This design comes from an exercise in tuning for small area on the open sky130 flow, not from production work. Where RTL was checked, it was by simulation tests only, not by an equivalence proof against the original. Not every run is shown, and edits may drop behaviour that the tests do not exercise. No functional check of the RTL was part of run 2.

$ cat flow/run.sh
#!/bin/bash
# synth_recipe.tcl (not shown) runs the flow's synth.tcl, then flattens the netlist and writes it again
# the make line also repeats each setting of config.mk as NAME=value (left out here)
make -C /OpenROAD-flow-scripts/flow DESIGN_CONFIG=/design/flow/config.mk WORK_HOME=/design/flow/orfs CLKGATE_MAP_FILE= SYNTH_SCRIPT=/design/flow/synth_recipe.tcl finish
$ cat flow/config.mk
export PLATFORM = sky130hd
export DESIGN_NAME = TRON_game
export DESIGN_NICKNAME = TRON_game
export VERILOG_FILES = /design/flow/design.v
export SDC_FILE = /design/flow/constraint.sdc
export NUM_CORES = 4
export LEC_CHECK = 0
export CAP_MARGIN = 20
export CORE_MARGIN = 2
export CORE_UTILIZATION = 40
export PLACE_DENSITY = 0.6
export SLEW_MARGIN = 20
$ cat flow/constraint.sdc
create_clock -name core_clock -period 40.0 [get_ports {CLK}]
set_input_delay 8.0000 -clock core_clock [delete_from_list [all_inputs] [get_ports {CLK}]]
set_output_delay 8.0000 -clock core_clock [all_outputs]
set_load 0.01 [all_outputs]
$ cat flow/design.v
module VGA_controller(H_sync_out, V_sync_out, COLOR_OUT, COMP_ADDR, xpos, ypos,   CLK_VGA, RST, VIDBUFF);
	input CLK_VGA, RST;
	input [7:0] VIDBUFF;
	output H_sync_out;
	output V_sync_out;
	output [9:0] xpos;
	output [9:0] ypos;
	output [7:0] COLOR_OUT;
	output [17:0] COMP_ADDR;
	reg [9:0] xpos;
	reg [9:0] ypos;
	reg H_sync_out, V_sync_out;
	reg H_data_on, V_data_on;
	assign COMP_ADDR = (xpos - 100) + (440 * (ypos - 20));
	always @(posedge CLK_VGA)
		if (RST)
		begin
			xpos = 0;
			ypos = 0;
			H_sync_out = 1;
			V_sync_out = 1;
			H_data_on = 1;
			V_data_on = 1;
		end
		else
		begin
			xpos = xpos + 1;
			if (xpos == 640) H_data_on = 0;
			if (xpos == 660) H_sync_out = 0;
			if (xpos == 755) H_sync_out = 1;
			if (xpos == 800)
				begin
					H_data_on = 1;
					xpos = 0;
					ypos = ypos + 1;
				end
			if (ypos == 480) V_data_on = 0;
			if (ypos == 494) V_sync_out = 0;
			if (ypos == 496) V_sync_out = 1;
			if (ypos == 528)
				begin
					V_data_on = 1;
					ypos = 0;
				end
		end
	assign RED_out2 = (VIDBUFF[7] && H_data_on && V_data_on);
	assign RED_out1 = (VIDBUFF[6] && H_data_on && V_data_on);
	assign RED_out0 = (VIDBUFF[5] && H_data_on && V_data_on);
	assign GREEN_out2 = (VIDBUFF[4] && H_data_on && V_data_on);
	assign GREEN_out1 = (VIDBUFF[3] && H_data_on && V_data_on);
	assign GREEN_out0 = (VIDBUFF[2] && H_data_on && V_data_on);
	assign BLUE_out1 = (VIDBUFF[1] && H_data_on && V_data_on);
	assign BLUE_out0 = (VIDBUFF[0] && H_data_on && V_data_on);
	assign COLOR_OUT = {RED_out2, RED_out1, RED_out0, GREEN_out2, GREEN_out1, GREEN_out0, BLUE_out1, BLUE_out0};
endmodule
module VBUFF_controller(VIDBUFF, LOSS_flag,   ypos, xpos, P1_xpos, P1_ypos, P2_xpos, P2_ypos, VRAM_in);
	input [9:0] ypos;
	input [9:0] xpos;
	input [9:0] P1_xpos;
	input [9:0] P2_xpos;
	input [9:0] P1_ypos;
	input [9:0] P2_ypos;
	input VRAM_in;
	output [7:0] VIDBUFF;
	output LOSS_flag;
	reg [7:0] VIDBUFF;
	wire LOSS_flag;
	wire LOSS_status;
	wire traila;
	wire [7:0] wVIDBUFF_LOSS_P1;
	wire [7:0] wVIDBUFF_LOSS_P2;
	DISP_OUTLINE border(outline_true, xpos, ypos);
	COLLISION_WALL wall_p1(collision_wall_true_p1, P1_xpos, P1_ypos);
	COLLISION_WALL wall_p2(collision_wall_true_p2, P2_xpos, P2_ypos);
	COLLISION_TRAIL trail_p1(collision_trail_true_p1, xpos, xpos, P1_xpos, P1_ypos, P2_xpos, P2_xpos, VRAM_in);
	COLLISION_TRAIL trail_p2(collision_trail_true_p2, xpos, xpos, P2_xpos, P2_ypos, P1_xpos, P1_xpos, VRAM_in);
	LOSS_P1 loss_p1(wVIDBUFF_LOSS_P1, xpos, ypos);
	LOSS_P2 loss_p2(wVIDBUFF_LOSS_P2, xpos, ypos);
	assign LOSS_flag = (collision_wall_true_p2 || collision_trail_true_p2 || collision_wall_true_p1 || collision_trail_true_p1 || traila);
	assign LOSS_status = (collision_wall_true_p1 || collision_trail_true_p1) ? 0:1;
	always @ (*)
		begin
			if(LOSS_flag)
				begin
					if(LOSS_status == 0)  
						begin
							VIDBUFF = wVIDBUFF_LOSS_P1;
						end
					else  
						begin
							VIDBUFF = wVIDBUFF_LOSS_P2;
						end
				end
			else if((!outline_true) && (!LOSS_flag))
				begin
					if((ypos == P1_ypos) && (xpos == P1_xpos)) VIDBUFF[7:0] = 8'b00011100;  
					else if((ypos == P2_ypos) && (xpos == P2_xpos)) VIDBUFF[7:0] = 8'b11100000;  
					else if(VRAM_in == 1) VIDBUFF[7:0] = 8'b00000010;  
					else VIDBUFF[7:0] = 8'b00000000;
				end
			else
				VIDBUFF = 8'b00000001;  
		end
		assign traila = ((P2_ypos == P1_ypos) && (P2_xpos == P1_xpos));  
	endmodule
module DISP_OUTLINE(outline_true, xpos, ypos);
		input [9:0] xpos;
		input [9:0] ypos;
		output outline_true;
		wire outline_true;
		wire xbound_left_low = (0 <= xpos[9:0]);
		wire xbound_left_high = (xpos[9:0] < 100);
		wire xbound_right_low = (540 <= xpos[9:0]);
		wire xbound_right_high = (xpos[9:0] < 641);
		wire ybound_top_low = (0 <= ypos[9:0]);
		wire ybound_top_high = (ypos[9:0] < 20);
		wire ybound_bottom_low = (460 <= ypos[9:0]);
		wire ybound_bottom_high = (ypos[9:0] < 481);
		and(xbound_left, xbound_left_low, xbound_left_high);
		and(xbound_right, xbound_right_low, xbound_right_high);
		and(ybound_top, ybound_top_low, ybound_top_high);
		and(ybound_bottom, ybound_bottom_low, ybound_bottom_high);
		or(outline_true, xbound_left, xbound_right, ybound_top, ybound_bottom);
endmodule
module COLLISION_WALL(collision_wall_true, pxpos, pypos);
		input [9:0] pxpos;
		input [9:0] pypos;
		output collision_wall_true;
		wire collision_wall_true;
		wire xbound_left = (pxpos[9:0] <= 100);
		wire xbound_right = (pxpos[9:0] >= 540);
		wire ybound_top = (pypos[9:0] <= 20);
		wire ybound_bottom = (pypos[9:0] >= 460);
		or(collision_wall_true, xbound_left, xbound_right, ybound_top, ybound_bottom);
endmodule
module COLLISION_TRAIL(collision_trail_true, xpos, ypos, p1xpos, p1ypos, p2xpos, p2ypos, VRAM_in);
		input [9:0] xpos;
		input [9:0] ypos;
		input [9:0] p1xpos;
		input [9:0] p1ypos;
		input [9:0] p2xpos;
		input [9:0] p2ypos;
		input VRAM_in;
		output collision_trail_true;
		wire collision_trail_true;
			wire present_x = (xpos == p1xpos);
			wire present_y = (ypos == p1ypos);
			and(present, present_x, present_y);
			and(collision_trail_true, present, VRAM_in);
endmodule
module LOSS_P1(VIDBUFF_LOSS_P1, xpos, ypos);
	input [9:0] xpos;
	input [9:0] ypos;
	output [7:0] VIDBUFF_LOSS_P1;
	reg [7:0] VIDBUFF_LOSS_P1;
	wire [4:0] ptext;
	wire [4:0] wintext;
	wire text;
	always @ (*)
		begin
			if(text) VIDBUFF_LOSS_P1 = 8'b11100000;
			else VIDBUFF_LOSS_P1 = 8'b00000000;
		end
		assign text = (ptext[0] | ptext[1] | ptext[2] | ptext[3] | ptext[4] | wintext[0] | wintext[1] | wintext[2] | wintext[3] | wintext[4]);
		assign ptext[0] = ( (((223<=xpos)&&(xpos<=334)) || ((372<=xpos)&&(xpos<=488))) && ((28<=ypos)&&(ypos<=65)) );
		assign ptext[1] = ( (((223<=xpos)&&(xpos<=260)) || ((298<=xpos)&&(xpos<=334))) && ((66<=ypos)&&(ypos<=102)) );
		assign ptext[2] = ( ((223<=xpos)&&(xpos<=334)) && ((103<=ypos)&&(ypos<=139)) );
		assign ptext[3] = ( ((223<=xpos)&&(xpos<=260)) && ((140<=ypos)&&(ypos<=213)) );
		assign ptext[4] = ( (((223<=xpos)&&(xpos<=260)) || ((372<=xpos)&&(xpos<=488))) && ((140<=ypos)&&(ypos<=213)) );
		assign wintext[0] = ( (((52<=xpos)&&(xpos <= 88)) || ((126<=xpos)&&(xpos<=162)) || ((200<=xpos)&&(xpos<=236)) || ((274<=xpos)&&(xpos<=310)) || ((348<=xpos)&&(xpos<=458)) || ((496<=xpos)&&(xpos<=606))) && ((286<=ypos)&&(ypos<=323)) );
		assign wintext[1] = ( (((52<=xpos)&&(xpos <= 88)) || ((126<=xpos)&&(xpos<=162)) || ((200<=xpos)&&(xpos<=236)) || ((274<=xpos)&&(xpos<=310)) || ((348<=xpos)&&(xpos<=384)) || ((422<=xpos)&&(xpos<=458)) || ((496<=xpos)&&(xpos<=532)) ) && ((324<=ypos)&&(ypos<=360)));
		assign wintext[2] = ( (((52<=xpos)&&(xpos <= 88)) || ((126<=xpos)&&(xpos<=162)) || ((200<=xpos)&&(xpos<=236)) || ((274<=xpos)&&(xpos<=310)) || ((348<=xpos)&&(xpos<=384)) || ((422<=xpos)&&(xpos<=458)) || ((496<=xpos)&&(xpos<=606)) ) && ((361<=ypos)&&(ypos<=397)));
		assign wintext[3] = ( (((52<=xpos)&&(xpos <= 236)) || ((274<=xpos)&&(xpos<=310)) || ((348<=xpos)&&(xpos<=384)) || ((422<=xpos)&&(xpos<=458)) || ((570<=xpos)&&(xpos<=606))) && ((398<=ypos)&&(ypos<=434)) );
		assign wintext[4] = ( (((52<=xpos)&&(xpos <= 236)) || ((274<=xpos)&&(xpos<=310)) || ((348<=xpos)&&(xpos<=384)) || ((422<=xpos)&&(xpos<=458)) || ((496<=xpos)&&(xpos<=606))) && ((435<=ypos)&&(ypos<=471)) );
endmodule
module LOSS_P2(VIDBUFF_LOSS_P2, xpos, ypos);
	input [9:0] xpos;
	input [9:0] ypos;
	output [7:0] VIDBUFF_LOSS_P2;
	reg [7:0] VIDBUFF_LOSS_P2;
	wire [3:0] ptext;
	wire [4:0] wintext;
	wire text;
	always @ (*)
		begin
			if (text) VIDBUFF_LOSS_P2 = 8'b11100000;
			else VIDBUFF_LOSS_P2 = 8'b00000000;
		end
		assign text = (ptext[0] | ptext[1] | ptext[2] | ptext[3] | wintext[0] | wintext[1] | wintext[2] | wintext[3] | wintext[4]);
		assign ptext[0] = ( (((223<=xpos)&&(xpos<=334)) || ((372<=xpos)&&(xpos<=488))) && ((28<=ypos)&&(ypos<=65)) );
		assign ptext[1] = ( (((223<=xpos)&&(xpos<=260)) || ((298<=xpos)&&(xpos<=334)) || ((372<=xpos)&&(xpos<=488))) && ((66<=ypos)&&(ypos<=102)) );
		assign ptext[2] = ( (((223<=xpos)&&(xpos<=334)) || ((372<=xpos)&&(xpos<=488))) && ((103<=ypos)&&(ypos<=139)) );
		assign ptext[3] = ( (((223<=xpos)&&(xpos<=260)) || ((372<=xpos)&&(xpos<=488))) && ((140<=ypos)&&(ypos<=213)) );
		assign wintext[0] = ( (((52<=xpos)&&(xpos <= 88)) || ((126<=xpos)&&(xpos<=162)) || ((200<=xpos)&&(xpos<=236)) || ((274<=xpos)&&(xpos<=310)) || ((348<=xpos)&&(xpos<=458)) || ((496<=xpos)&&(xpos<=606))) && ((286<=ypos)&&(ypos<=323)));
		assign wintext[1] = ( (((52<=xpos)&&(xpos <= 88)) || ((126<=xpos)&&(xpos<=162)) || ((200<=xpos)&&(xpos<=236)) || ((274<=xpos)&&(xpos<=310)) || ((348<=xpos)&&(xpos<=384)) || ((422<=xpos)&&(xpos<=458)) || ((496<=xpos)&&(xpos<=532))) && ((324<=ypos)&&(ypos<=360)));
		assign wintext[2] = ( (((52<=xpos)&&(xpos <= 88)) || ((126<=xpos)&&(xpos<=162)) || ((200<=xpos)&&(xpos<=236)) || ((274<=xpos)&&(xpos<=310)) || ((348<=xpos)&&(xpos<=384)) || ((422<=xpos)&&(xpos<=458)) || ((496<=xpos)&&(xpos<=606))) && ((361<=ypos)&&(ypos<=397)));
		assign wintext[3] = ( (((52<=xpos)&&(xpos <= 236)) || ((274<=xpos)&&(xpos<=310)) || ((348<=xpos)&&(xpos<=384)) || ((422<=xpos)&&(xpos<=458)) || ((570<=xpos)&&(xpos<=606))) && ((398<=ypos)&&(ypos<=434)));
		assign wintext[4] = ( (((52<=xpos)&&(xpos <= 236)) || ((274<=xpos)&&(xpos<=310)) || ((348<=xpos)&&(xpos<=384)) || ((422<=xpos)&&(xpos<=458)) || ((496<=xpos)&&(xpos<=606))) && ((435<=ypos)&&(ypos<=471)));
endmodule
module PLAYERS(P1_xpos, P1_ypos, P2_xpos, P2_ypos, WEB, COMP_ADDR_B,   CLK_VGA, P1_left, P1_right, P2_left, P2_right, RST, LOSS_flag);
	input CLK_VGA, RST, LOSS_flag;
	input P1_left, P1_right, P2_left, P2_right;
	output [9:0] P1_xpos;
	output [9:0] P1_ypos;
	output [9:0] P2_xpos;
	output [9:0] P2_ypos;
	output WEB;
	output [17:0] COMP_ADDR_B;
	reg [9:0] P1_xpos, P1_xpos_old;
	reg [9:0] P1_ypos, P1_ypos_old;
	reg [9:0] P2_xpos, P2_xpos_old;
	reg [9:0] P2_ypos, P2_ypos_old;
	reg [1:0] P1_dir;
	reg [1:0] P2_dir;
	reg WEB;
	reg RAM_toggle;
	reg [21:0] CLK_GAME;
	reg [21:0] CLK_RAM;
	wire [17:0] COMP_ADDR_B;
	wire P1_left, P1_right, P2_left, P2_right;
	wire wP1_left_down, wP1_right_down, wP2_left_down, wP2_right_down;
	assign COMP_ADDR_B = RAM_toggle ? (P1_xpos_old - 100) + (440 * (P1_ypos_old - 20)):(P2_xpos_old - 100) + (440 * (P2_ypos_old - 20));
	always @ (posedge CLK_VGA)
		begin
				if(!LOSS_flag)
					begin
						CLK_GAME = CLK_GAME + 1;
						CLK_RAM = CLK_RAM + 1;
					end
			if(RST)
				begin
					P1_xpos = 300;
					P1_ypos = 240;
					P2_xpos = 340;
					P2_ypos = 240;
					P1_xpos_old = 0;
					P1_ypos_old = 0;
					P2_xpos_old = 0;
					P2_ypos_old = 0;
					P1_dir = 1;
					P2_dir = 3;
					CLK_GAME = 0;
					CLK_RAM = 0;
					RAM_toggle = 0;
					WEB = 0;
				end
			if(CLK_GAME == 62500)
				begin
					CLK_GAME = 0; 
						P1_xpos_old = P1_xpos;
						P1_ypos_old = P1_ypos;
						P2_xpos_old = P2_xpos;
						P2_ypos_old = P2_ypos;
						if(P1_dir == 0) P1_ypos = P1_ypos - 1;
						else if(P1_dir == 1) P1_xpos = P1_xpos + 1;
						else if(P1_dir == 2) P1_ypos = P1_ypos + 1;
						else if(P1_dir == 3) P1_xpos = P1_xpos - 1;
						if(P2_dir == 0) P2_ypos = P2_ypos - 1;
						else if(P2_dir == 1) P2_xpos = P2_xpos + 1;
						else if(P2_dir == 2) P2_ypos = P2_ypos + 1;
						else if(P2_dir == 3) P2_xpos = P2_xpos - 1;
				end
				if(CLK_RAM == 1)
					begin
						RAM_toggle = 1;
						WEB = 1;
					end
				if(CLK_RAM == 15625)WEB = 0;
				if(CLK_RAM == 31250)
					begin
						RAM_toggle = 0;
						WEB = 1;
					end
				if(CLK_RAM == 62500)
					begin
						WEB = 0;
						CLK_RAM = 0;
					end
			if(wP1_left_down == 1) P1_dir = P1_dir - 1;
			else if(wP1_right_down == 1) P1_dir = P1_dir + 1;
			if(wP2_left_down == 1) P2_dir = P2_dir - 1;
			else if(wP2_right_down == 1) P2_dir = P2_dir + 1;
		end
		DEBOUNCE P1L(CLK_VGA, RST, P1_left, wP1_left_down); 
		DEBOUNCE P1R(CLK_VGA, RST, P1_right, wP1_right_down);
		DEBOUNCE P2L(CLK_VGA, RST, P2_left, wP2_left_down);
		DEBOUNCE P2R(CLK_VGA, RST, P2_right, wP2_right_down);
endmodule
module DEBOUNCE(clk, rst, button, button_down);  
	input clk;
	input rst;
	input button;
	output button_down;
	reg button_sync_0;  always @(posedge clk) button_sync_0 <= rst ? 1'b1 : ~button;
	reg button_sync_1;  always @(posedge clk) button_sync_1 <= rst ? 1'b1 : button_sync_0;
	reg [15:0] button_cnt;
	reg button_state;
	wire button_idle = (button_state == button_sync_1);
	wire button_cnt_ovf = &button_cnt;
	always @(posedge clk)
		if(rst)
			begin
				button_cnt <= 0;
				button_state <= 1'b1;
			end
		else if(button_idle)
			button_cnt <= 0;
		else
			begin
				button_cnt <= button_cnt + 1;
				if(button_cnt_ovf) button_state <= ~button_state;
			end
	wire button_down = ~button_state & ~button_idle & button_cnt_ovf;
endmodule
module TRON_game(CLK, P1_left, P1_right, P2_left, P2_right, H_sync_out, V_sync_out, COLOR_OUT, RST,
	VRAM_ADDR_A, VRAM_WE_A, VRAM_DOUT_A, VRAM_ADDR_B, VRAM_WE_B);
	input CLK, RST;
	input P1_left, P1_right, P2_left, P2_right;
	output H_sync_out, V_sync_out;
	output [7:0] COLOR_OUT;
	output [17:0] VRAM_ADDR_A;
	output VRAM_WE_A;
	input VRAM_DOUT_A;
	output [17:0] VRAM_ADDR_B;
	output VRAM_WE_B;
	wire [9:0] wP1_xpos, wP1_ypos, wP2_xpos, wP2_ypos;
	wire [17:0] wCOMP_ADDR_A;
	wire [17:0] wCOMP_ADDR_B;
	wire [9:0] wxpos, wypos;
	wire [7:0] wVIDBUFF;
	wire web;
	wire LOSS_flag;
	wire douta = VRAM_DOUT_A & ~RST;
	assign VRAM_ADDR_A = wCOMP_ADDR_A;
	assign VRAM_WE_A = RST;
	assign VRAM_ADDR_B = wCOMP_ADDR_B;
	assign VRAM_WE_B = web;
	VGA_controller display(H_sync_out, V_sync_out, COLOR_OUT, wCOMP_ADDR_A, wxpos, wypos,   CLK, RST, wVIDBUFF);
	VBUFF_controller vmem(wVIDBUFF, LOSS_flag,  wypos, wxpos, wP1_xpos, wP1_ypos, wP2_xpos, wP2_ypos, douta);
	PLAYERS controls(wP1_xpos, wP1_ypos, wP2_xpos, wP2_ypos, web, wCOMP_ADDR_B,   CLK, P1_left, P1_right, P2_left, P2_right, RST, LOSS_flag);
endmodule
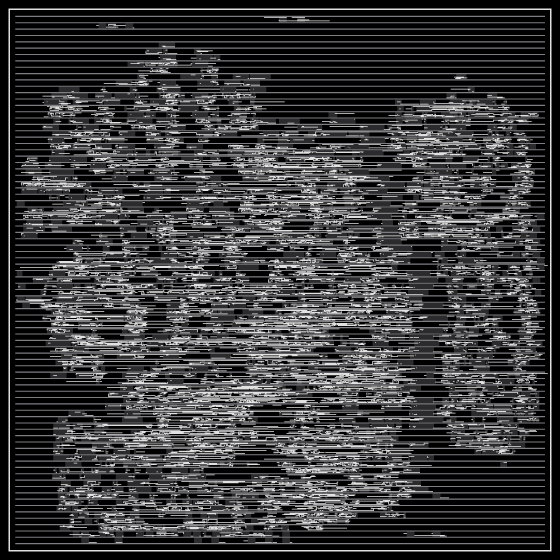
run_1/m1.png
Supply wires on this layer in gray.
longest straight run	73.1 µm
nets with wire on the layer	2608
main direction	horizontal
wire length on this layer	23.4 mm
share of all routed wire	47%

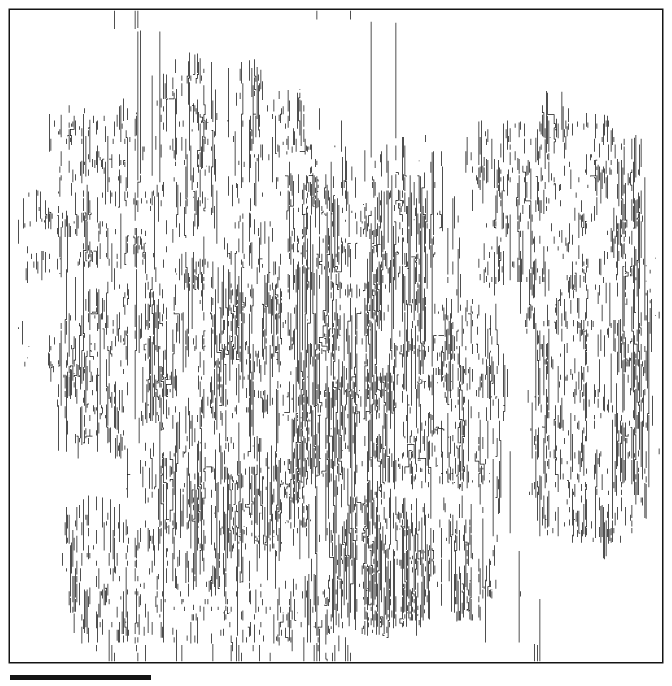
run_1/m2.png
Scale bar: 50 µm.
nets with wire on the layer	2255
wire length on this layer	23.2 mm
share of all routed wire	47%
longest straight run	61.5 µm

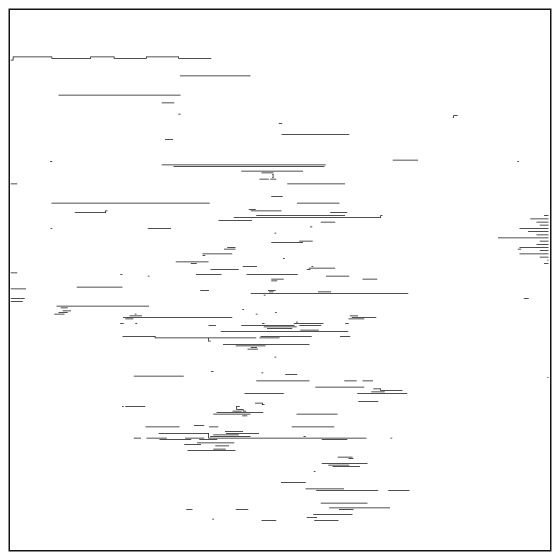
run_1/m3.png
wire length on this layer	2180 µm
share of all routed wire	4.4%
longest straight run	69.9 µm
main direction	horizontal
nets with wire on the layer	126

==> impl_metrics.yaml, run 1 <==
status:
  status: "finished clean"
setup_path:
  worstPathCellList: "buf_4, nand2b_1, or4_4, nor3_2, a21oi_1, nand3_1, nor2_1, a211oi_1, clkdlybuf4s50_1"
  crit_path_end: "COLOR_OUT[7]"
global_route:
  overflow: 0
  track_usage_pct: 18.3
  gr-max-usage-layer: "met2"
drt:
  top_layer_used: "met4"
  drt-pass1-iter-count: 5
  vias: 17100
  vias_per_cell: 5.30
placed_design:
  gp_congestion: 0.889
  portBuffers: 54
  dp.cells: 3172
clock_tree:
  numCtsBuffers: 26
finish:
  layout.non_clock_inverters: 246
  layout.nets: 2763
  fin_area_um2: 22400
  syn_to_final_growth_pct: 8.53
timing:
  worst_slack_ps: 20520
  final_hold_viol_count: 0
  timing.fmax_mhz: 51.3
  layout_worst_path_cycle_share_pct: 48.7
hold_path:
  hp-class: "flop to flop"
floorplan:
  die_w_um: 231
  row_count: 83
job:
  drv_cap: 0
synth:
  synth.area.mux_share_pct: 1.08
  synth.distinct_cells: 83
  yosys_warnings: 24
==> run 1: cell usage after synthesis (9+ instances only) <==
master    count  area share (%)
fa_1         69             6.7
nor2_1      309             5.6
ha_1        167              10
nand4_1      43             1.3
buf_4        14            0.51
mux2i_1      13            0.63
clkbuf_1     85             1.5
and3_1       37             1.1
a21boi_0     11            0.40
a31oi_1      22            0.67
and4_1       13            0.55
or2_2        18            0.55
nor3b_1      15            0.55
buf_1        13            0.24
o21ai_0      88             2.1
inv_1       244             4.4
xor2_1      159             6.7
a21oi_1     105             2.5
o211ai_1     10            0.36
a21o_1       17            0.62
nor4_1       40             1.2
nand3_1      86             2.1
o31ai_1      14            0.51
nor2b_1      39             1.2
buf_2        32            0.78
o21a_1       11            0.40
edfxtp_1     40             5.8
nor3_1       60             1.5
and2_1       21            0.64
nand2_1     180             3.3
nand3b_1     12            0.44
or3_1        28            0.85
dfxtp_1     190              18
or4_1         9            0.33
xnor2_1     194             8.2
nand2b_1     23            0.70
run_1/m4.png
Supply wires on this layer in gray.
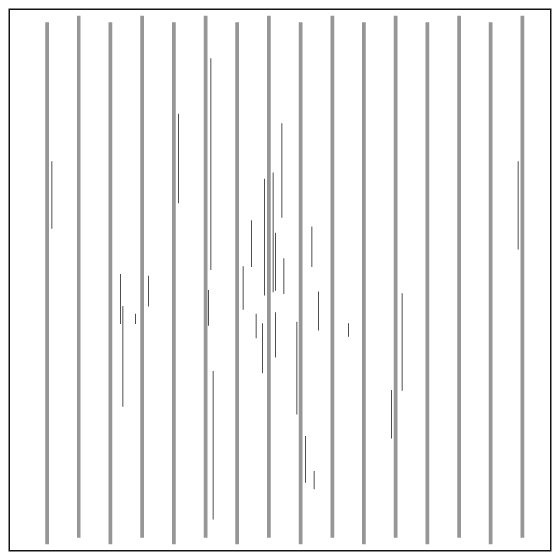

==> run 2: a larger rewrite; changed files in full <==
==> flow/design.v <==
module VGA_controller(CLK, RST, xpos, ypos, H_sync_out, V_sync_out, ADDR);
	input CLK, RST;
	output reg [9:0] xpos;
	output reg [9:0] ypos;
	output H_sync_out, V_sync_out;
	output [17:0] ADDR;
	reg [14:0] hi;
	assign ADDR = {hi, ~xpos[2], xpos[1:0]};
	wire x_end = xpos[9] & xpos[8] & (&xpos[4:0]);    
	wire y_end = ypos[9] & (&ypos[3:0]);              
	wire lo_wrap = ~xpos[2] & xpos[1] & xpos[0];      
	wire [14:0] k = {{9{x_end}}, 1'b0, x_end, 2'b00, x_end, x_end | lo_wrap};
	wire [14:0] hi_sum;
	wire [15:0] cy;
	assign cy[0] = 1'b0;
	genvar i;
	generate for (i = 0; i < 15; i = i + 1) begin : add
		assign hi_sum[i] = hi[i] ^ k[i] ^ cy[i];
		assign cy[i+1] = (hi[i] & k[i]) | (cy[i] & (hi[i] ^ k[i]));
	end endgenerate
	always @(posedge CLK)
		if (RST | (x_end & y_end)) begin
			xpos <= 0;
			ypos <= 0;
			hi <= 15'd31655;                           
		end else begin
			hi <= hi_sum;
			if (x_end) begin
				xpos <= 0;
				ypos <= ypos + 1'b1;
			end else
				xpos <= xpos + 1'b1;
		end
	assign H_sync_out = ~((xpos >= 660) & (xpos <= 754));
	assign V_sync_out = ~(ypos[9:1] == 9'd247);       
endmodule
module VBUFF_controller(xpos, ypos, P1_xpos, P1_ypos, P2_xpos, P2_ypos, VRAM_in, LOSS_flag, COLOR_OUT);
	input [9:0] xpos, ypos;
	input [9:0] P1_xpos, P2_xpos;
	input [8:0] P1_ypos, P2_ypos;
	input VRAM_in;
	output LOSS_flag;
	output [7:0] COLOR_OUT;
	wire data_on = (xpos < 640) & (ypos < 480);
	wire outline = (xpos < 100) | (xpos >= 540) | (ypos < 20) | (ypos >= 460);
	wire wall1 = (P1_xpos <= 100) | (P1_xpos >= 540) | (P1_ypos <= 20) | (P1_ypos >= 460);
	wire wall2 = (P2_xpos <= 100) | (P2_xpos >= 540) | (P2_ypos <= 20) | (P2_ypos >= 460);
	wire x_p1 = (xpos == P1_xpos);
	wire x_p2 = (xpos == P2_xpos);
	wire trail1 = x_p1 & (xpos == {1'b0, P1_ypos}) & VRAM_in;
	wire trail2 = x_p2 & (xpos == {1'b0, P2_ypos}) & VRAM_in;
	wire meet = (P1_xpos == P2_xpos) & (P1_ypos == P2_ypos);
	wire p1_lost = wall1 | trail1;
	assign LOSS_flag = p1_lost | wall2 | trail2 | meet;
	wire p1_here = x_p1 & (ypos == {1'b0, P1_ypos});
	wire p2_here = x_p2 & (ypos == {1'b0, P2_ypos});
	wire t1, t2;
	LOSS_TEXT ltext(.xpos(xpos), .ypos(ypos), .t_p1_lost(t1), .t_p2_lost(t2));
	wire text = p1_lost ? t1 : t2;
	wire field = ~LOSS_flag & ~outline;
	wire red   = LOSS_flag ? text : (field & ~p1_here & p2_here);
	wire green = field & p1_here;
	wire blue1 = field & ~p1_here & ~p2_here & VRAM_in;
	wire blue0 = ~LOSS_flag & outline;
	assign COLOR_OUT = {red, red, red, green, green, green, blue1, blue0} & {8{data_on}};
endmodule
module LOSS_TEXT(xpos, ypos, t_p1_lost, t_p2_lost);
	input [9:0] xpos, ypos;
	output t_p1_lost, t_p2_lost;
	wire xa = (223 <= xpos) & (xpos <= 260);
	wire xb = (261 <= xpos) & (xpos <= 297);
	wire xc = (298 <= xpos) & (xpos <= 334);
	wire xd = (372 <= xpos) & (xpos <= 488);
	wire y0 = (28 <= ypos) & (ypos <= 65);
	wire y1 = (66 <= ypos) & (ypos <= 102);
	wire y2 = (103 <= ypos) & (ypos <= 139);
	wire y3 = (140 <= ypos) & (ypos <= 213);
	wire p_common = (y0 & (xa | xb | xc | xd)) | (y1 & (xa | xc)) | (y2 & (xa | xb | xc)) | (y3 & xa);
	wire p2_extra = y3 & xd;                        
	wire p1_extra = (y1 | y2 | y3) & xd;            
	wire w0 = (286 <= ypos) & (ypos <= 323);
	wire w1 = (324 <= ypos) & (ypos <= 360);
	wire w2 = (361 <= ypos) & (ypos <= 397);
	wire w3 = (398 <= ypos) & (ypos <= 434);
	wire w4 = (435 <= ypos) & (ypos <= 471);
	wire c1 = (52 <= xpos) & (xpos <= 88);
	wire c2 = (89 <= xpos) & (xpos <= 125);
	wire c3 = (126 <= xpos) & (xpos <= 162);
	wire c4 = (163 <= xpos) & (xpos <= 199);
	wire c5 = (200 <= xpos) & (xpos <= 236);
	wire c6 = (274 <= xpos) & (xpos <= 310);
	wire c7 = (348 <= xpos) & (xpos <= 384);
	wire c8 = (385 <= xpos) & (xpos <= 421);
	wire c9 = (422 <= xpos) & (xpos <= 458);
	wire c10 = (496 <= xpos) & (xpos <= 532);
	wire c11 = (533 <= xpos) & (xpos <= 569);
	wire c12 = (570 <= xpos) & (xpos <= 606);
	wire wcol = c1 | c3 | c5 | c6 | c7 | c9;
	wire wins = (w0 & (wcol | c8 | c10 | c11 | c12)) |
	            (w1 & (wcol | c10)) |
	            (w2 & (wcol | c10 | c11 | c12)) |
	            (w3 & (wcol | c2 | c4 | c12)) |
	            (w4 & (wcol | c2 | c4 | c10 | c11 | c12));
	assign t_p1_lost = p_common | p2_extra | wins;
	assign t_p2_lost = p_common | p1_extra | wins;
endmodule
module PLAYERS(CLK, RST, LOSS_flag, P1_left, P1_right, P2_left, P2_right,
	P1_xpos, P1_ypos, P2_xpos, P2_ypos, WEB, ADDR_B);
	input CLK, RST, LOSS_flag;
	input P1_left, P1_right, P2_left, P2_right;
	output [9:0] P1_xpos, P2_xpos;
	output [8:0] P1_ypos, P2_ypos;               
	output WEB;
	output [17:0] ADDR_B;
	reg [1:0] phase;
	reg [13:0] sub;
	wire sub_end = (sub == 14'b01011110001010);   
	wire sub_zero = (sub == 14'd0);
	wire [13:0] sub_next = {sub[12:0], ~(sub[13] ^ sub[12] ^ sub[11] ^ sub[1])};
	wire tick = ~LOSS_flag;
	wire move = tick & sub_end & (&phase);
	always @(posedge CLK)
		if (RST) begin
			phase <= 0;
			sub <= 0;
		end else if (tick) begin
			if (sub_end) begin
				sub <= 0;
				phase <= phase + 1'b1;
			end else
				sub <= sub_next;
		end
	assign WEB = phase[1] | (~phase[0] & ~sub_zero);
	wire d1l, d1r, d2l, d2r;
	DEBOUNCE P1L(CLK, RST, P1_left, d1l);
	DEBOUNCE P1R(CLK, RST, P1_right, d1r);
	DEBOUNCE P2L(CLK, RST, P2_left, d2l);
	DEBOUNCE P2R(CLK, RST, P2_right, d2r);
	reg [1:0] P1_dir, P2_dir;
	wire [1:0] P1_dir_r = RST ? 2'd1 : P1_dir;
	wire [1:0] P2_dir_r = RST ? 2'd3 : P2_dir;
	always @(posedge CLK) begin
		P1_dir <= d1l ? P1_dir_r - 1'b1 : d1r ? P1_dir_r + 1'b1 : P1_dir_r;
		P2_dir <= d2l ? P2_dir_r - 1'b1 : d2r ? P2_dir_r + 1'b1 : P2_dir_r;
	end
	reg [9:0] P1_xold, P2_xold;
	reg [8:0] P1_yold, P2_yold;
	reg [1:0] P1_last, P2_last;
	reg fresh;                                   
	STEP #(10) s1x(P1_xold, P1_last[0], P1_last[1], P1_xpos);
	STEP #(9)  s1y(P1_yold, ~P1_last[0], ~P1_last[1], P1_ypos);
	STEP #(10) s2x(P2_xold, P2_last[0], P2_last[1], P2_xpos);
	STEP #(9)  s2y(P2_yold, ~P2_last[0], ~P2_last[1], P2_ypos);
	always @(posedge CLK)
		if (RST) begin
			P1_xold <= 299;
			P1_yold <= 240;
			P1_last <= 2'd1;
			P2_xold <= 341;
			P2_yold <= 240;
			P2_last <= 2'd3;
			fresh <= 1;
		end else if (move) begin
			P1_xold <= P1_xpos;
			P1_yold <= P1_ypos;
			P1_last <= P1_dir;
			P2_xold <= P2_xpos;
			P2_yold <= P2_ypos;
			P2_last <= P2_dir;
			fresh <= 0;
		end
	wire s1 = ~fresh & ~phase[1];
	wire s2 = ~fresh & phase[1];
	wire [9:0] xs = (P1_xold & {10{s1}}) | (P2_xold & {10{s2}});
	wire [8:0] ys = (P1_yold & {9{s1}}) | (P2_yold & {9{s2}});
	ADDR440 ab(xs, ys, ADDR_B);
endmodule
module STEP(in, en, dn, out);
	parameter W = 10;
	input [W-1:0] in;
	input en, dn;
	output [W-1:0] out;
	wire [W-1:0] b = {{(W-1){en & dn}}, en};
	wire [W:0] cy;
	assign cy[0] = 1'b0;
	genvar i;
	generate for (i = 0; i < W; i = i + 1) begin : add
		assign out[i] = in[i] ^ b[i] ^ cy[i];
		assign cy[i+1] = (in[i] & b[i]) | (cy[i] & (in[i] ^ b[i]));
	end endgenerate
endmodule
module ADDR440(x, y, a);
	input [9:0] x;
	input [8:0] y;
	output [17:0] a;
	wire [17:0] t0 = {8'd0, x};
	wire [17:0] t1 = {y, 9'd0};
	wire [17:0] t2 = ~{3'd0, y, 6'd0};
	wire [17:0] t3 = ~{6'd0, y, 3'd0};
	wire [17:0] t4 = -18'd8900 + 18'd2;
	wire [17:0] s1 = t0 ^ t1 ^ t2;
	wire [17:0] c1 = {(t0 & t1) | (t0 & t2) | (t1 & t2), 1'b0};
	wire [17:0] s2 = s1 ^ c1 ^ t3;
	wire [17:0] c2 = {(s1 & c1) | (s1 & t3) | (c1 & t3), 1'b0};
	wire [17:0] s3 = s2 ^ c2 ^ t4;
	wire [17:0] c3 = {(s2 & c2) | (s2 & t4) | (c2 & t4), 1'b0};
	wire [18:0] cy;
	assign cy[0] = 1'b0;
	genvar i;
	generate for (i = 0; i < 18; i = i + 1) begin : add
		assign a[i] = s3[i] ^ c3[i] ^ cy[i];
		assign cy[i+1] = (s3[i] & c3[i]) | (cy[i] & (s3[i] ^ c3[i]));
	end endgenerate
endmodule
module DEBOUNCE(clk, rst, button, button_down);
	input clk, rst, button;
	output button_down;
	reg sync_0, sync_1, state;
	reg [16:0] cnt;
	always @(posedge clk) begin
		sync_0 <= rst | ~button;
		sync_1 <= rst | sync_0;
	end
	wire idle = (state == sync_1);
	wire ovf = (cnt == 17'b11111111100000001);
	always @(posedge clk)
		if (rst) begin
			cnt <= 0;
			state <= 1'b1;
		end else if (idle | ovf) begin
			cnt <= 0;
			if (~idle) state <= ~state;
		end else
			cnt <= {cnt[15:0], ~(cnt[16] ^ cnt[13])};
	assign button_down = ~state & ~idle & ovf;
endmodule
module TRON_game(CLK, P1_left, P1_right, P2_left, P2_right, H_sync_out, V_sync_out, COLOR_OUT, RST,
	VRAM_ADDR_A, VRAM_WE_A, VRAM_DOUT_A, VRAM_ADDR_B, VRAM_WE_B);
	input CLK, RST;
	input P1_left, P1_right, P2_left, P2_right;
	output H_sync_out, V_sync_out;
	output [7:0] COLOR_OUT;
	output [17:0] VRAM_ADDR_A;
	output VRAM_WE_A;
	input VRAM_DOUT_A;
	output [17:0] VRAM_ADDR_B;
	output VRAM_WE_B;
	wire [9:0] xpos, ypos;
	wire [9:0] P1_xpos, P2_xpos;
	wire [8:0] P1_ypos, P2_ypos;
	wire LOSS_flag;
	wire douta = VRAM_DOUT_A & ~RST;
	assign VRAM_WE_A = RST;
	VGA_controller display(.CLK(CLK), .RST(RST), .xpos(xpos), .ypos(ypos),
		.H_sync_out(H_sync_out), .V_sync_out(V_sync_out), .ADDR(VRAM_ADDR_A));
	VBUFF_controller vmem(.xpos(xpos), .ypos(ypos), .P1_xpos(P1_xpos), .P1_ypos(P1_ypos),
		.P2_xpos(P2_xpos), .P2_ypos(P2_ypos), .VRAM_in(douta), .LOSS_flag(LOSS_flag), .COLOR_OUT(COLOR_OUT));
	PLAYERS controls(.CLK(CLK), .RST(RST), .LOSS_flag(LOSS_flag),
		.P1_left(P1_left), .P1_right(P1_right), .P2_left(P2_left), .P2_right(P2_right),
		.P1_xpos(P1_xpos), .P1_ypos(P1_ypos), .P2_xpos(P2_xpos), .P2_ypos(P2_ypos),
		.WEB(VRAM_WE_B), .ADDR_B(VRAM_ADDR_B));
endmodule
==> flow/config.mk <==
export PLATFORM = sky130hd
export DESIGN_NAME = TRON_game
export DESIGN_NICKNAME = TRON_game
export VERILOG_FILES = /design/flow/design.v
export SDC_FILE = /design/flow/constraint.sdc
export NUM_CORES = 4
export LEC_CHECK = 0
export CAP_MARGIN = 20
export CORE_MARGIN = 2
export CORE_UTILIZATION = 40
export CTS_BUF_LIST = sky130_fd_sc_hd__clkbuf_8
export CTS_CLUSTER_DIAMETER = 100
export CTS_CLUSTER_SIZE = 30
export PLACE_DENSITY = 0.6
export SLEW_MARGIN = 20
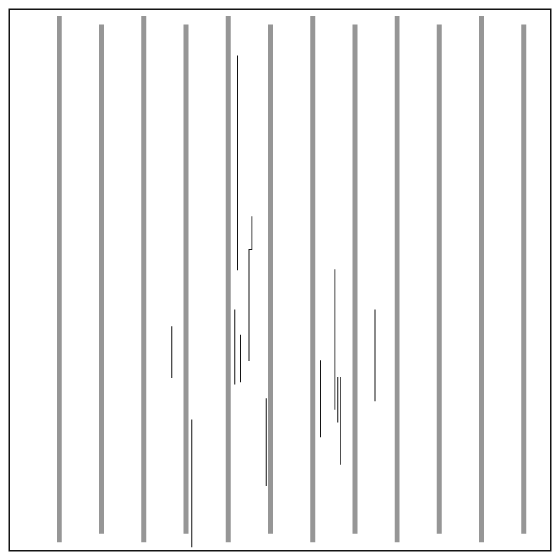
run_2/m4.png
Supply wires on this layer in gray.
share of all routed wire	1.5%
main direction	vertical
wire length on this layer	380 µm

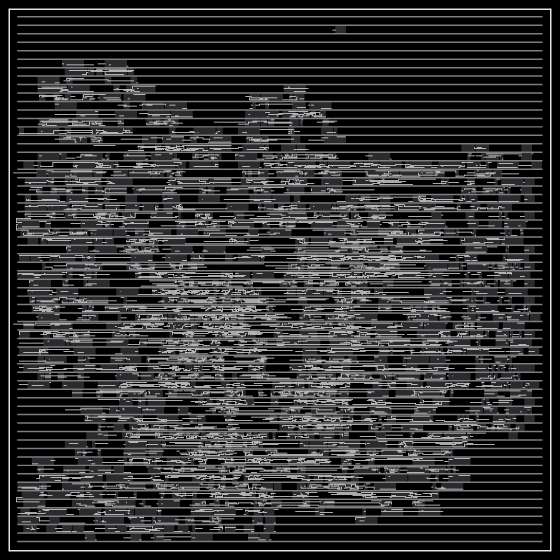
run_2/m1.png
Supply wires on this layer in gray.
main direction	horizontal
share of all routed wire	47%

==> impl_metrics.yaml, run 2 <==
status:
  status: "finished clean"
finish:
  syn_to_final_growth_pct: 10.1
  fin_area_um2: 12700
  layout.nets: 1411
  final_cell_mix: "178 x dfxtp_1, 112 x inv_1, 107 x nor2_1, 87 x nand2_1, 75 x and2_1"
synth:
  synth_area_leaders: "dfxtp_1 31%, fa_1 9.2%, ha_1 7.0%"
  synth_top_cell_by_area: "dfxtp_1"
  async_flop_share_pct: 0
  synth.distinct_cells: 76
  netlist.area_leader.share_pct: 31.0
  synth_top_cells_by_count: "178 x dfxtp_1, 112 x inv_1, 107 x nor2_1"
  synth.most_common_cell: "dfxtp_1"
  yosys_warnings: 3
hold_path:
  hp-class: "flop to flop"
  hold_start: "controls.P2L.sync_0"
drt:
  top_layer_used: "met4"
  drt-pass1-iter-count: 5
  vias: 8719
  vias_per_cell: 5.18
setup_path:
  cp_max_fo: 3
  cp.required_ps: 32000
  worstPathCellList: "clkdlybuf4s50_1, nor3b_1, nand2_1, or4_1, o31ai_2, o31ai_1, nand3_1, nor4bb_1, a21oi_1, clkdlybuf4s50_1"
  r2r_slack_ps: 33100
  rr_worst_depth: 19
  path_buf_inv: 2
  path_class: "input pin to primary output"
floorplan:
  die_w_um: 174
  row_count: 62
placed_design:
  portBuffers: 54
  dp.cells: 1652
  gp_congestion: 0.882
clock_tree:
  numCtsBuffers: 17
  post_cts_buffers: 0
timing:
  finClkSkew_ps: 18.2
  fin_tns_setup_ps: 0
  timing.fmax_mhz: 52.6
  final_hold_viol_count: 0
  layout_worst_path_cycle_share_pct: 47.5
  worst_slack_ps: 20990
global_route:
  track_usage_pct: 17.3
  overflow: 0
job:
  drv_cap: 0
[run 2: worst max-delay path by stage]
stage / to / slack [ps] / startpoint / cells after the start
after global placement: COLOR_OUT[5] / 21100 / VRAM_DOUT_A / 10
after CTS: COLOR_OUT[5] / 21000 / VRAM_DOUT_A / 10
after detailed placement: COLOR_OUT[5] / 21010 / VRAM_DOUT_A / 10
final: COLOR_OUT[5] / 20990 / VRAM_DOUT_A / 10
after global routing: COLOR_OUT[5] / 20820 / VRAM_DOUT_A / 10
after floorplan: COLOR_OUT[6] / 22020 / RST / 9
[run 2: layout make-up]
type	count	area, µm²	area share (%)
flip-flops and latches	178	3560	28.1
clock buffers	17	234	1.85
well taps	384	480	3.80
inverters	113	424	3.35
clock inverters	15	211	1.67
multi-input cells	912	7130	56.3
repair buffers	65	618	4.88
[run 2: cell families after synthesis]
group	Yosys count	synth area share [%]
and+or+nand+nor	459	20.7
buffers and inverters	200	7.22
DFF	178	31.0
AOI/OAI and AO/OA	137	8.28
xor gates and xnor gates	128	10.2
adders and majority gates	118	16.3
muxes	70	6.34
[run 2: metal layers]
layer,GRT usage [%],up-vias
met4,5.01,0
met1,23.7,4162
met2,28.3,201
met5,0,-
li1,-,4330
met3,2.48,26
run_2/m3.png
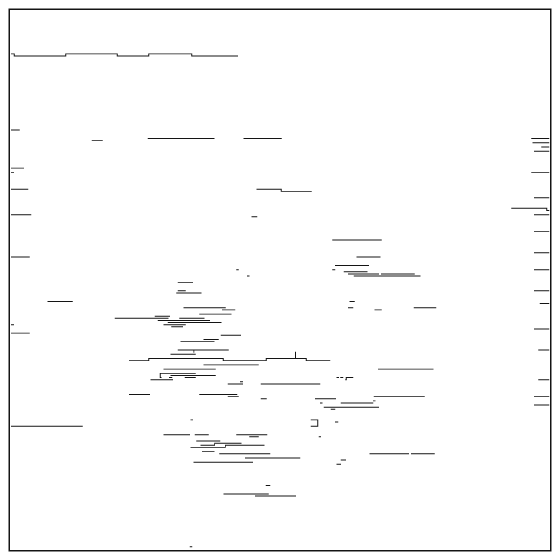

==> run 3: a larger rewrite; changed files in full <==
==> flow/design.v <==
module VGA_controller(CLK, RST, xpos, ypos, H_sync_out, V_sync_out, ADDR);
	input CLK, RST;
	output reg [9:0] xpos;
	output reg [9:0] ypos;
	output H_sync_out, V_sync_out;
	output reg [17:0] ADDR;
	wire x_end = xpos[9] & xpos[8] & (&xpos[4:0]);    
	wire y_end = ypos[9] & (&ypos[3:0]);              
	always @(posedge CLK)
		if (RST | (x_end & y_end)) begin
			xpos <= 0;
			ypos <= 0;
			ADDR <= 18'd253244;                       
		end else if (x_end) begin
			xpos <= 0;
			ypos <= ypos + 1'b1;
			ADDR <= ADDR - 18'd359;
		end else begin
			xpos <= xpos + 1'b1;
			ADDR <= ADDR + 1'b1;
		end
	assign H_sync_out = ~((xpos >= 660) & (xpos <= 754));
	assign V_sync_out = ~(ypos[9:1] == 9'd247);       
endmodule
module VBUFF_controller(xpos, ypos, P1_xpos, P1_ypos, P2_xpos, P2_ypos, VRAM_in, LOSS_flag, COLOR_OUT);
	input [9:0] xpos, ypos;
	input [9:0] P1_xpos, P2_xpos;
	input [8:0] P1_ypos, P2_ypos;
	input VRAM_in;
	output LOSS_flag;
	output [7:0] COLOR_OUT;
	wire data_on = (xpos < 640) & (ypos < 480);
	wire outline = (xpos < 100) | (xpos >= 540) | (ypos < 20) | (ypos >= 460);
	wire wall1 = (P1_xpos <= 100) | (P1_xpos >= 540) | (P1_ypos <= 20) | (P1_ypos >= 460);
	wire wall2 = (P2_xpos <= 100) | (P2_xpos >= 540) | (P2_ypos <= 20) | (P2_ypos >= 460);
	wire x_p1 = (xpos == P1_xpos);
	wire x_p2 = (xpos == P2_xpos);
	wire trail1 = x_p1 & (xpos == {1'b0, P1_ypos}) & VRAM_in;
	wire trail2 = x_p2 & (xpos == {1'b0, P2_ypos}) & VRAM_in;
	wire meet = (P1_xpos == P2_xpos) & (P1_ypos == P2_ypos);
	wire p1_lost = wall1 | trail1;
	assign LOSS_flag = p1_lost | wall2 | trail2 | meet;
	wire p1_here = x_p1 & (ypos == {1'b0, P1_ypos});
	wire p2_here = x_p2 & (ypos == {1'b0, P2_ypos});
	wire t1, t2;
	LOSS_TEXT ltext(.xpos(xpos), .ypos(ypos), .t_p1_lost(t1), .t_p2_lost(t2));
	wire text = p1_lost ? t1 : t2;
	wire field = ~LOSS_flag & ~outline;
	wire red   = LOSS_flag ? text : (field & ~p1_here & p2_here);
	wire green = field & p1_here;
	wire blue1 = field & ~p1_here & ~p2_here & VRAM_in;
	wire blue0 = ~LOSS_flag & outline;
	assign COLOR_OUT = {red, red, red, green, green, green, blue1, blue0} & {8{data_on}};
endmodule
module LOSS_TEXT(xpos, ypos, t_p1_lost, t_p2_lost);
	input [9:0] xpos, ypos;
	output t_p1_lost, t_p2_lost;
	wire xa = (223 <= xpos) & (xpos <= 260);
	wire xb = (261 <= xpos) & (xpos <= 297);
	wire xc = (298 <= xpos) & (xpos <= 334);
	wire xd = (372 <= xpos) & (xpos <= 488);
	wire y0 = (28 <= ypos) & (ypos <= 65);
	wire y1 = (66 <= ypos) & (ypos <= 102);
	wire y2 = (103 <= ypos) & (ypos <= 139);
	wire y3 = (140 <= ypos) & (ypos <= 213);
	wire p_common = (y0 & (xa | xb | xc | xd)) | (y1 & (xa | xc)) | (y2 & (xa | xb | xc)) | (y3 & xa);
	wire p2_extra = y3 & xd;                        
	wire p1_extra = (y1 | y2 | y3) & xd;            
	wire w0 = (286 <= ypos) & (ypos <= 323);
	wire w1 = (324 <= ypos) & (ypos <= 360);
	wire w2 = (361 <= ypos) & (ypos <= 397);
	wire w3 = (398 <= ypos) & (ypos <= 434);
	wire w4 = (435 <= ypos) & (ypos <= 471);
	wire c1 = (52 <= xpos) & (xpos <= 88);
	wire c2 = (89 <= xpos) & (xpos <= 125);
	wire c3 = (126 <= xpos) & (xpos <= 162);
	wire c4 = (163 <= xpos) & (xpos <= 199);
	wire c5 = (200 <= xpos) & (xpos <= 236);
	wire c6 = (274 <= xpos) & (xpos <= 310);
	wire c7 = (348 <= xpos) & (xpos <= 384);
	wire c8 = (385 <= xpos) & (xpos <= 421);
	wire c9 = (422 <= xpos) & (xpos <= 458);
	wire c10 = (496 <= xpos) & (xpos <= 532);
	wire c11 = (533 <= xpos) & (xpos <= 569);
	wire c12 = (570 <= xpos) & (xpos <= 606);
	wire wcol = c1 | c3 | c5 | c6 | c7 | c9;
	wire wins = (w0 & (wcol | c8 | c10 | c11 | c12)) |
	            (w1 & (wcol | c10)) |
	            (w2 & (wcol | c10 | c11 | c12)) |
	            (w3 & (wcol | c2 | c4 | c12)) |
	            (w4 & (wcol | c2 | c4 | c10 | c11 | c12));
	assign t_p1_lost = p_common | p2_extra | wins;
	assign t_p2_lost = p_common | p1_extra | wins;
endmodule
module PLAYERS(CLK, RST, LOSS_flag, P1_left, P1_right, P2_left, P2_right,
	P1_xpos, P1_ypos, P2_xpos, P2_ypos, WEB, ADDR_B);
	input CLK, RST, LOSS_flag;
	input P1_left, P1_right, P2_left, P2_right;
	output reg [9:0] P1_xpos, P2_xpos;
	output reg [8:0] P1_ypos, P2_ypos;           
	output WEB;
	output [17:0] ADDR_B;
	reg [1:0] P1_dir, P2_dir;
	reg [1:0] P1_last, P2_last;                  
	reg fresh;                                   
	reg [1:0] phase;
	reg [13:0] sub;
	wire sub_end = (sub == 14'b01011110001010);   
	wire sub_zero = (sub == 14'd0);
	wire [13:0] sub_next = {sub[12:0], ~(sub[13] ^ sub[12] ^ sub[11] ^ sub[1])};
	wire tick = ~LOSS_flag;
	wire move = tick & sub_end & (&phase);
	always @(posedge CLK)
		if (RST) begin
			phase <= 0;
			sub <= 0;
		end else if (tick) begin
			if (sub_end) begin
				sub <= 0;
				phase <= phase + 1'b1;
			end else
				sub <= sub_next;
		end
	assign WEB = phase[1] | (~phase[0] & ~sub_zero);
	wire d1l, d1r, d2l, d2r;
	DEBOUNCE P1L(CLK, RST, P1_left, d1l);
	DEBOUNCE P1R(CLK, RST, P1_right, d1r);
	DEBOUNCE P2L(CLK, RST, P2_left, d2l);
	DEBOUNCE P2R(CLK, RST, P2_right, d2r);
	wire [1:0] P1_dir_r = RST ? 2'd1 : P1_dir;
	wire [1:0] P2_dir_r = RST ? 2'd3 : P2_dir;
	always @(posedge CLK) begin
		P1_dir <= d1l ? P1_dir_r - 1'b1 : d1r ? P1_dir_r + 1'b1 : P1_dir_r;
		P2_dir <= d2l ? P2_dir_r - 1'b1 : d2r ? P2_dir_r + 1'b1 : P2_dir_r;
	end
	always @(posedge CLK)
		if (RST) begin
			P1_xpos <= 300;
			P1_ypos <= 240;
			P2_xpos <= 340;
			P2_ypos <= 240;
			fresh <= 1;
		end else if (move) begin
			fresh <= 0;
			P1_last <= P1_dir;
			P2_last <= P2_dir;
			case (P1_dir)
				2'd0: P1_ypos <= P1_ypos - 1'b1;
				2'd1: P1_xpos <= P1_xpos + 1'b1;
				2'd2: P1_ypos <= P1_ypos + 1'b1;
				2'd3: P1_xpos <= P1_xpos - 1'b1;
			endcase
			case (P2_dir)
				2'd0: P2_ypos <= P2_ypos - 1'b1;
				2'd1: P2_xpos <= P2_xpos + 1'b1;
				2'd2: P2_ypos <= P2_ypos + 1'b1;
				2'd3: P2_xpos <= P2_xpos - 1'b1;
			endcase
		end
	wire sel1 = ~phase[1];
	wire [9:0] xs = fresh ? 10'd0 : sel1 ? P1_xpos : P2_xpos;
	wire [8:0] ys = fresh ? 9'd0 : sel1 ? P1_ypos : P2_ypos;
	wire [1:0] ls = sel1 ? P1_last : P2_last;
	reg [17:0] k;
	always @(*)
		if (fresh) k = -18'd8900;
		else case (ls)
			2'd0: k = -18'd8900 + 18'd440;       
			2'd1: k = -18'd8900 - 18'd1;         
			2'd2: k = -18'd8900 - 18'd440;       
			default: k = -18'd8900 + 18'd1;      
		endcase
	assign ADDR_B = xs + 18'd440 * ys + k;
endmodule
module DEBOUNCE(clk, rst, button, button_down);
	input clk, rst, button;
	output button_down;
	reg sync_0, sync_1, state;
	reg [16:0] cnt;
	always @(posedge clk) begin
		sync_0 <= rst | ~button;
		sync_1 <= rst | sync_0;
	end
	wire idle = (state == sync_1);
	wire ovf = (cnt == 17'b11111111100000001);
	always @(posedge clk)
		if (rst) begin
			cnt <= 0;
			state <= 1'b1;
		end else if (idle | ovf) begin
			cnt <= 0;
			if (~idle) state <= ~state;
		end else
			cnt <= {cnt[15:0], ~(cnt[16] ^ cnt[13])};
	assign button_down = ~state & ~idle & ovf;
endmodule
module TRON_game(CLK, P1_left, P1_right, P2_left, P2_right, H_sync_out, V_sync_out, COLOR_OUT, RST,
	VRAM_ADDR_A, VRAM_WE_A, VRAM_DOUT_A, VRAM_ADDR_B, VRAM_WE_B);
	input CLK, RST;
	input P1_left, P1_right, P2_left, P2_right;
	output H_sync_out, V_sync_out;
	output [7:0] COLOR_OUT;
	output [17:0] VRAM_ADDR_A;
	output VRAM_WE_A;
	input VRAM_DOUT_A;
	output [17:0] VRAM_ADDR_B;
	output VRAM_WE_B;
	wire [9:0] xpos, ypos;
	wire [9:0] P1_xpos, P2_xpos;
	wire [8:0] P1_ypos, P2_ypos;
	wire LOSS_flag;
	wire douta = VRAM_DOUT_A & ~RST;
	assign VRAM_WE_A = RST;
	VGA_controller display(.CLK(CLK), .RST(RST), .xpos(xpos), .ypos(ypos),
		.H_sync_out(H_sync_out), .V_sync_out(V_sync_out), .ADDR(VRAM_ADDR_A));
	VBUFF_controller vmem(.xpos(xpos), .ypos(ypos), .P1_xpos(P1_xpos), .P1_ypos(P1_ypos),
		.P2_xpos(P2_xpos), .P2_ypos(P2_ypos), .VRAM_in(douta), .LOSS_flag(LOSS_flag), .COLOR_OUT(COLOR_OUT));
	PLAYERS controls(.CLK(CLK), .RST(RST), .LOSS_flag(LOSS_flag),
		.P1_left(P1_left), .P1_right(P1_right), .P2_left(P2_left), .P2_right(P2_right),
		.P1_xpos(P1_xpos), .P1_ypos(P1_ypos), .P2_xpos(P2_xpos), .P2_ypos(P2_ypos),
		.WEB(VRAM_WE_B), .ADDR_B(VRAM_ADDR_B));
endmodule
==> flow/config.mk <==
export PLATFORM = sky130hd
export DESIGN_NAME = TRON_game
export DESIGN_NICKNAME = TRON_game
export VERILOG_FILES = /design/flow/design.v
export SDC_FILE = /design/flow/constraint.sdc
export NUM_CORES = 4
export LEC_CHECK = 0
export CAP_MARGIN = 20
export CORE_MARGIN = 2
export CORE_UTILIZATION = 40
export PLACE_DENSITY = 0.6
export SLEW_MARGIN = 20
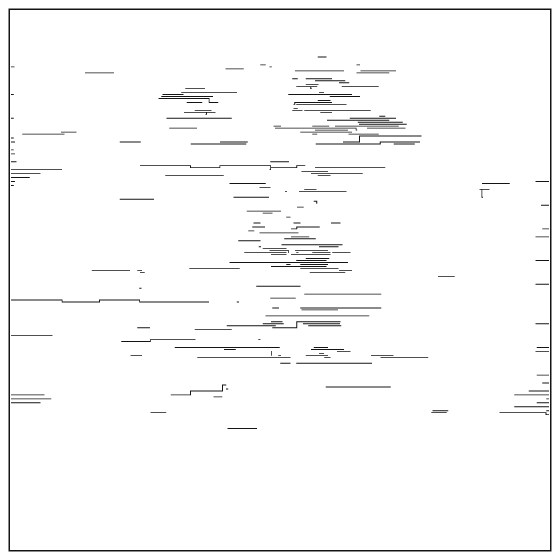
run_3/m3.png
longest straight run	40.5 µm
main direction	horizontal
wire length on this layer	1920 µm
nets with wire on the layer	136
share of all routed wire	6.1%

==> impl_metrics.yaml, run 3 <==
status:
  status: "finished clean"
setup_path:
  cp.required_ps: 32000
  worstPathCellList: "clkdlybuf4s50_1, nor3b_1, nand4_1, nor4_1, a211oi_1, nand3_1, or2_2, nor3b_1, clkdlybuf4s50_1"
  crit_path_end: "COLOR_OUT[4]"
  cp_max_fo: 23
  r2r_slack_ps: 36390
  cp.depth: 9
placed_design:
  portBuffers: 54
  gp_congestion: 0.905
finish:
  layout.nonclk_buf_share_pct: 4.50
  n_sequential_cell: 181
  num-clock-buffers: 17
  regArea_um2: 3660
  multi_input_area_um2: 8750
  multi_input_area_share_pct: 59.8
  layout.non_clock_inverters: 98
  seq_area_share_pct: 25.0
  fin_area_um2: 14600
  final_cell_mix: "177 x dfxtp_1, 119 x nor2_1, 117 x xnor2_1, 114 x nand2_1, 108 x ha_1"
  multi_input_comb_cells: 1201
floorplan:
  die_w_um: 186
  num_tap_cells: 442
drt:
  vias_per_cell: 5.48
  drt-pass1-iter-count: 5
  vias: 11100
synth:
  synth_top_cells_by_count: "177 x dfxtp_1, 119 x nor2_1, 117 x xnor2_1"
  synth_area_leaders: "dfxtp_1 27%, ha_1 10%, xnor2_1 7.7%"
  synth.distinct_cells: 79
  netlist.area_leader.share_pct: 26.8
global_route:
  track_usage_pct: 18.7
  overflow: 0
timing:
  final_hold_viol_count: 0
  fin_tns_setup_ps: 0
  timing.fmax_mhz: 50.8
  finClkSkew_ps: 14.9
  layout_worst_path_cycle_share_pct: 49.2
hold_path:
  hp-class: "flop to flop"
clock_tree:
  numCtsBuffers: 17
job:
  drv_cap: 0
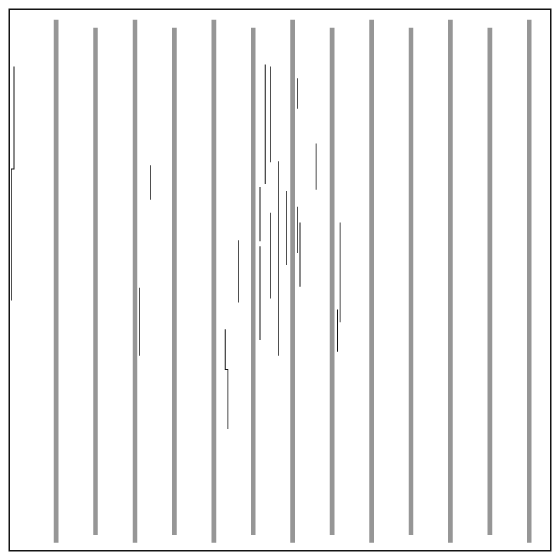
run_3/m4.png
Supply wires on this layer in gray.
nets with wire on the layer	14
share of all routed wire	1.7%
main direction	vertical

## run 3: cell count changes in the layout (fill, tap and decap cells not counted), moves of 12 or more
cell,previous run,this run
nand2_1,87,114
fa_1,53,28
clkbuf_8,17,0
or2_2,5,19
nand4_1,18,35
a21oi_1,35,80
o21ai_0,20,58
clkbuf_16,0,17
inv_1,112,97
xnor2_1,59,117
ha_1,64,108
mux2i_1,62,37
nor2_1,107,119
nand3_1,29,46
## run 3: per-layer routing
layer	part of all wire [%]	up-vias	wire, µm	track usage [%]
met5	0	-	0	0
met4	1.7	0	528	5.04
met3	6.1	41	1920	2.72
met2	45	345	14200	30.6
met1	48	5194	15100	25.7
li1	-	5508	-	-
## run 3: cell families after synthesis
group / Yosys count / share of synthesized area [%]
AO/OA/AOI/OAI: 290 / 14.6
multiplexers: 45 / 3.51
flip-flops: 181 / 27.7
adder cells (fa/ha/maj): 136 / 14.5
XOR/XNOR: 173 / 11.5
AND/OR/NAND/NOR: 557 / 21.9
buffers and inverters: 205 / 6.37
## run 3: through the flow
stage / std cells / setup slack, ps
after floorplan: 1587 / 22100
after global placement: 1991 / 20390
after detailed placement: 1993 / 20300
after CTS: 2025 / 20290
after global routing: 2025 / 19950
final: 2025 / 20320
run_3/critical_path.png
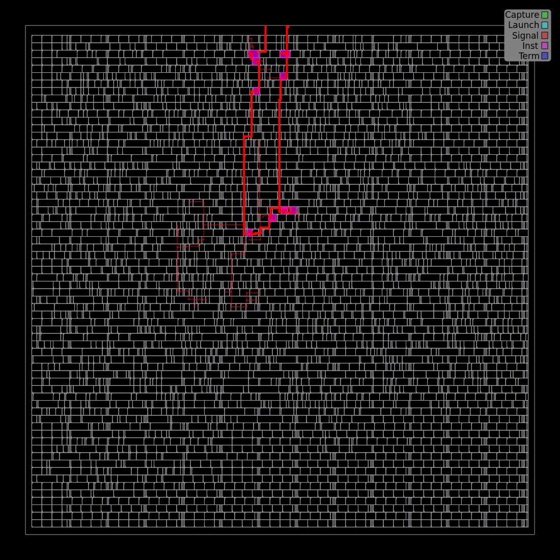

--- run 4 (changed files replaced; the others as in run 3) ---
removed: flow/run.sh
==> flow/design.v <==
module VGA_controller(CLK, RST, xpos, ypos, H_sync_out, V_sync_out, ADDR);
	function ge10(input [9:0] v, input [9:0] c);
		integer i;
		reg r;
		begin
			r = 1'b1;
			for (i = 0; i < 10; i = i + 1)
				r = c[i] ? (v[i] & r) : (v[i] | r);
			ge10 = r;
		end
	endfunction
	input CLK, RST;
	output reg [9:0] xpos;
	output reg [9:0] ypos;
	output H_sync_out, V_sync_out;
	output [17:0] ADDR;
	reg [14:0] hi;
	assign ADDR = {hi, ~xpos[2], xpos[1:0]};
	wire x_end = xpos[9] & xpos[8] & (&xpos[4:0]);    
	wire y_end = ypos[9] & (&ypos[3:0]);              
	wire lo_wrap = ~xpos[2] & xpos[1] & xpos[0];      
	wire [14:0] k = {{9{x_end}}, 1'b0, x_end, 2'b00, x_end, x_end | lo_wrap};
	wire [14:0] hi_sum;
	wire [15:0] cy;
	assign cy[0] = 1'b0;
	genvar i;
	generate for (i = 0; i < 15; i = i + 1) begin : add
		assign hi_sum[i] = hi[i] ^ k[i] ^ cy[i];
		assign cy[i+1] = (hi[i] & k[i]) | (cy[i] & (hi[i] ^ k[i]));
	end endgenerate
	always @(posedge CLK)
		if (RST | (x_end & y_end)) begin
			xpos <= 0;
			ypos <= 0;
			hi <= 15'd31655;                           
		end else begin
			hi <= hi_sum;
			if (x_end) begin
				xpos <= 0;
				ypos <= ypos + 1'b1;
			end else
				xpos <= xpos + 1'b1;
		end
	assign H_sync_out = ~(ge10(xpos, 10'd660) & ~ge10(xpos, 10'd755));
	assign V_sync_out = ~(ypos[9:1] == 9'd247);       
endmodule
module VBUFF_controller(xpos, ypos, P1_xpos, P1_ypos, P2_xpos, P2_ypos, VRAM_in, LOSS_flag, COLOR_OUT);
	function ge10(input [9:0] v, input [9:0] c);
		integer i;
		reg r;
		begin
			r = 1'b1;
			for (i = 0; i < 10; i = i + 1)
				r = c[i] ? (v[i] & r) : (v[i] | r);
			ge10 = r;
		end
	endfunction
	input [9:0] xpos, ypos;
	input [9:0] P1_xpos, P2_xpos;
	input [8:0] P1_ypos, P2_ypos;
	input VRAM_in;
	output LOSS_flag;
	output [7:0] COLOR_OUT;
	wire data_on = ~ge10(xpos, 10'd640) & ~ge10(ypos, 10'd480);
	wire outline = ~ge10(xpos, 10'd100) | ge10(xpos, 10'd540) | ~ge10(ypos, 10'd20) | ge10(ypos, 10'd460);
	wire wall1 = ~ge10(P1_xpos, 10'd101) | ge10(P1_xpos, 10'd540) | ~ge10(P1_ypos, 10'd21) | ge10(P1_ypos, 10'd460);
	wire wall2 = ~ge10(P2_xpos, 10'd101) | ge10(P2_xpos, 10'd540) | ~ge10(P2_ypos, 10'd21) | ge10(P2_ypos, 10'd460);
	wire x_p1 = (xpos == P1_xpos);
	wire x_p2 = (xpos == P2_xpos);
	wire trail1 = x_p1 & (xpos == {1'b0, P1_ypos}) & VRAM_in;
	wire trail2 = x_p2 & (xpos == {1'b0, P2_ypos}) & VRAM_in;
	wire meet = (P1_xpos == P2_xpos) & (P1_ypos == P2_ypos);
	wire p1_lost = wall1 | trail1;
	assign LOSS_flag = p1_lost | wall2 | trail2 | meet;
	wire p1_here = x_p1 & (ypos == {1'b0, P1_ypos});
	wire p2_here = x_p2 & (ypos == {1'b0, P2_ypos});
	wire t1, t2;
	LOSS_TEXT ltext(.xpos(xpos), .ypos(ypos), .t_p1_lost(t1), .t_p2_lost(t2));
	wire text = p1_lost ? t1 : t2;
	wire field = ~LOSS_flag & ~outline;
	wire red   = LOSS_flag ? text : (field & ~p1_here & p2_here);
	wire green = field & p1_here;
	wire blue1 = field & ~p1_here & ~p2_here & VRAM_in;
	wire blue0 = ~LOSS_flag & outline;
	assign COLOR_OUT = {red, red, red, green, green, green, blue1, blue0} & {8{data_on}};
endmodule
module LOSS_TEXT(xpos, ypos, t_p1_lost, t_p2_lost);
	function ge10(input [9:0] v, input [9:0] c);
		integer i;
		reg r;
		begin
			r = 1'b1;
			for (i = 0; i < 10; i = i + 1)
				r = c[i] ? (v[i] & r) : (v[i] | r);
			ge10 = r;
		end
	endfunction
	input [9:0] xpos, ypos;
	output t_p1_lost, t_p2_lost;
	wire xa = ge10(xpos, 10'd223) & ~ge10(xpos, 10'd261);
	wire xb = ge10(xpos, 10'd261) & ~ge10(xpos, 10'd298);
	wire xc = ge10(xpos, 10'd298) & ~ge10(xpos, 10'd335);
	wire xd = ge10(xpos, 10'd372) & ~ge10(xpos, 10'd489);
	wire y0 = ge10(ypos, 10'd28) & ~ge10(ypos, 10'd66);
	wire y1 = ge10(ypos, 10'd66) & ~ge10(ypos, 10'd103);
	wire y2 = ge10(ypos, 10'd103) & ~ge10(ypos, 10'd140);
	wire y3 = ge10(ypos, 10'd140) & ~ge10(ypos, 10'd214);
	wire p_common = (y0 & (xa | xb | xc | xd)) | (y1 & (xa | xc)) | (y2 & (xa | xb | xc)) | (y3 & xa);
	wire p2_extra = y3 & xd;                        
	wire p1_extra = (y1 | y2 | y3) & xd;            
	wire w0 = ge10(ypos, 10'd286) & ~ge10(ypos, 10'd324);
	wire w1 = ge10(ypos, 10'd324) & ~ge10(ypos, 10'd361);
	wire w2 = ge10(ypos, 10'd361) & ~ge10(ypos, 10'd398);
	wire w3 = ge10(ypos, 10'd398) & ~ge10(ypos, 10'd435);
	wire w4 = ge10(ypos, 10'd435) & ~ge10(ypos, 10'd472);
	wire c1 = ge10(xpos, 10'd52) & ~ge10(xpos, 10'd89);
	wire c2 = ge10(xpos, 10'd89) & ~ge10(xpos, 10'd126);
	wire c3 = ge10(xpos, 10'd126) & ~ge10(xpos, 10'd163);
	wire c4 = ge10(xpos, 10'd163) & ~ge10(xpos, 10'd200);
	wire c5 = ge10(xpos, 10'd200) & ~ge10(xpos, 10'd237);
	wire c6 = ge10(xpos, 10'd274) & ~ge10(xpos, 10'd311);
	wire c7 = ge10(xpos, 10'd348) & ~ge10(xpos, 10'd385);
	wire c8 = ge10(xpos, 10'd385) & ~ge10(xpos, 10'd422);
	wire c9 = ge10(xpos, 10'd422) & ~ge10(xpos, 10'd459);
	wire c10 = ge10(xpos, 10'd496) & ~ge10(xpos, 10'd533);
	wire c11 = ge10(xpos, 10'd533) & ~ge10(xpos, 10'd570);
	wire c12 = ge10(xpos, 10'd570) & ~ge10(xpos, 10'd607);
	wire wcol = c1 | c3 | c5 | c6 | c7 | c9;
	wire wins = (w0 & (wcol | c8 | c10 | c11 | c12)) |
	            (w1 & (wcol | c10)) |
	            (w2 & (wcol | c10 | c11 | c12)) |
	            (w3 & (wcol | c2 | c4 | c12)) |
	            (w4 & (wcol | c2 | c4 | c10 | c11 | c12));
	assign t_p1_lost = p_common | p2_extra | wins;
	assign t_p2_lost = p_common | p1_extra | wins;
endmodule
module PLAYERS(CLK, RST, LOSS_flag, P1_left, P1_right, P2_left, P2_right,
	P1_xpos, P1_ypos, P2_xpos, P2_ypos, WEB, ADDR_B);
	input CLK, RST, LOSS_flag;
	input P1_left, P1_right, P2_left, P2_right;
	output [9:0] P1_xpos, P2_xpos;
	output [8:0] P1_ypos, P2_ypos;               
	output WEB;
	output [17:0] ADDR_B;
	reg [1:0] phase;
	reg [13:0] sub;
	wire sub_end = (sub == 14'b01011110001010);   
	wire sub_zero = (sub == 14'd0);
	wire [13:0] sub_next = {sub[12:0], ~(sub[13] ^ sub[12] ^ sub[11] ^ sub[1])};
	wire tick = ~LOSS_flag;
	wire move = tick & sub_end & (&phase);
	always @(posedge CLK)
		if (RST) begin
			phase <= 0;
			sub <= 0;
		end else if (tick) begin
			if (sub_end) begin
				sub <= 0;
				phase <= phase + 1'b1;
			end else
				sub <= sub_next;
		end
	assign WEB = phase[1] | (~phase[0] & ~sub_zero);
	wire d1l, d1r, d2l, d2r;
	DEBOUNCE P1L(CLK, RST, P1_left, d1l);
	DEBOUNCE P1R(CLK, RST, P1_right, d1r);
	DEBOUNCE P2L(CLK, RST, P2_left, d2l);
	DEBOUNCE P2R(CLK, RST, P2_right, d2r);
	reg [1:0] P1_dir, P2_dir;
	wire [1:0] P1_dir_r = RST ? 2'd1 : P1_dir;
	wire [1:0] P2_dir_r = RST ? 2'd3 : P2_dir;
	always @(posedge CLK) begin
		P1_dir <= d1l ? P1_dir_r - 1'b1 : d1r ? P1_dir_r + 1'b1 : P1_dir_r;
		P2_dir <= d2l ? P2_dir_r - 1'b1 : d2r ? P2_dir_r + 1'b1 : P2_dir_r;
	end
	reg [9:0] P1_xold, P2_xold;
	reg [8:0] P1_yold, P2_yold;
	reg [1:0] P1_last, P2_last;
	reg fresh;                                   
	STEP #(10) s1x(P1_xold, P1_last[0], P1_last[1], P1_xpos);
	STEP #(9)  s1y(P1_yold, ~P1_last[0], ~P1_last[1], P1_ypos);
	STEP #(10) s2x(P2_xold, P2_last[0], P2_last[1], P2_xpos);
	STEP #(9)  s2y(P2_yold, ~P2_last[0], ~P2_last[1], P2_ypos);
	always @(posedge CLK)
		if (RST) begin
			P1_xold <= 299;
			P1_yold <= 240;
			P1_last <= 2'd1;
			P2_xold <= 341;
			P2_yold <= 240;
			P2_last <= 2'd3;
			fresh <= 1;
		end else if (move) begin
			P1_xold <= P1_xpos;
			P1_yold <= P1_ypos;
			P1_last <= P1_dir;
			P2_xold <= P2_xpos;
			P2_yold <= P2_ypos;
			P2_last <= P2_dir;
			fresh <= 0;
		end
	wire s1 = ~fresh & ~phase[1];
	wire s2 = ~fresh & phase[1];
	wire [9:0] xs = (P1_xold & {10{s1}}) | (P2_xold & {10{s2}});
	wire [8:0] ys = (P1_yold & {9{s1}}) | (P2_yold & {9{s2}});
	ADDR440 ab(xs, ys, ADDR_B);
endmodule
module STEP(in, en, dn, out);
	parameter W = 10;
	input [W-1:0] in;
	input en, dn;
	output [W-1:0] out;
	wire [W-1:0] b = {{(W-1){en & dn}}, en};
	wire [W:0] cy;
	assign cy[0] = 1'b0;
	genvar i;
	generate for (i = 0; i < W; i = i + 1) begin : add
		assign out[i] = in[i] ^ b[i] ^ cy[i];
		assign cy[i+1] = (in[i] & b[i]) | (cy[i] & (in[i] ^ b[i]));
	end endgenerate
endmodule
module ADDR440(x, y, a);
	input [9:0] x;
	input [8:0] y;
	output [17:0] a;
	function [17:0] radd(input [17:0] p, input [17:0] q);
		integer i;
		reg c;
		reg [17:0] s;
		begin
			c = 1'b0;
			for (i = 0; i < 18; i = i + 1) begin
				s[i] = p[i] ^ q[i] ^ c;
				c = (p[i] & q[i]) | (c & (p[i] ^ q[i]));
			end
			radd = s;
		end
	endfunction
	wire [8:0] ny = ~y;
	wire [17:0] n9 = radd({9'd0, ny}, {6'd0, ny, 3'd0});           
	wire [17:0] u = radd({y, 9'd0}, {n9[14:0], 3'd0});             
	wire [17:0] t = radd({8'd0, x}, -18'd45692);
	assign a = radd(u, t);
endmodule
module DEBOUNCE(clk, rst, button, button_down);
	input clk, rst, button;
	output button_down;
	localparam [16:0] INV = 17'b10101010101010101;
	reg sync_0, sync_1, state;
	reg [16:0] r;
	wire [16:0] cnt = r ^ INV;
	always @(posedge clk) begin
		sync_0 <= rst | ~button;
		sync_1 <= rst | sync_0;
	end
	wire idle = (state == sync_1);
	wire ovf = (cnt == 17'b11111111100000001);
	always @(posedge clk)
		if (rst) begin
			r <= INV;
			state <= 1'b1;
		end else if (idle | ovf) begin
			r <= INV;
			if (~idle) state <= ~state;
		end else
			r <= {cnt[15:0], ~(cnt[16] ^ cnt[13])} ^ INV;
	assign button_down = ~state & ~idle & ovf;
endmodule
module TRON_game(CLK, P1_left, P1_right, P2_left, P2_right, H_sync_out, V_sync_out, COLOR_OUT, RST,
	VRAM_ADDR_A, VRAM_WE_A, VRAM_DOUT_A, VRAM_ADDR_B, VRAM_WE_B);
	input CLK, RST;
	input P1_left, P1_right, P2_left, P2_right;
	output H_sync_out, V_sync_out;
	output [7:0] COLOR_OUT;
	output [17:0] VRAM_ADDR_A;
	output VRAM_WE_A;
	input VRAM_DOUT_A;
	output [17:0] VRAM_ADDR_B;
	output VRAM_WE_B;
	wire [9:0] xpos, ypos;
	wire [9:0] P1_xpos, P2_xpos;
	wire [8:0] P1_ypos, P2_ypos;
	wire LOSS_flag;
	wire douta = VRAM_DOUT_A & ~RST;
	assign VRAM_WE_A = RST;
	VGA_controller display(.CLK(CLK), .RST(RST), .xpos(xpos), .ypos(ypos),
		.H_sync_out(H_sync_out), .V_sync_out(V_sync_out), .ADDR(VRAM_ADDR_A));
	VBUFF_controller vmem(.xpos(xpos), .ypos(ypos), .P1_xpos(P1_xpos), .P1_ypos(P1_ypos),
		.P2_xpos(P2_xpos), .P2_ypos(P2_ypos), .VRAM_in(douta), .LOSS_flag(LOSS_flag), .COLOR_OUT(COLOR_OUT));
	PLAYERS controls(.CLK(CLK), .RST(RST), .LOSS_flag(LOSS_flag),
		.P1_left(P1_left), .P1_right(P1_right), .P2_left(P2_left), .P2_right(P2_right),
		.P1_xpos(P1_xpos), .P1_ypos(P1_ypos), .P2_xpos(P2_xpos), .P2_ypos(P2_ypos),
		.WEB(VRAM_WE_B), .ADDR_B(VRAM_ADDR_B));
endmodule
==> flow/flow/run.sh <==
#!/bin/bash
set -euo pipefail
export BUFFER_PORTS_ARGS="-buffer_cell sky130_fd_sc_hd__buf_1"
export CTS_ARGS="-sink_clustering_enable -repair_clock_nets -dont_use_dummy_load -buf_list sky130_fd_sc_hd__clkbuf_16 -sink_clustering_size 30 -sink_clustering_max_diameter 80"
bash standard.sh > standard_flow.log 2>&1
==> flow/standard.sh <==
#!/bin/bash
# synth_recipe.tcl (not shown) runs the flow's synth.tcl, then flattens the netlist and writes it again
# the make line also repeats each setting of config.mk as NAME=value (left out here)
make -C /OpenROAD-flow-scripts/flow DESIGN_CONFIG=/design/flow/config.mk WORK_HOME=/design/flow/orfs CLKGATE_MAP_FILE= SYNTH_SCRIPT=/design/flow/synth_recipe.tcl "${@:-finish}"
==> flow/config.mk <==
export PLATFORM = sky130hd
export DESIGN_NAME = TRON_game
export DESIGN_NICKNAME = TRON_game
export VERILOG_FILES = /design/flow/design.v
export SDC_FILE = /design/flow/constraint.sdc
export NUM_CORES = 4
export LEC_CHECK = 0
export CAP_MARGIN = 20
export CORE_MARGIN = 2
export CORE_UTILIZATION = 70
export CTS_BUF_LIST = sky130_fd_sc_hd__clkbuf_8
export CTS_CLUSTER_DIAMETER = 60
export CTS_CLUSTER_SIZE = 20
export PLACE_DENSITY = 0.85
export SLEW_MARGIN = 20
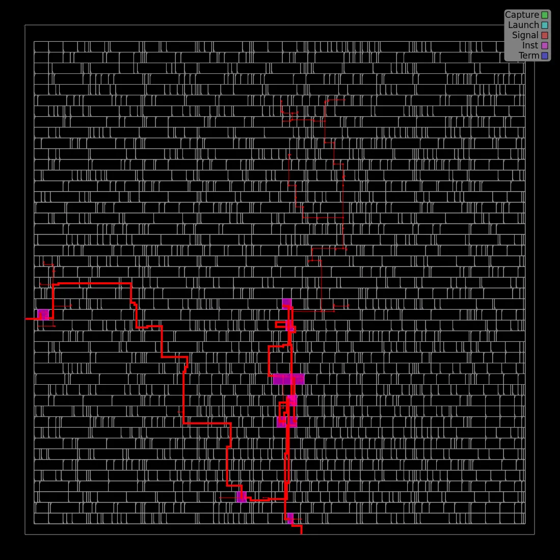
run_4/critical_path.png
TNS Setup: 0 ps
setup ws final: 21390 ps
min Tclk post-route: 18610 ps
final core occ: 75.6%
fin cells: 1448

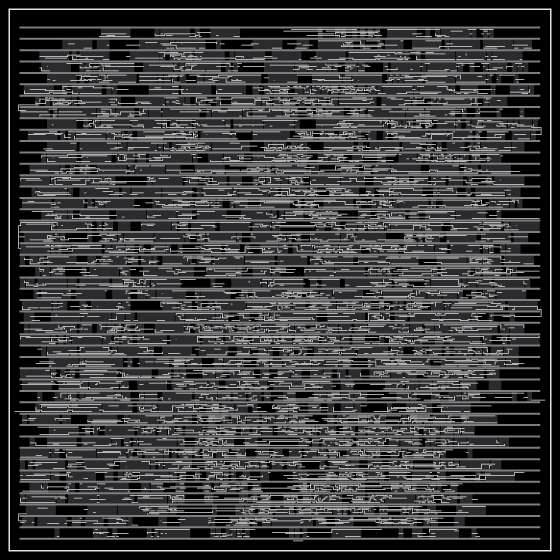
run_4/m1.png
Supply wires on this layer in gray.
longest straight run	35.4 µm
nets with wire on the layer	1273
share of all routed wire	43%

==> impl_metrics.yaml, run 4 <==
setup_path:
  cp.required_ps: 32000
  r2r_slack_ps: 32210
  rr_worst_depth: 19
  crit_path_end: "COLOR_OUT[6]"
timing:
  finClkSkew_ps: 25.0
  layout_worst_path_cycle_share_pct: 46.5
clock_tree:
  post_cts_buffers: 0
hold_path:
  hold_start: "controls.P1L.r[1]"
floorplan:
  row_count: 45
job:
  drv_cap: 0
finish:
  final_cell_mix: "178 x dfxtp_1, 136 x nor2_1, 97 x inv_1, 75 x nand2_1, 60 x fa_1"
  syn_to_final_growth_pct: 4.95
  layout.nets: 1348
  multi_input_area_um2: 6630
  regArea_um2: 3560
drt:
  vias: 8854
  drt-pass1-iter-count: 6
synth:
  synth.distinct_cells: 73
  netlist.area_leader.share_pct: 32.4
  synth.most_common_cell: "dfxtp_1"
  synth_top_cell_by_area: "dfxtp_1"
  yosys_warnings: 6
placed_design:
  portBuffers: 54
  gp_congestion: 0.921
  place_ws_ps: 21470
global_route:
  overflow: 0
status:
  status: "finished clean"
[run 4: cell count changes after synthesis, sizes merged, moves of 21 or more]
cell	delta
ha	-66
o21ai	-21
xnor2	-57
fa	+32
and2	-61
nand2	-39
a21oi	-33
[run 4: final cells by class]
cell class              instances  share of cell area [%]
clock buffers                  17                    3.69
multi-input cells             879                    57.5
inverters                      99                    3.22
well taps                     211                    2.29
repair buffers                 64                    2.44
flip-flops and latches        178                    30.9
[run 4: cells by family after synthesis]
kind of cell / share of synthesized area [%]
AND/OR/NAND/NOR: 22.3
flip-flops: 32.4
buffers and inverters: 7.32
AO/OA/AOI/OAI: 9.61
XOR/XNOR: 9.00
adder cells (fa/ha/maj): 15.7
multiplexers: 3.67
[run 4: metal layers]
layer,part of all wire [%],global-route usage (%)
met5,0,0
met4,3.1,12.6
met3,7.3,5.24
met2,47,50.4
met1,43,42.3
[run 4: worst max-delay path: cells and delay by family]
family | cells | cell delay (ps)
AOI/OAI and AO/OA | 1 | 310
buffers and inverters | 2 | 370
and+or+nand+nor | 6 | 1910
run_4/m4.png
Supply wires on this layer in gray.
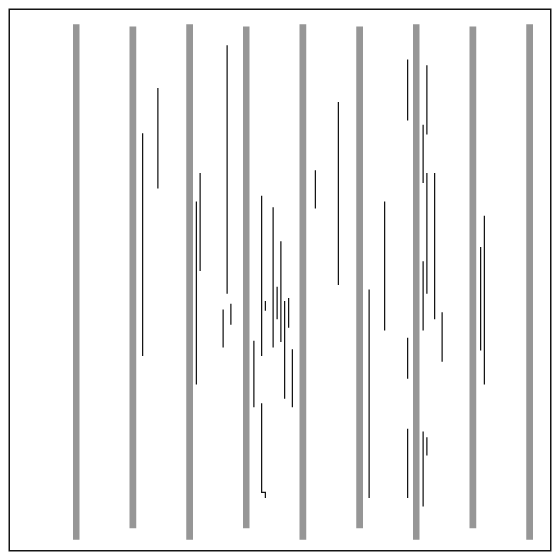

--- run 5 (diff from run 4) ---
==> flow/flow/run.sh (replaced) <==
#!/bin/bash
set -euo pipefail
export BUFFER_PORTS_ARGS="-buffer_cell sky130_fd_sc_hd__buf_1"
export CTS_ARGS="-sink_clustering_enable -repair_clock_nets -dont_use_dummy_load -buf_list sky130_fd_sc_hd__clkbuf_8 -sink_clustering_size 30 -sink_clustering_max_diameter 80"
bash standard.sh > standard_flow.log 2>&1
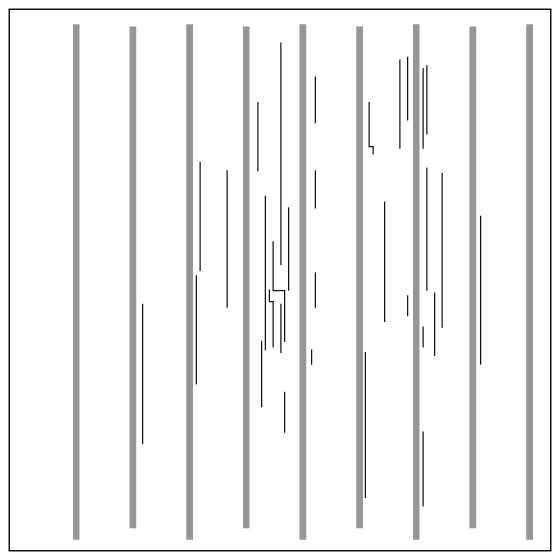
run_5/m4.png
Supply wires on this layer in gray.
main direction	vertical
longest straight run	53.0 µm

==> impl_metrics.yaml, run 5 <==
status:
  status: "finished clean"
finish:
  syn_to_final_growth_pct: 3.21
  largestClassByArea: "multi-input combinational cells"
  layout.cells.non_filler: 1448
  clock_cell_area_share_pct: 2.06
  layout.nets: 1348
  num-clock-buffers: 17
  multi_input_area_um2: 6630
  final_cell_mix: "178 x dfxtp_1, 136 x nor2_1, 97 x inv_1, 75 x nand2_1, 60 x fa_1"
  seq_area_share_pct: 31.4
  multi_input_area_share_pct: 58.4
  multi_input_comb_cells: 879
  fin_area_um2: 11300
drt:
  drt-met1-wl_mm: 10.5
  vias: 8852
  wl_met3_mm: 1.93
  wl_met2_mm: 11.7
  top_layer_used: "met4"
  drt-pass1-iter-count: 6
  vias_per_cell: 6.11
global_route:
  use_met1_pct: 41.9
  gr-max-usage-layer: "met2"
  overflow: 0
  grt_use_met2_pct: 49.8
  track_usage_pct: 31.0
timing:
  final_hold_viol_count: 0
  layout_worst_path_cycle_share_pct: 46.4
  timing.fmax_mhz: 53.8
placed_design:
  portBuffers: 54
  gp_congestion: 0.921
  place_ws_ps: 21470
  dp.cells: 1431
floorplan:
  num_tap_cells: 211
  row_count: 45
  die_w_um: 129
synth:
  async_flop_share_pct: 0
  synth_top_cells_by_count: "178 x dfxtp_1, 137 x nor2_1, 97 x inv_1"
  synth.distinct_cells: 73
  netlist.area_leader.share_pct: 32.4
  synth_top_cell_by_area: "dfxtp_1"
  synth.most_common_cell: "dfxtp_1"
hold_path:
  hp-class: "flop to flop"
  hold_start: "controls.P2R.r[1]"
clock_tree:
  numCtsBuffers: 17
  post_cts_buffers: 0
setup_path:
  cp.required_ps: 32000
  path_class: "input pin to primary output"
  cp_max_fo: 28
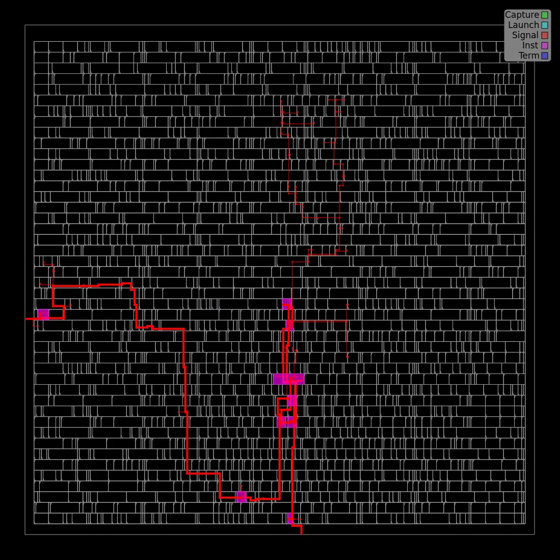
run_5/critical_path.png
final core occ: 74.4%
min Tclk post-route: 18580 ps
setup ws final: 21420 ps

-- run 5: cell counts after synthesis --
Identical to the previous run, type by type.
-- run 5: cell families (layout without fill, tap and decap cells) --
group / after synthesis / in the layout / synth area share (%)
and+or+nand+nor: 468 / 468 / 22.3
buffers and inverters: 195 / 180 / 7.32
DFF: 178 / 178 / 32.4
AOI/OAI and AO/OA: 160 / 160 / 9.61
xor gates and xnor gates: 109 / 109 / 9.00
adders and majority gates: 102 / 102 / 15.7
muxes: 40 / 40 / 3.67
-- run 5: worst max path at each step --
stage,end,cells past startpoint,slack [ps],startpoint
floorplan,COLOR_OUT[6],9,22160,VRAM_DOUT_A
CTS,COLOR_OUT[6],9,21460,RST
detailed placement,COLOR_OUT[6],9,21470,RST
finish,COLOR_OUT[6],9,21420,RST
global route,COLOR_OUT[6],9,21330,RST
global placement,COLOR_OUT[6],9,21570,RST
-- run 5: critical path: stages --
cell      delay [ps]
clkbuf_4         180
nor2b_1          220
nor2b_1          230
nand4_1          170
nor4_4           330
or2_1            740
nor3_1           190
a31oi_1          300
buf_1            190
run_5/m3.png
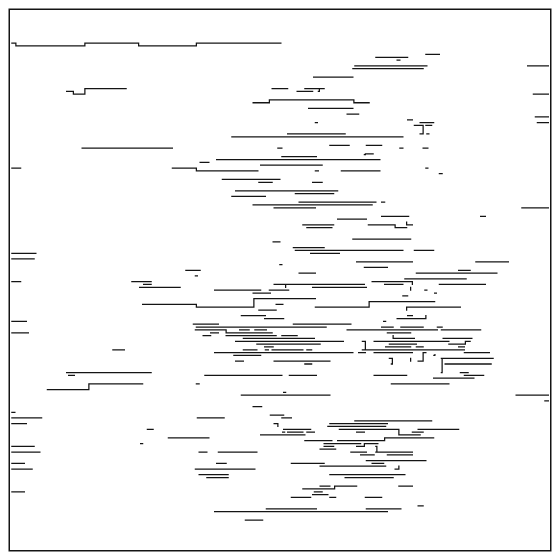

--- run 6 (diff from run 5) ---
==> flow/run.sh (new file) <==
#!/bin/bash
# synth_recipe.tcl (not shown) runs the flow's synth.tcl, then flattens the netlist and writes it again
# the make line also repeats each setting of config.mk as NAME=value (left out here)
make -C /OpenROAD-flow-scripts/flow DESIGN_CONFIG=/design/flow/config.mk WORK_HOME=/design/flow/orfs CLKGATE_MAP_FILE= SYNTH_SCRIPT=/design/flow/synth_recipe.tcl finish
--- a/flow/config.mk
+++ b/flow/config.mk
@@ -7,9 +7,9 @@
 export LEC_CHECK = 0
 export CAP_MARGIN = 20
 export CORE_MARGIN = 2
-export CORE_UTILIZATION = 70
+export CORE_UTILIZATION = 55
 export CTS_BUF_LIST = sky130_fd_sc_hd__clkbuf_8
 export CTS_CLUSTER_DIAMETER = 60
 export CTS_CLUSTER_SIZE = 20
-export PLACE_DENSITY = 0.85
+export PLACE_DENSITY = 0.7
 export SLEW_MARGIN = 20
removed: flow/flow/run.sh
removed: flow/standard.sh
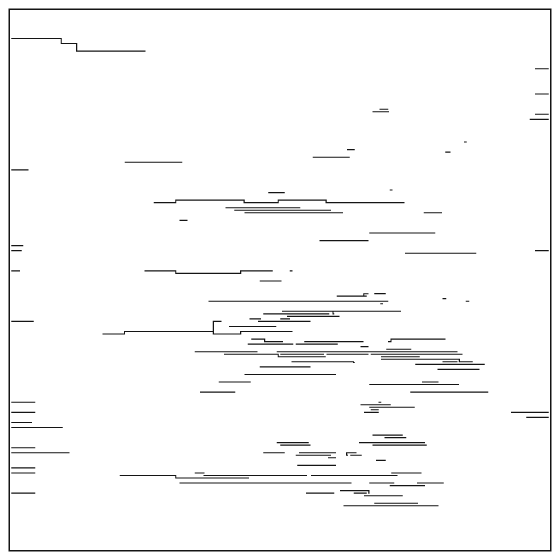
run_6/m3.png
share of all routed wire	5.7%
nets with wire on the layer	93
main direction	horizontal
longest straight run	48.3 µm
wire length on this layer	1420 µm

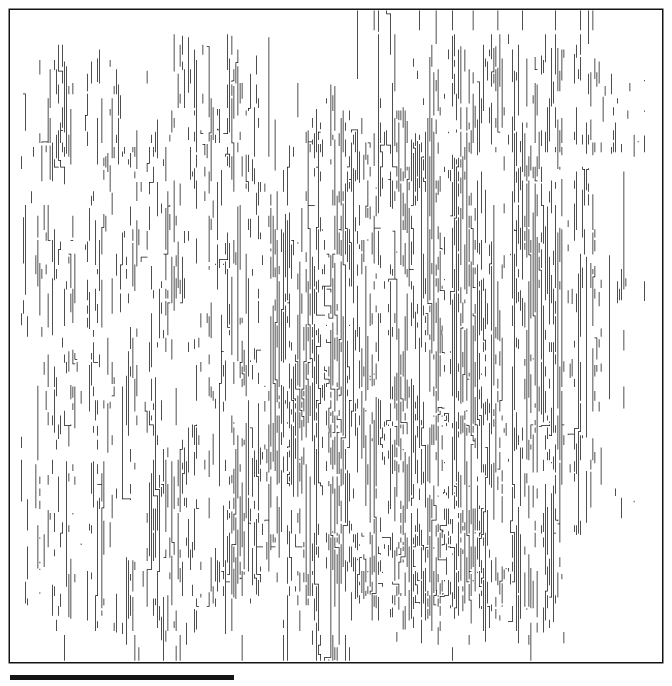
run_6/m2.png
Scale bar: 50 µm.
main direction	vertical
share of all routed wire	46%
wire length on this layer	11300 µm
nets with wire on the layer	1094

==> impl_metrics.yaml, run 6 <==
setup_path:
  crit_start: "VRAM_DOUT_A"
  cp.depth: 9
  path_class: "input pin to primary output"
  r2r_slack_ps: 32380
  crit_path_end: "COLOR_OUT[6]"
  cp_top_family: "simple AND/OR/NAND/NOR gates"
placed_design:
  gp_congestion: 0.892
  place_ws_ps: 21100
floorplan:
  die_w_um: 145
timing:
  finClkSkew_ps: 19.0
  layout_worst_path_cycle_share_pct: 47.2
job:
  drv_cap: 0
finish:
  syn_to_final_growth_pct: 8.69
  final_cell_mix: "178 x dfxtp_1, 136 x nor2_1, 97 x inv_1, 75 x nand2_1, 60 x fa_1"
  final_util_pct: 61.2
global_route:
  grt_use_met2_pct: 37.5
  use_met1_pct: 33.8
  grt_util_met3_pct: 4.33
  overflow: 0
status:
  status: "finished clean"
synth:
  async_flop_share_pct: 0
  synth.most_common_cell: "dfxtp_1"
  yosys_warnings: 6
drt:
  drt-met1-wl_mm: 11.7
  top_layer_used: "met4"
  drt-pass1-iter-count: 5
-- run 6: changes by cell type in the layout (fill, tap and decap cells not counted), moves of 2 or more --
cell	change
buf_1	-53
buf_4	+2
clkdlybuf4s50_1	+53
clkinv_8	+4
inv_12	+3
inv_8	+5
-- run 6: layout make-up --
type                            instances  area [µm²]
Clock buffer                           17         234
Clock inverter                         15         195
Fill cell                            1736        7580
Inverter                               99         372
Multi-Input combinational cell        879        6630
Sequential cell                       178        3560
Tap cell                              265         332
Timing Repair Buffer                   65         621
-- run 6: metrics by stage --
stage	instances	hold slack [ps]
floorplan	1252	352
global placement	1486	357
detailed placement	1486	362
CTS	1518	385
global route	1518	398
finish	1518	384
-- run 6: cells by family (layout without fill, tap and decap cells) --
logic type / count (synthesis) / after routing / synth area share (%)
flops: 178 / 178 / 32.4
simple gates: 468 / 468 / 22.3
xor+xnor: 109 / 109 / 9.00
compound gates: 160 / 160 / 9.61
mux: 40 / 40 / 3.67
fa+ha+maj: 102 / 102 / 15.7
buf+inv: 195 / 196 / 7.32
run_6/m4.png
Supply wires on this layer in gray.
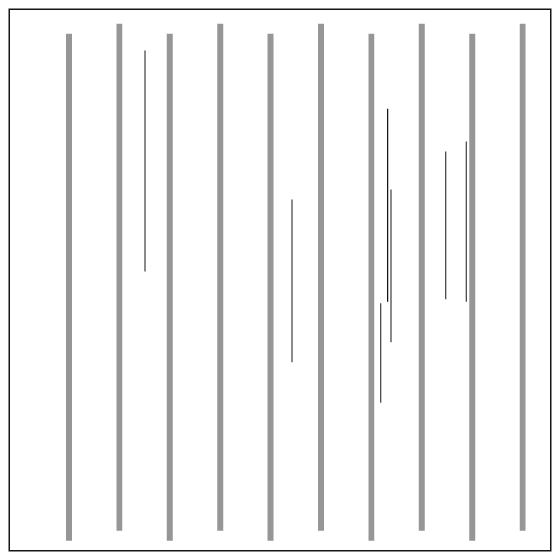

--- run 7 (diff from run 6) ---
==> flow/flow/run.sh (new file) <==
#!/bin/bash
set -euo pipefail
export BUFFER_PORTS_ARGS="-buffer_cell sky130_fd_sc_hd__buf_1"
export CTS_ARGS="-sink_clustering_enable -repair_clock_nets -dont_use_dummy_load -buf_list sky130_fd_sc_hd__clkbuf_8 -sink_clustering_size 20 -sink_clustering_max_diameter 60"
bash standard.sh > standard_flow.log 2>&1
==> flow/standard.sh (new file) <==
#!/bin/bash
# synth_recipe.tcl (not shown) runs the flow's synth.tcl, then flattens the netlist and writes it again
# the make line also repeats each setting of config.mk as NAME=value (left out here)
make -C /OpenROAD-flow-scripts/flow DESIGN_CONFIG=/design/flow/config.mk WORK_HOME=/design/flow/orfs CLKGATE_MAP_FILE= SYNTH_SCRIPT=/design/flow/synth_recipe.tcl "${@:-finish}"
removed: flow/run.sh
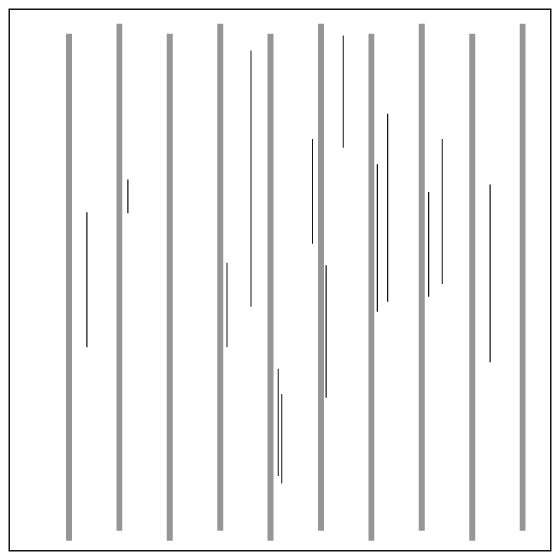
run_7/m4.png
Supply wires on this layer in gray.
nets with wire on the layer	11
share of all routed wire	2.0%

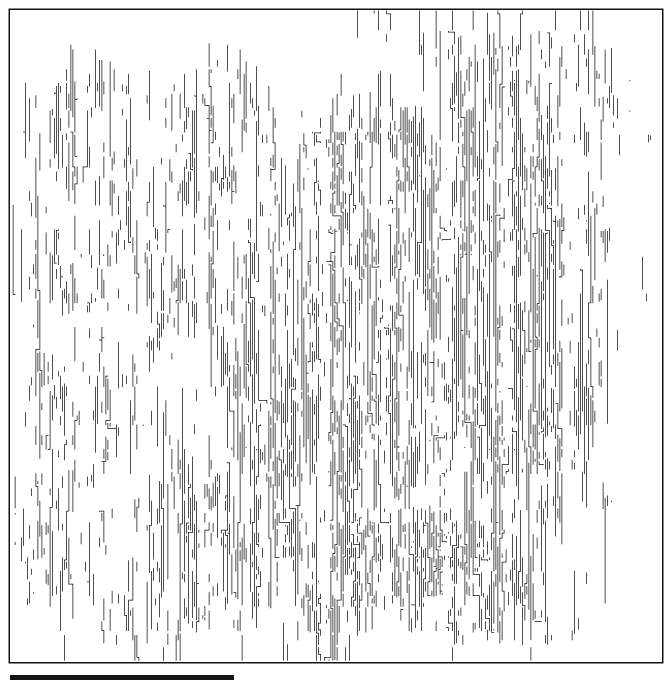
run_7/m2.png
Scale bar: 50 µm.
longest straight run	45.4 µm
wire length on this layer	11300 µm
nets with wire on the layer	1082
share of all routed wire	46%
main direction	vertical

==> impl_metrics.yaml, run 7 <==
hold_path:
  hold_start: "controls.P2R.r[5]"
  hp-class: "flop to flop"
placed_design:
  portBuffers: 54
  dp.cells: 1486
  gp_congestion: 0.900
finish:
  layout.cells.non_filler: 1503
  layout.nets: 1349
  syn_to_final_growth_pct: 3.86
drt:
  top_layer_used: "met4"
  vias: 8543
  wl_met2_mm: 11.3
  drt-pass1-iter-count: 5
  wl_met3_mm: 1.39
  vias_per_cell: 5.68
clock_tree:
  numCtsBuffers: 17
  post_cts_buffers: 0
synth:
  synth.distinct_cells: 73
  synth_top_cells_by_count: "178 x dfxtp_1, 137 x nor2_1, 97 x inv_1"
  synth.most_common_cell: "dfxtp_1"
  synth_area_leaders: "dfxtp_1 32%, fa_1 11%, ha_1 4.8%"
setup_path:
  crit_path_end: "COLOR_OUT[6]"
  rr_worst_depth: 22
  cp.required_ps: 32000
  r2r_slack_ps: 32560
  path_class: "input pin to primary output"
  worstPathCellList: "clkbuf_4, nor2b_1, nor2b_1, nand4_1, nor4_4, or2_1, nor3_1, a31oi_1, buf_1"
  crit_start: "RST"
  cpMaxStageDelayCell: "or2_1"
  worst_path_most_repeated_cell: "nor2b_1"
timing:
  worst_slack_ps: 21350
  layout_worst_path_cycle_share_pct: 46.6
  finClkSkew_ps: 36.2
  timing.fmax_mhz: 53.6
  whs_ps: 366
status:
  status: "finished clean"
floorplan:
  die_w_um: 145
[run 7: cell count changes in the layout (fill, tap and decap cells not counted), moves of 3 or more]
| cell | previous run | this run |
|---|---|---|
| inv_12 | 3 | 0 |
| inv_8 | 5 | 0 |
| clkdlybuf4s50_1 | 53 | 0 |
| clkinv_8 | 4 | 0 |
| buf_1 | 0 | 53 |
[run 7: final cells by class]
class	instances	area, µm²
Tap cell	265	332
Fill cell	1803	8110
Inverter	99	372
Timing Repair Buffer	65	289
Sequential cell	178	3560
Multi-Input combinational cell	879	6630
Clock buffer	17	234
[run 7: kinds of logic (layout without fill, tap and decap cells)]
| kind of cell | after synthesis | count (layout) | share of synthesized area, % |
|---|---|---|---|
| buffers and inverters | 195 | 181 | 7.32 |
| DFF | 178 | 178 | 32.4 |
| and+or+nand+nor | 468 | 468 | 22.3 |
| adders and majority gates | 102 | 102 | 15.7 |
| xor gates and xnor gates | 109 | 109 | 9.00 |
| muxes | 40 | 40 | 3.67 |
| AOI/OAI and AO/OA | 160 | 160 | 9.61 |
[run 7: routing by layer]
metal  global-route usage [%]  vias up
li1                         -     4182
met1                     33.9     4064
met2                     36.7      267
met3                     4.08       30
met4                     6.81        0
met5                        0        -
run_7/m1.png
Supply wires on this layer in gray.
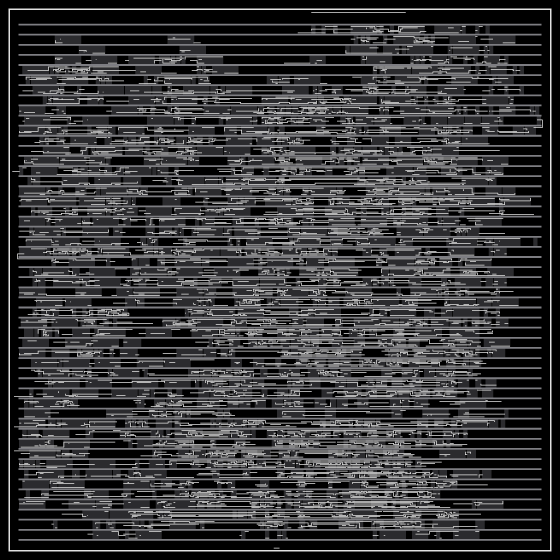

--- run 8 (diff from run 7) ---
--- a/flow/config.mk
+++ b/flow/config.mk
@@ -7,9 +7,9 @@
 export LEC_CHECK = 0
 export CAP_MARGIN = 20
 export CORE_MARGIN = 2
-export CORE_UTILIZATION = 55
+export CORE_UTILIZATION = 70
 export CTS_BUF_LIST = sky130_fd_sc_hd__clkbuf_8
 export CTS_CLUSTER_DIAMETER = 60
 export CTS_CLUSTER_SIZE = 20
-export PLACE_DENSITY = 0.7
+export PLACE_DENSITY = 0.85
 export SLEW_MARGIN = 20
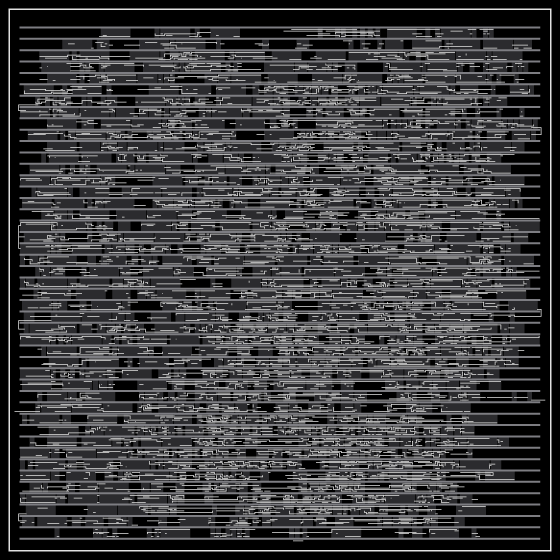
run_8/m1.png
Supply wires on this layer in gray.
share of all routed wire	42%
main direction	horizontal
wire length on this layer	10500 µm

==> impl_metrics.yaml, run 8 <==
global_route:
  grt_util_met3_pct: 6.11
  track_usage_pct: 31.0
  grt_use_met2_pct: 49.8
  overflow: 0
  use_met1_pct: 41.9
drt:
  drt-met1-wl_mm: 10.5
  drt-pass1-iter-count: 6
  wl_met2_mm: 11.7
  vias: 8852
  vias_per_cell: 6.11
  wl_met3_mm: 1.93
setup_path:
  rr_worst_depth: 19
  worstPathCellList: "clkbuf_4, nor2b_1, nor2b_1, nand4_1, nor4_4, or2_1, nor3_1, a31oi_1, buf_1"
  cp.required_ps: 32000
  cp_slowest_stage_delay_ps: 740
  r2r_slack_ps: 32280
synth:
  synth_xor_area_share_pct: 9.00
  netlist.area_leader.share_pct: 32.4
  synth_top_cell_by_area: "dfxtp_1"
  synthAdderAreaFrac_pct: 15.7
  synth_area_leaders: "dfxtp_1 32%, fa_1 11%, ha_1 4.8%"
  synth_top_cells_by_count: "178 x dfxtp_1, 137 x nor2_1, 97 x inv_1"
  synth-compound-area-share_pct: 9.61
  synth-simple-area-share_pct: 22.3
  synth_top_family_by_area: "simple AND/OR/NAND/NOR gates"
  async_flop_share_pct: 0
  synth.most_common_cell: "dfxtp_1"
  synth.area.mux_share_pct: 3.67
placed_design:
  portBuffers: 54
  place_ws_ps: 21470
  gp_congestion: 0.921
timing:
  worst_slack_ps: 21420
  final_hold_viol_count: 0
  layout_worst_path_cycle_share_pct: 46.4
  finClkSkew_ps: 25.9
  period_needed_ps: 18580
  whs_ps: 379
floorplan:
  die_w_um: 129
  row_count: 45
finish:
  regArea_um2: 3560
  fin_area_um2: 11300
  fill_cells: 1137
  syn_to_final_growth_pct: 3.21
status:
  status: "finished clean"
clock_tree:
  post_cts_buffers: 0
job:
  drv_cap: 0
hold_path:
  hold_start: "controls.P2R.r[1]"
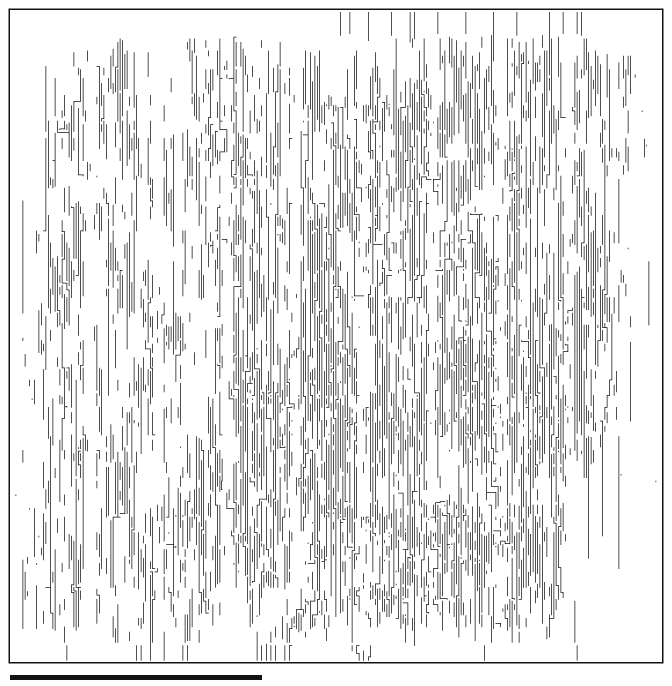
run_8/m2.png
Scale bar: 50 µm.
nets with wire on the layer	1144
longest straight run	45.6 µm
share of all routed wire	47%
wire length on this layer	11700 µm
main direction	vertical

[run 8: area by class of cell]
type	instances	area share (%)
Tap cell	211	2.33
Clock buffer	17	2.06
Inverter	99	3.28
Multi-Input combinational cell	879	58.4
Timing Repair Buffer	64	2.48
Sequential cell	178	31.4
[run 8: critical path: cells and delay by family]
kind,cells,cell delay (ps)
AOI/OAI and AO/OA,1,300
buffers and inverters,2,370
and+or+nand+nor,6,1880
[run 8: how the worst max path moves through the flow]
stage	from	end	slack [ps]	cells after the start
2_1_floorplan	VRAM_DOUT_A	COLOR_OUT[6]	22160	9
3_3_place_gp	RST	COLOR_OUT[6]	21570	9
3_5_place_dp	RST	COLOR_OUT[6]	21470	9
4_1_cts	RST	COLOR_OUT[6]	21460	9
5_1_grt	RST	COLOR_OUT[6]	21330	9
6_report	RST	COLOR_OUT[6]	21420	9
run_8/ir_map.png
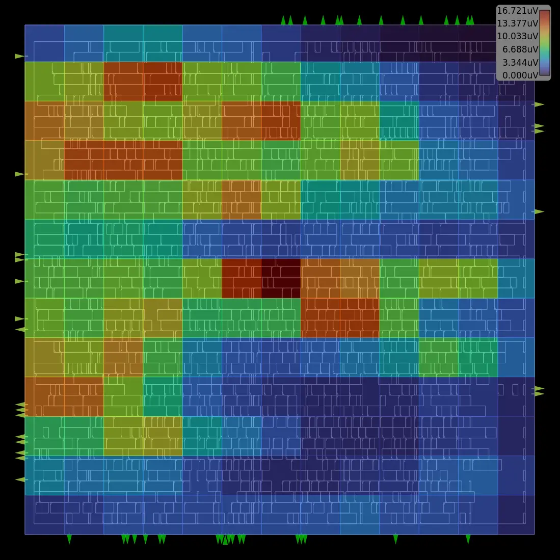

--- run 9 (diff from run 8) ---
--- a/flow/design.v
+++ b/flow/design.v
@@ -28,6 +28,11 @@
 		assign hi_sum[i] = hi[i] ^ k[i] ^ cy[i];
 		assign cy[i+1] = (hi[i] & k[i]) | (cy[i] & (hi[i] ^ k[i]));
 	end endgenerate
+	wire [9:0] y_tog;
+	assign y_tog[0] = x_end;
+	generate for (i = 1; i < 10; i = i + 1) begin : ytog
+		assign y_tog[i] = y_tog[i-1] & ypos[i-1];
+	end endgenerate
 	always @(posedge CLK)
 		if (RST | (x_end & y_end)) begin
 			xpos <= 0;
@@ -35,10 +40,10 @@
 			hi <= 15'd31655;                           
 		end else begin
 			hi <= hi_sum;
-			if (x_end) begin
+			ypos <= ypos ^ y_tog;
+			if (x_end)
 				xpos <= 0;
-				ypos <= ypos + 1'b1;
-			end else
+			else
 				xpos <= xpos + 1'b1;
 		end
 	assign H_sync_out = ~(ge10(xpos, 10'd660) & ~ge10(xpos, 10'd755));
@@ -61,10 +66,16 @@
 	input VRAM_in;
 	output LOSS_flag;
 	output [7:0] COLOR_OUT;
-	wire data_on = ~ge10(xpos, 10'd640) & ~ge10(ypos, 10'd480);
+	wire data_on = ~(xpos[9] & (xpos[8] | xpos[7])) & ~(ypos[9] | (&ypos[8:5]));
 	wire outline = ~ge10(xpos, 10'd100) | ge10(xpos, 10'd540) | ~ge10(ypos, 10'd20) | ge10(ypos, 10'd460);
-	wire wall1 = ~ge10(P1_xpos, 10'd101) | ge10(P1_xpos, 10'd540) | ~ge10(P1_ypos, 10'd21) | ge10(P1_ypos, 10'd460);
-	wire wall2 = ~ge10(P2_xpos, 10'd101) | ge10(P2_xpos, 10'd540) | ~ge10(P2_ypos, 10'd21) | ge10(P2_ypos, 10'd460);
+	function wall(input [9:0] x, input [8:0] y);
+		wall = (~x[0] & ~x[1] & ~x[3] & ~x[4] & x[5] & ~x[7] & ~x[8]) |    
+		       (x[2] & x[3] & x[4] & x[9]) |                              
+		       (~y[0] & ~y[1] & ~y[3] & ~y[5] & ~y[6] & ~y[7] & ~y[8]) |   
+		       (y[2] & y[3] & y[6] & y[7] & y[8]);                         
+	endfunction
+	wire wall1 = wall(P1_xpos, P1_ypos);
+	wire wall2 = wall(P2_xpos, P2_ypos);
 	wire x_p1 = (xpos == P1_xpos);
 	wire x_p2 = (xpos == P2_xpos);
 	wire trail1 = x_p1 & (xpos == {1'b0, P1_ypos}) & VRAM_in;
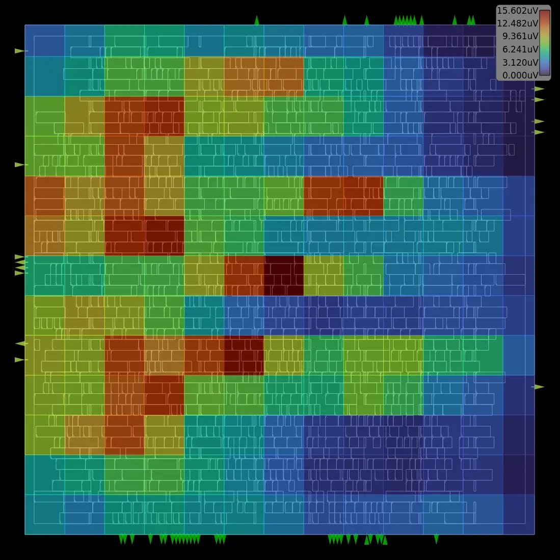
run_9/ir_map.png

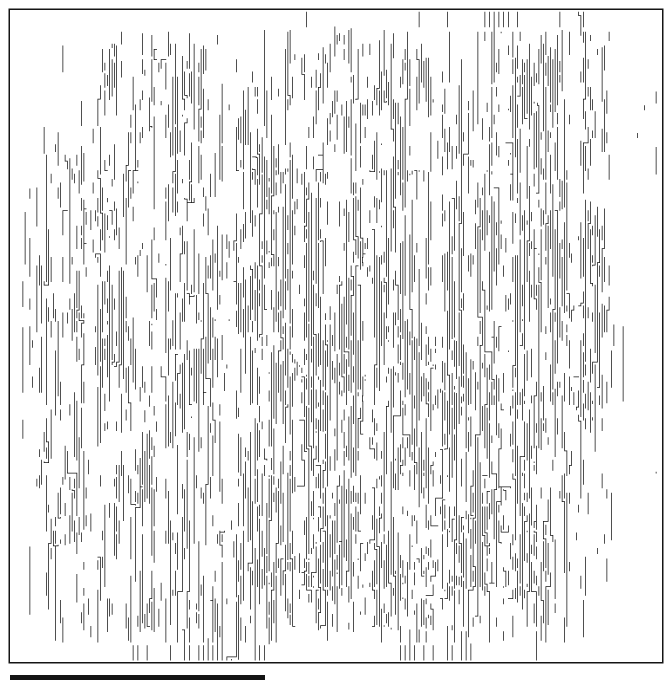
run_9/m2.png
Scale bar: 50 µm.
share of all routed wire	48%
longest straight run	41.1 µm
nets with wire on the layer	1091
main direction	vertical
wire length on this layer	10700 µm

==> impl_metrics.yaml, run 9 <==
floorplan:
  die_w_um: 128
  row_count: 45
synth:
  synth_area_leaders: "dfxtp_1 33%, fa_1 11%, ha_1 5.5%"
  synth.most_common_cell: "dfxtp_1"
  synth_top_cells_by_count: "178 x dfxtp_1, 129 x nor2_1, 94 x inv_1"
  netlist.area_leader.share_pct: 33.2
clock_tree:
  post_cts_buffers: 0
  numCtsBuffers: 17
setup_path:
  cp.depth: 10
  worstPathCellList: "clkbuf_4, or3b_4, nor4_2, nand4_1, or4_4, nand2_2, nor3_4, a21o_1, a31oi_1, buf_1"
  path_buf_inv: 2
  r2r_slack_ps: 32730
  rr_worst_depth: 21
placed_design:
  portBuffers: 54
  place_ws_ps: 21260
  gp_congestion: 0.955
timing:
  worst_slack_ps: 21580
  whs_ps: 379
  timing.fmax_mhz: 54.3
  finClkSkew_ps: 27.0
finish:
  syn_to_final_growth_pct: 3.09
  final_util_pct: 73.4
  layout.cells.non_filler: 1364
  layout.nets: 1292
  fin_area_um2: 11100
status:
  status: "finished clean"
hold_path:
  hp-class: "flop to flop"
global_route:
  track_usage_pct: 28.5
  overflow: 0
drt:
  vias: 8102
## run 9: cell families after synthesis
| family | share of synthesized area [%] |
|---|---|
| simple gates | 20.7 |
| fa+ha+maj | 16.6 |
| mux | 5.43 |
| compound gates | 7.85 |
| buf+inv | 7.07 |
| flops | 33.2 |
| xor+xnor | 9.10 |
## run 9: routing by layer
| layer | vias to the layer above | GRT usage (%) | routed length (µm) |
|---|---|---|---|
| met5 | - | 0 | 0 |
| met4 | 0 | 10.5 | 502 |
| met3 | 40 | 4.80 | 1280 |
| met2 | 247 | 47.2 | 10700 |
| met1 | 3899 | 38.0 | 9820 |
| li1 | 3916 | - | - |
## run 9: worst paths after layout
kind                            end
hold reg to reg   controls.P1L.r[8]
setup / recovery       COLOR_OUT[7]
setup reg to reg     display.hi[14]
hold / removal    controls.P1L.r[8]
## run 9: layout make-up
| cell class | instances | area [µm²] |
|---|---|---|
| multi-input cells | 826 | 6430 |
| fillers | 1113 | 4010 |
| flip-flops and latches | 178 | 3560 |
| inverters | 95 | 357 |
| repair buffers | 60 | 259 |
| well taps | 188 | 235 |
| clock buffers | 17 | 234 |
run_9/m4.png
Supply wires on this layer in gray.
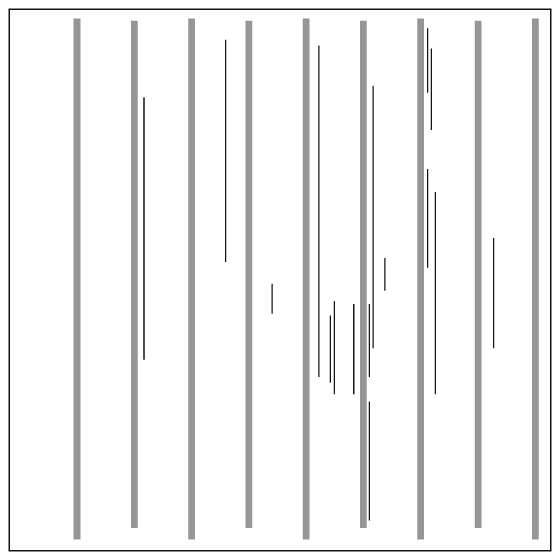

--- run 10 (diff from run 9) ---
--- a/flow/design.v
+++ b/flow/design.v
@@ -85,9 +85,8 @@
 	assign LOSS_flag = p1_lost | wall2 | trail2 | meet;
 	wire p1_here = x_p1 & (ypos == {1'b0, P1_ypos});
 	wire p2_here = x_p2 & (ypos == {1'b0, P2_ypos});
-	wire t1, t2;
-	LOSS_TEXT ltext(.xpos(xpos), .ypos(ypos), .t_p1_lost(t1), .t_p2_lost(t2));
-	wire text = p1_lost ? t1 : t2;
+	wire text;
+	LOSS_TEXT ltext(.xpos(xpos), .ypos(ypos), .p1_lost(p1_lost), .text(text));
 	wire field = ~LOSS_flag & ~outline;
 	wire red   = LOSS_flag ? text : (field & ~p1_here & p2_here);
 	wire green = field & p1_here;
@@ -95,7 +94,7 @@
 	wire blue0 = ~LOSS_flag & outline;
 	assign COLOR_OUT = {red, red, red, green, green, green, blue1, blue0} & {8{data_on}};
 endmodule
-module LOSS_TEXT(xpos, ypos, t_p1_lost, t_p2_lost);
+module LOSS_TEXT(xpos, ypos, p1_lost, text);
 	function ge10(input [9:0] v, input [9:0] c);
 		integer i;
 		reg r;
@@ -107,7 +106,8 @@
 		end
 	endfunction
 	input [9:0] xpos, ypos;
-	output t_p1_lost, t_p2_lost;
+	input p1_lost;
+	output text;
 	wire xa = ge10(xpos, 10'd223) & ~ge10(xpos, 10'd261);
 	wire xb = ge10(xpos, 10'd261) & ~ge10(xpos, 10'd298);
 	wire xc = ge10(xpos, 10'd298) & ~ge10(xpos, 10'd335);
@@ -142,8 +142,7 @@
 	            (w2 & (wcol | c10 | c11 | c12)) |
 	            (w3 & (wcol | c2 | c4 | c12)) |
 	            (w4 & (wcol | c2 | c4 | c10 | c11 | c12));
-	assign t_p1_lost = p_common | p2_extra | wins;
-	assign t_p2_lost = p_common | p1_extra | wins;
+	assign text = p_common | wins | (p1_lost ? p2_extra : p1_extra);
 endmodule
 module PLAYERS(CLK, RST, LOSS_flag, P1_left, P1_right, P2_left, P2_right,
 	P1_xpos, P1_ypos, P2_xpos, P2_ypos, WEB, ADDR_B);
--- a/flow/config.mk
+++ b/flow/config.mk
@@ -5,11 +5,11 @@
 export SDC_FILE = /design/flow/constraint.sdc
 export NUM_CORES = 4
 export LEC_CHECK = 0
-export CAP_MARGIN = 20
+export CAP_MARGIN = 0
 export CORE_MARGIN = 2
 export CORE_UTILIZATION = 70
 export CTS_BUF_LIST = sky130_fd_sc_hd__clkbuf_8
 export CTS_CLUSTER_DIAMETER = 60
 export CTS_CLUSTER_SIZE = 20
 export PLACE_DENSITY = 0.85
-export SLEW_MARGIN = 20
+export SLEW_MARGIN = 0
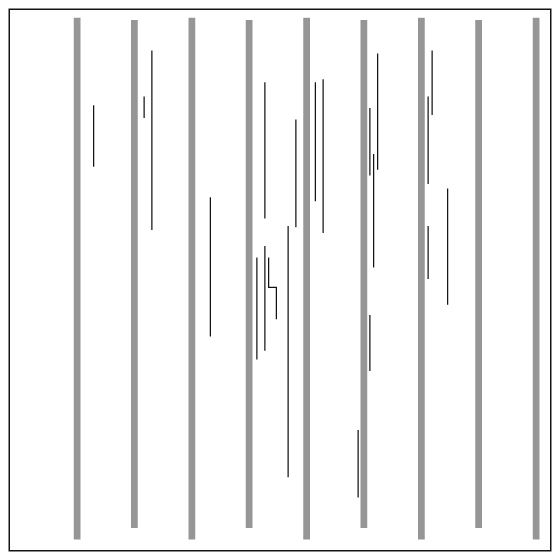
run_10/m4.png
Supply wires on this layer in gray.
wire length on this layer	511 µm
share of all routed wire	2.2%
longest straight run	59.2 µm
nets with wire on the layer	19

==> impl_metrics.yaml, run 10 <==
status:
  status: "finished clean"
global_route:
  track_usage_pct: 29.4
  grt_use_met2_pct: 47.9
  use_met1_pct: 39.7
  grt_util_met3_pct: 4.84
  overflow: 0
  gr-max-usage-layer: "met2"
timing:
  worst_slack_ps: 21860
  period_needed_ps: 18140
  finClkSkew_ps: 27.2
  timing.fmax_mhz: 55.1
  whs_ps: 375
setup_path:
  path_buf_inv: 4
  cpMaxStageDelayCell: "nor4_1"
  cp.depth: 10
  rr_worst_depth: 19
  cp_slowest_stage_delay_ps: 490
  worstPathCellList: "buf_2, inv_1, and3_1, nand2_1, nor4_1, a21oi_2, buf_4, nand2_1, mux2i_1, buf_1"
  cp.required_ps: 32000
placed_design:
  place_ws_ps: 21880
  gp_congestion: 0.961
floorplan:
  die_w_um: 128
  num_tap_cells: 188
  row_count: 45
drt:
  wl_met3_mm: 1.71
  wl_met2_mm: 10.9
  vias: 8339
finish:
  multi_input_area_um2: 6350
  syn_to_final_growth_pct: 2.79
  largestClassByArea: "multi-input combinational cells"
  fin_area_um2: 11000
  num-clock-buffers: 17
  layout.cells.non_filler: 1355
  layout.nonclk_buf_share_pct: 2.40
  layout.nets: 1283
synth:
  netlist.area_leader.share_pct: 33.3
  synth_top_cells_by_count: "178 x dfxtp_1, 95 x inv_1, 95 x nor2_1"
  synth.distinct_cells: 72
  async_flop_share_pct: 0
  synth_top_family_by_area: "simple AND/OR/NAND/NOR gates"
  synth-simple-area-share_pct: 19.0
hold_path:
  hp-class: "flop to flop"
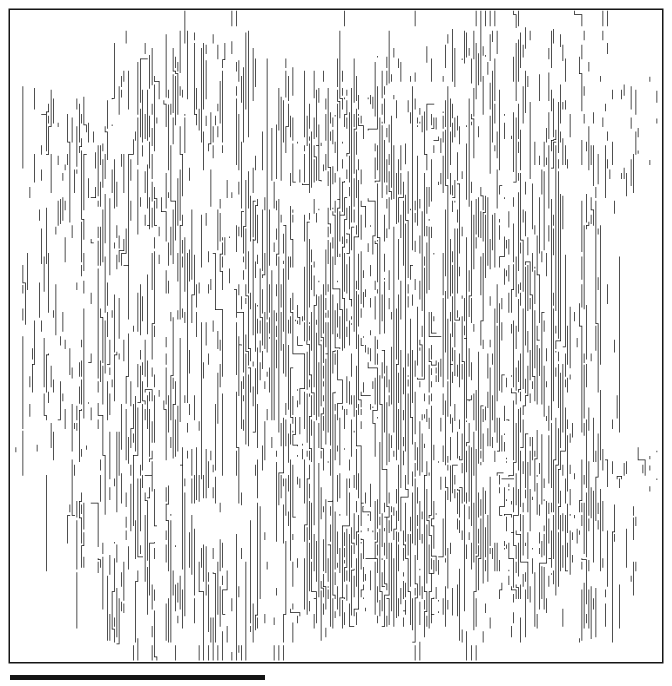
run_10/m2.png
Scale bar: 50 µm.
nets with wire on the layer	1087
longest straight run	51.0 µm
main direction	vertical
share of all routed wire	47%

run 10: cell count changes in the layout (fill, tap and decap cells not counted), moves of 8 or more:
cell,delta
nand2_1,+17
a31oi_1,+8
o21ai_0,+11
a211oi_2,+8
mux2i_1,-17
nor2_1,-34
a21oi_1,-12
and3_1,-9
nand2b_1,-30
run 10: worst paths after layout:
| path | start | end |
|---|---|---|
| setup / recovery | RST | COLOR_OUT[5] |
| hold / removal | controls.P2L.r[5] | controls.P2L.r[6] |
| setup reg to reg | controls.P2_last[0] | controls.P1_xold[9] |
| hold reg to reg | controls.P2L.r[5] | controls.P2L.r[6] |
run 10: worst register-to-register path, stage by stage, from the launching register on:
cell and delay [ps]:
dfxtp_1 450, nand2_1 400, fa_1 570, fa_1 430, fa_1 430, fa_1 430
fa_1 430, fa_1 410, inv_1 90, fa_1 170, inv_1 50, fa_1 400
xnor2_1 240, xnor2_1 160, a22o_1 240, a211oi_1 310, and3_4 520, and3_1 670
buf_4 440, mux2_2 390
run 10: logic make-up (layout without fill, tap and decap cells):
family	Yosys count	count (layout)
and+or+nand+nor	399	399
buffers and inverters	192	176
DFF	178	178
AOI/OAI and AO/OA	161	161
adders and majority gates	107	107
xor gates and xnor gates	104	104
muxes	42	42
--- run 11 (diff from run 10) ---
--- a/flow/config.mk
+++ b/flow/config.mk
@@ -5,11 +5,11 @@
 export SDC_FILE = /design/flow/constraint.sdc
 export NUM_CORES = 4
 export LEC_CHECK = 0
-export CAP_MARGIN = 0
+export CAP_MARGIN = 20
 export CORE_MARGIN = 2
 export CORE_UTILIZATION = 70
 export CTS_BUF_LIST = sky130_fd_sc_hd__clkbuf_8
 export CTS_CLUSTER_DIAMETER = 60
 export CTS_CLUSTER_SIZE = 20
 export PLACE_DENSITY = 0.85
-export SLEW_MARGIN = 0
+export SLEW_MARGIN = 20
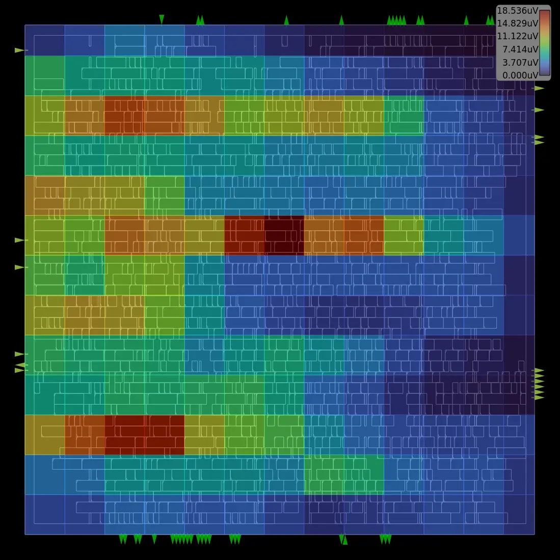
run_11/ir_map.png

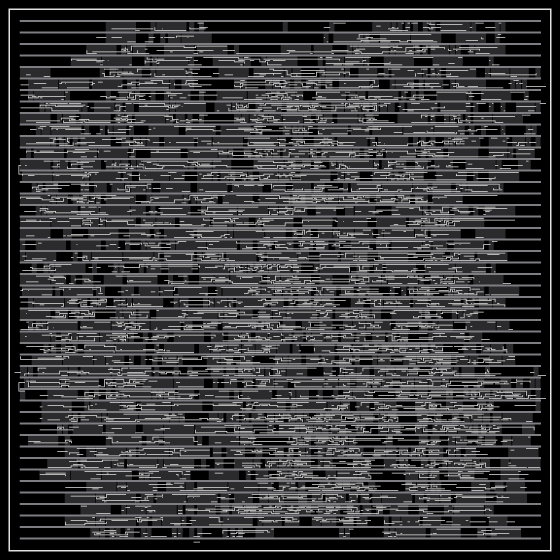
run_11/m1.png
Supply wires on this layer in gray.
nets with wire on the layer	1210
longest straight run	33.6 µm
main direction	horizontal
share of all routed wire	43%

==> impl_metrics.yaml, run 11 <==
synth:
  synth_top_cell_by_area: "dfxtp_1"
  synth.area.mux_share_pct: 3.96
  synthAdderAreaFrac_pct: 16.7
  synth.most_common_cell: "dfxtp_1"
  netlist.area_leader.share_pct: 33.3
  synth_xor_area_share_pct: 8.70
  synth_area_leaders: "dfxtp_1 33%, fa_1 11%, ha_1 5.5%"
  synth_top_cells_by_count: "178 x dfxtp_1, 95 x inv_1, 95 x nor2_1"
  async_flop_share_pct: 0
  synth.distinct_cells: 72
  yosys_warnings: 6
  synth-simple-area-share_pct: 19.0
  synth_top_family_by_area: "simple AND/OR/NAND/NOR gates"
finish:
  regArea_um2: 3560
  final_cell_mix: "178 x dfxtp_1, 95 x inv_1, 95 x nor2_1, 91 x nand2_1"
  syn_to_final_growth_pct: 2.79
  fin_area_um2: 11000
  final_util_pct: 73.0
  fill_cells: 1137
  multi_input_area_um2: 6350
drt:
  drt-pass1-iter-count: 5
  vias_per_cell: 6.15
setup_path:
  cpMaxStageDelayCell: "nor4_1"
  cp_top_family: "simple AND/OR/NAND/NOR gates"
  cp_max_fo: 38
  cp.required_ps: 32000
  cp_slowest_stage_delay_ps: 490
  worstPathCellList: "buf_2, inv_1, and3_1, nand2_1, nor4_1, a21oi_2, buf_4, nand2_1, mux2i_1, buf_1"
  path_buf_inv: 4
  worst_path_most_repeated_cell: "nand2_1"
  path_class: "input pin to primary output"
timing:
  maxSlewViolCount: 0
  fin_tns_setup_ps: 0
  timing.fmax_mhz: 55.1
  finClkSkew_ps: 27.2
  worst_slack_ps: 21860
  final_hold_viol_count: 0
  whs_ps: 375
  layout_worst_path_cycle_share_pct: 45.3
  period_needed_ps: 18140
floorplan:
  die_w_um: 128
  row_count: 45
status:
  status: "finished clean"
placed_design:
  portBuffers: 54
  gp_congestion: 0.961
  place_ws_ps: 21880
  dp.cells: 1338
clock_tree:
  numCtsBuffers: 17
  post_cts_buffers: 0
global_route:
  overflow: 0
  track_usage_pct: 29.4
hold_path:
  hp-class: "flop to flop"
job:
  drv_cap: 0
-- run 11: metal layers --
layer	GRT usage [%]	up-vias	wire (µm)
li1	-	3986	-
met1	39.7	3919	9940
met2	47.9	385	10900
met3	4.84	49	1710
met4	11.2	0	511
met5	0	-	0
-- run 11: final timing paths --
path / to / start / slack [ps] / cells past startpoint
min: controls.P2L.r[6] / controls.P2L.r[5] / 380 / 1
max: COLOR_OUT[5] / RST / 21860 / 10
min reg2reg: controls.P2L.r[6] / controls.P2L.r[5] / 380 / 1
max reg2reg: controls.P1_xold[9] / controls.P2_last[0] / 32650 / 19
-- run 11: layout make-up --
class	count	area share, %
clock buffers	17	2.12
multi-input cells	813	57.7
well taps	188	2.14
flip-flops and latches	178	32.4
repair buffers	62	2.40
inverters	97	3.31

## re-timing with driven ports
No port has a modelled driver above. Below, the same layouts with a new extraction and two added sets of constraints.
Step 1 sets driving cells, clkbuf_16 on the clock port and buf_2 on the other inputs (assumed; they add their load-dependent delay and slew).
Step 2, shift: input delay + t, output delay - t, t = (earliest + latest rising clock arrival at the registers) / 2. This alone moves slack from input paths to output paths.
a / b / c = no drivers / after step 1 / after step 2; a / b = the first two.
| run | t (ns) | setup slack, ns | cell pins on the clock port's net |
|---|---|---|---|
| run 1 | 0.591 | 20.524 / 20.500 / 20.500 | 1 |
| run 2 | 0.504 | 20.989 / 20.960 / 20.960 | 1 |
| run 3 | 0.482 | 20.323 / 20.298 / 20.298 | 1 |
| run 4 | 0.467 | 21.385 / 21.365 / 21.365 | 1 |
| run 5 | 0.496 | 21.421 / 21.400 / 21.400 | 1 |
| run 6 | 0.496 | 21.116 / 21.087 / 21.087 | 1 |
| run 7 | 0.483 | 21.354 / 21.332 / 21.332 | 1 |
| run 8 | 0.496 | 21.421 / 21.400 / 21.400 | 1 |
| run 9 | 0.488 | 21.576 / 21.556 / 21.556 | 1 |
| run 10 | 0.482 | 21.861 / 21.843 / 21.843 | 1 |
| run 11 | 0.482 | 21.861 / 21.843 / 21.843 | 1 |
After both steps setup and hold are still met in every run listed.
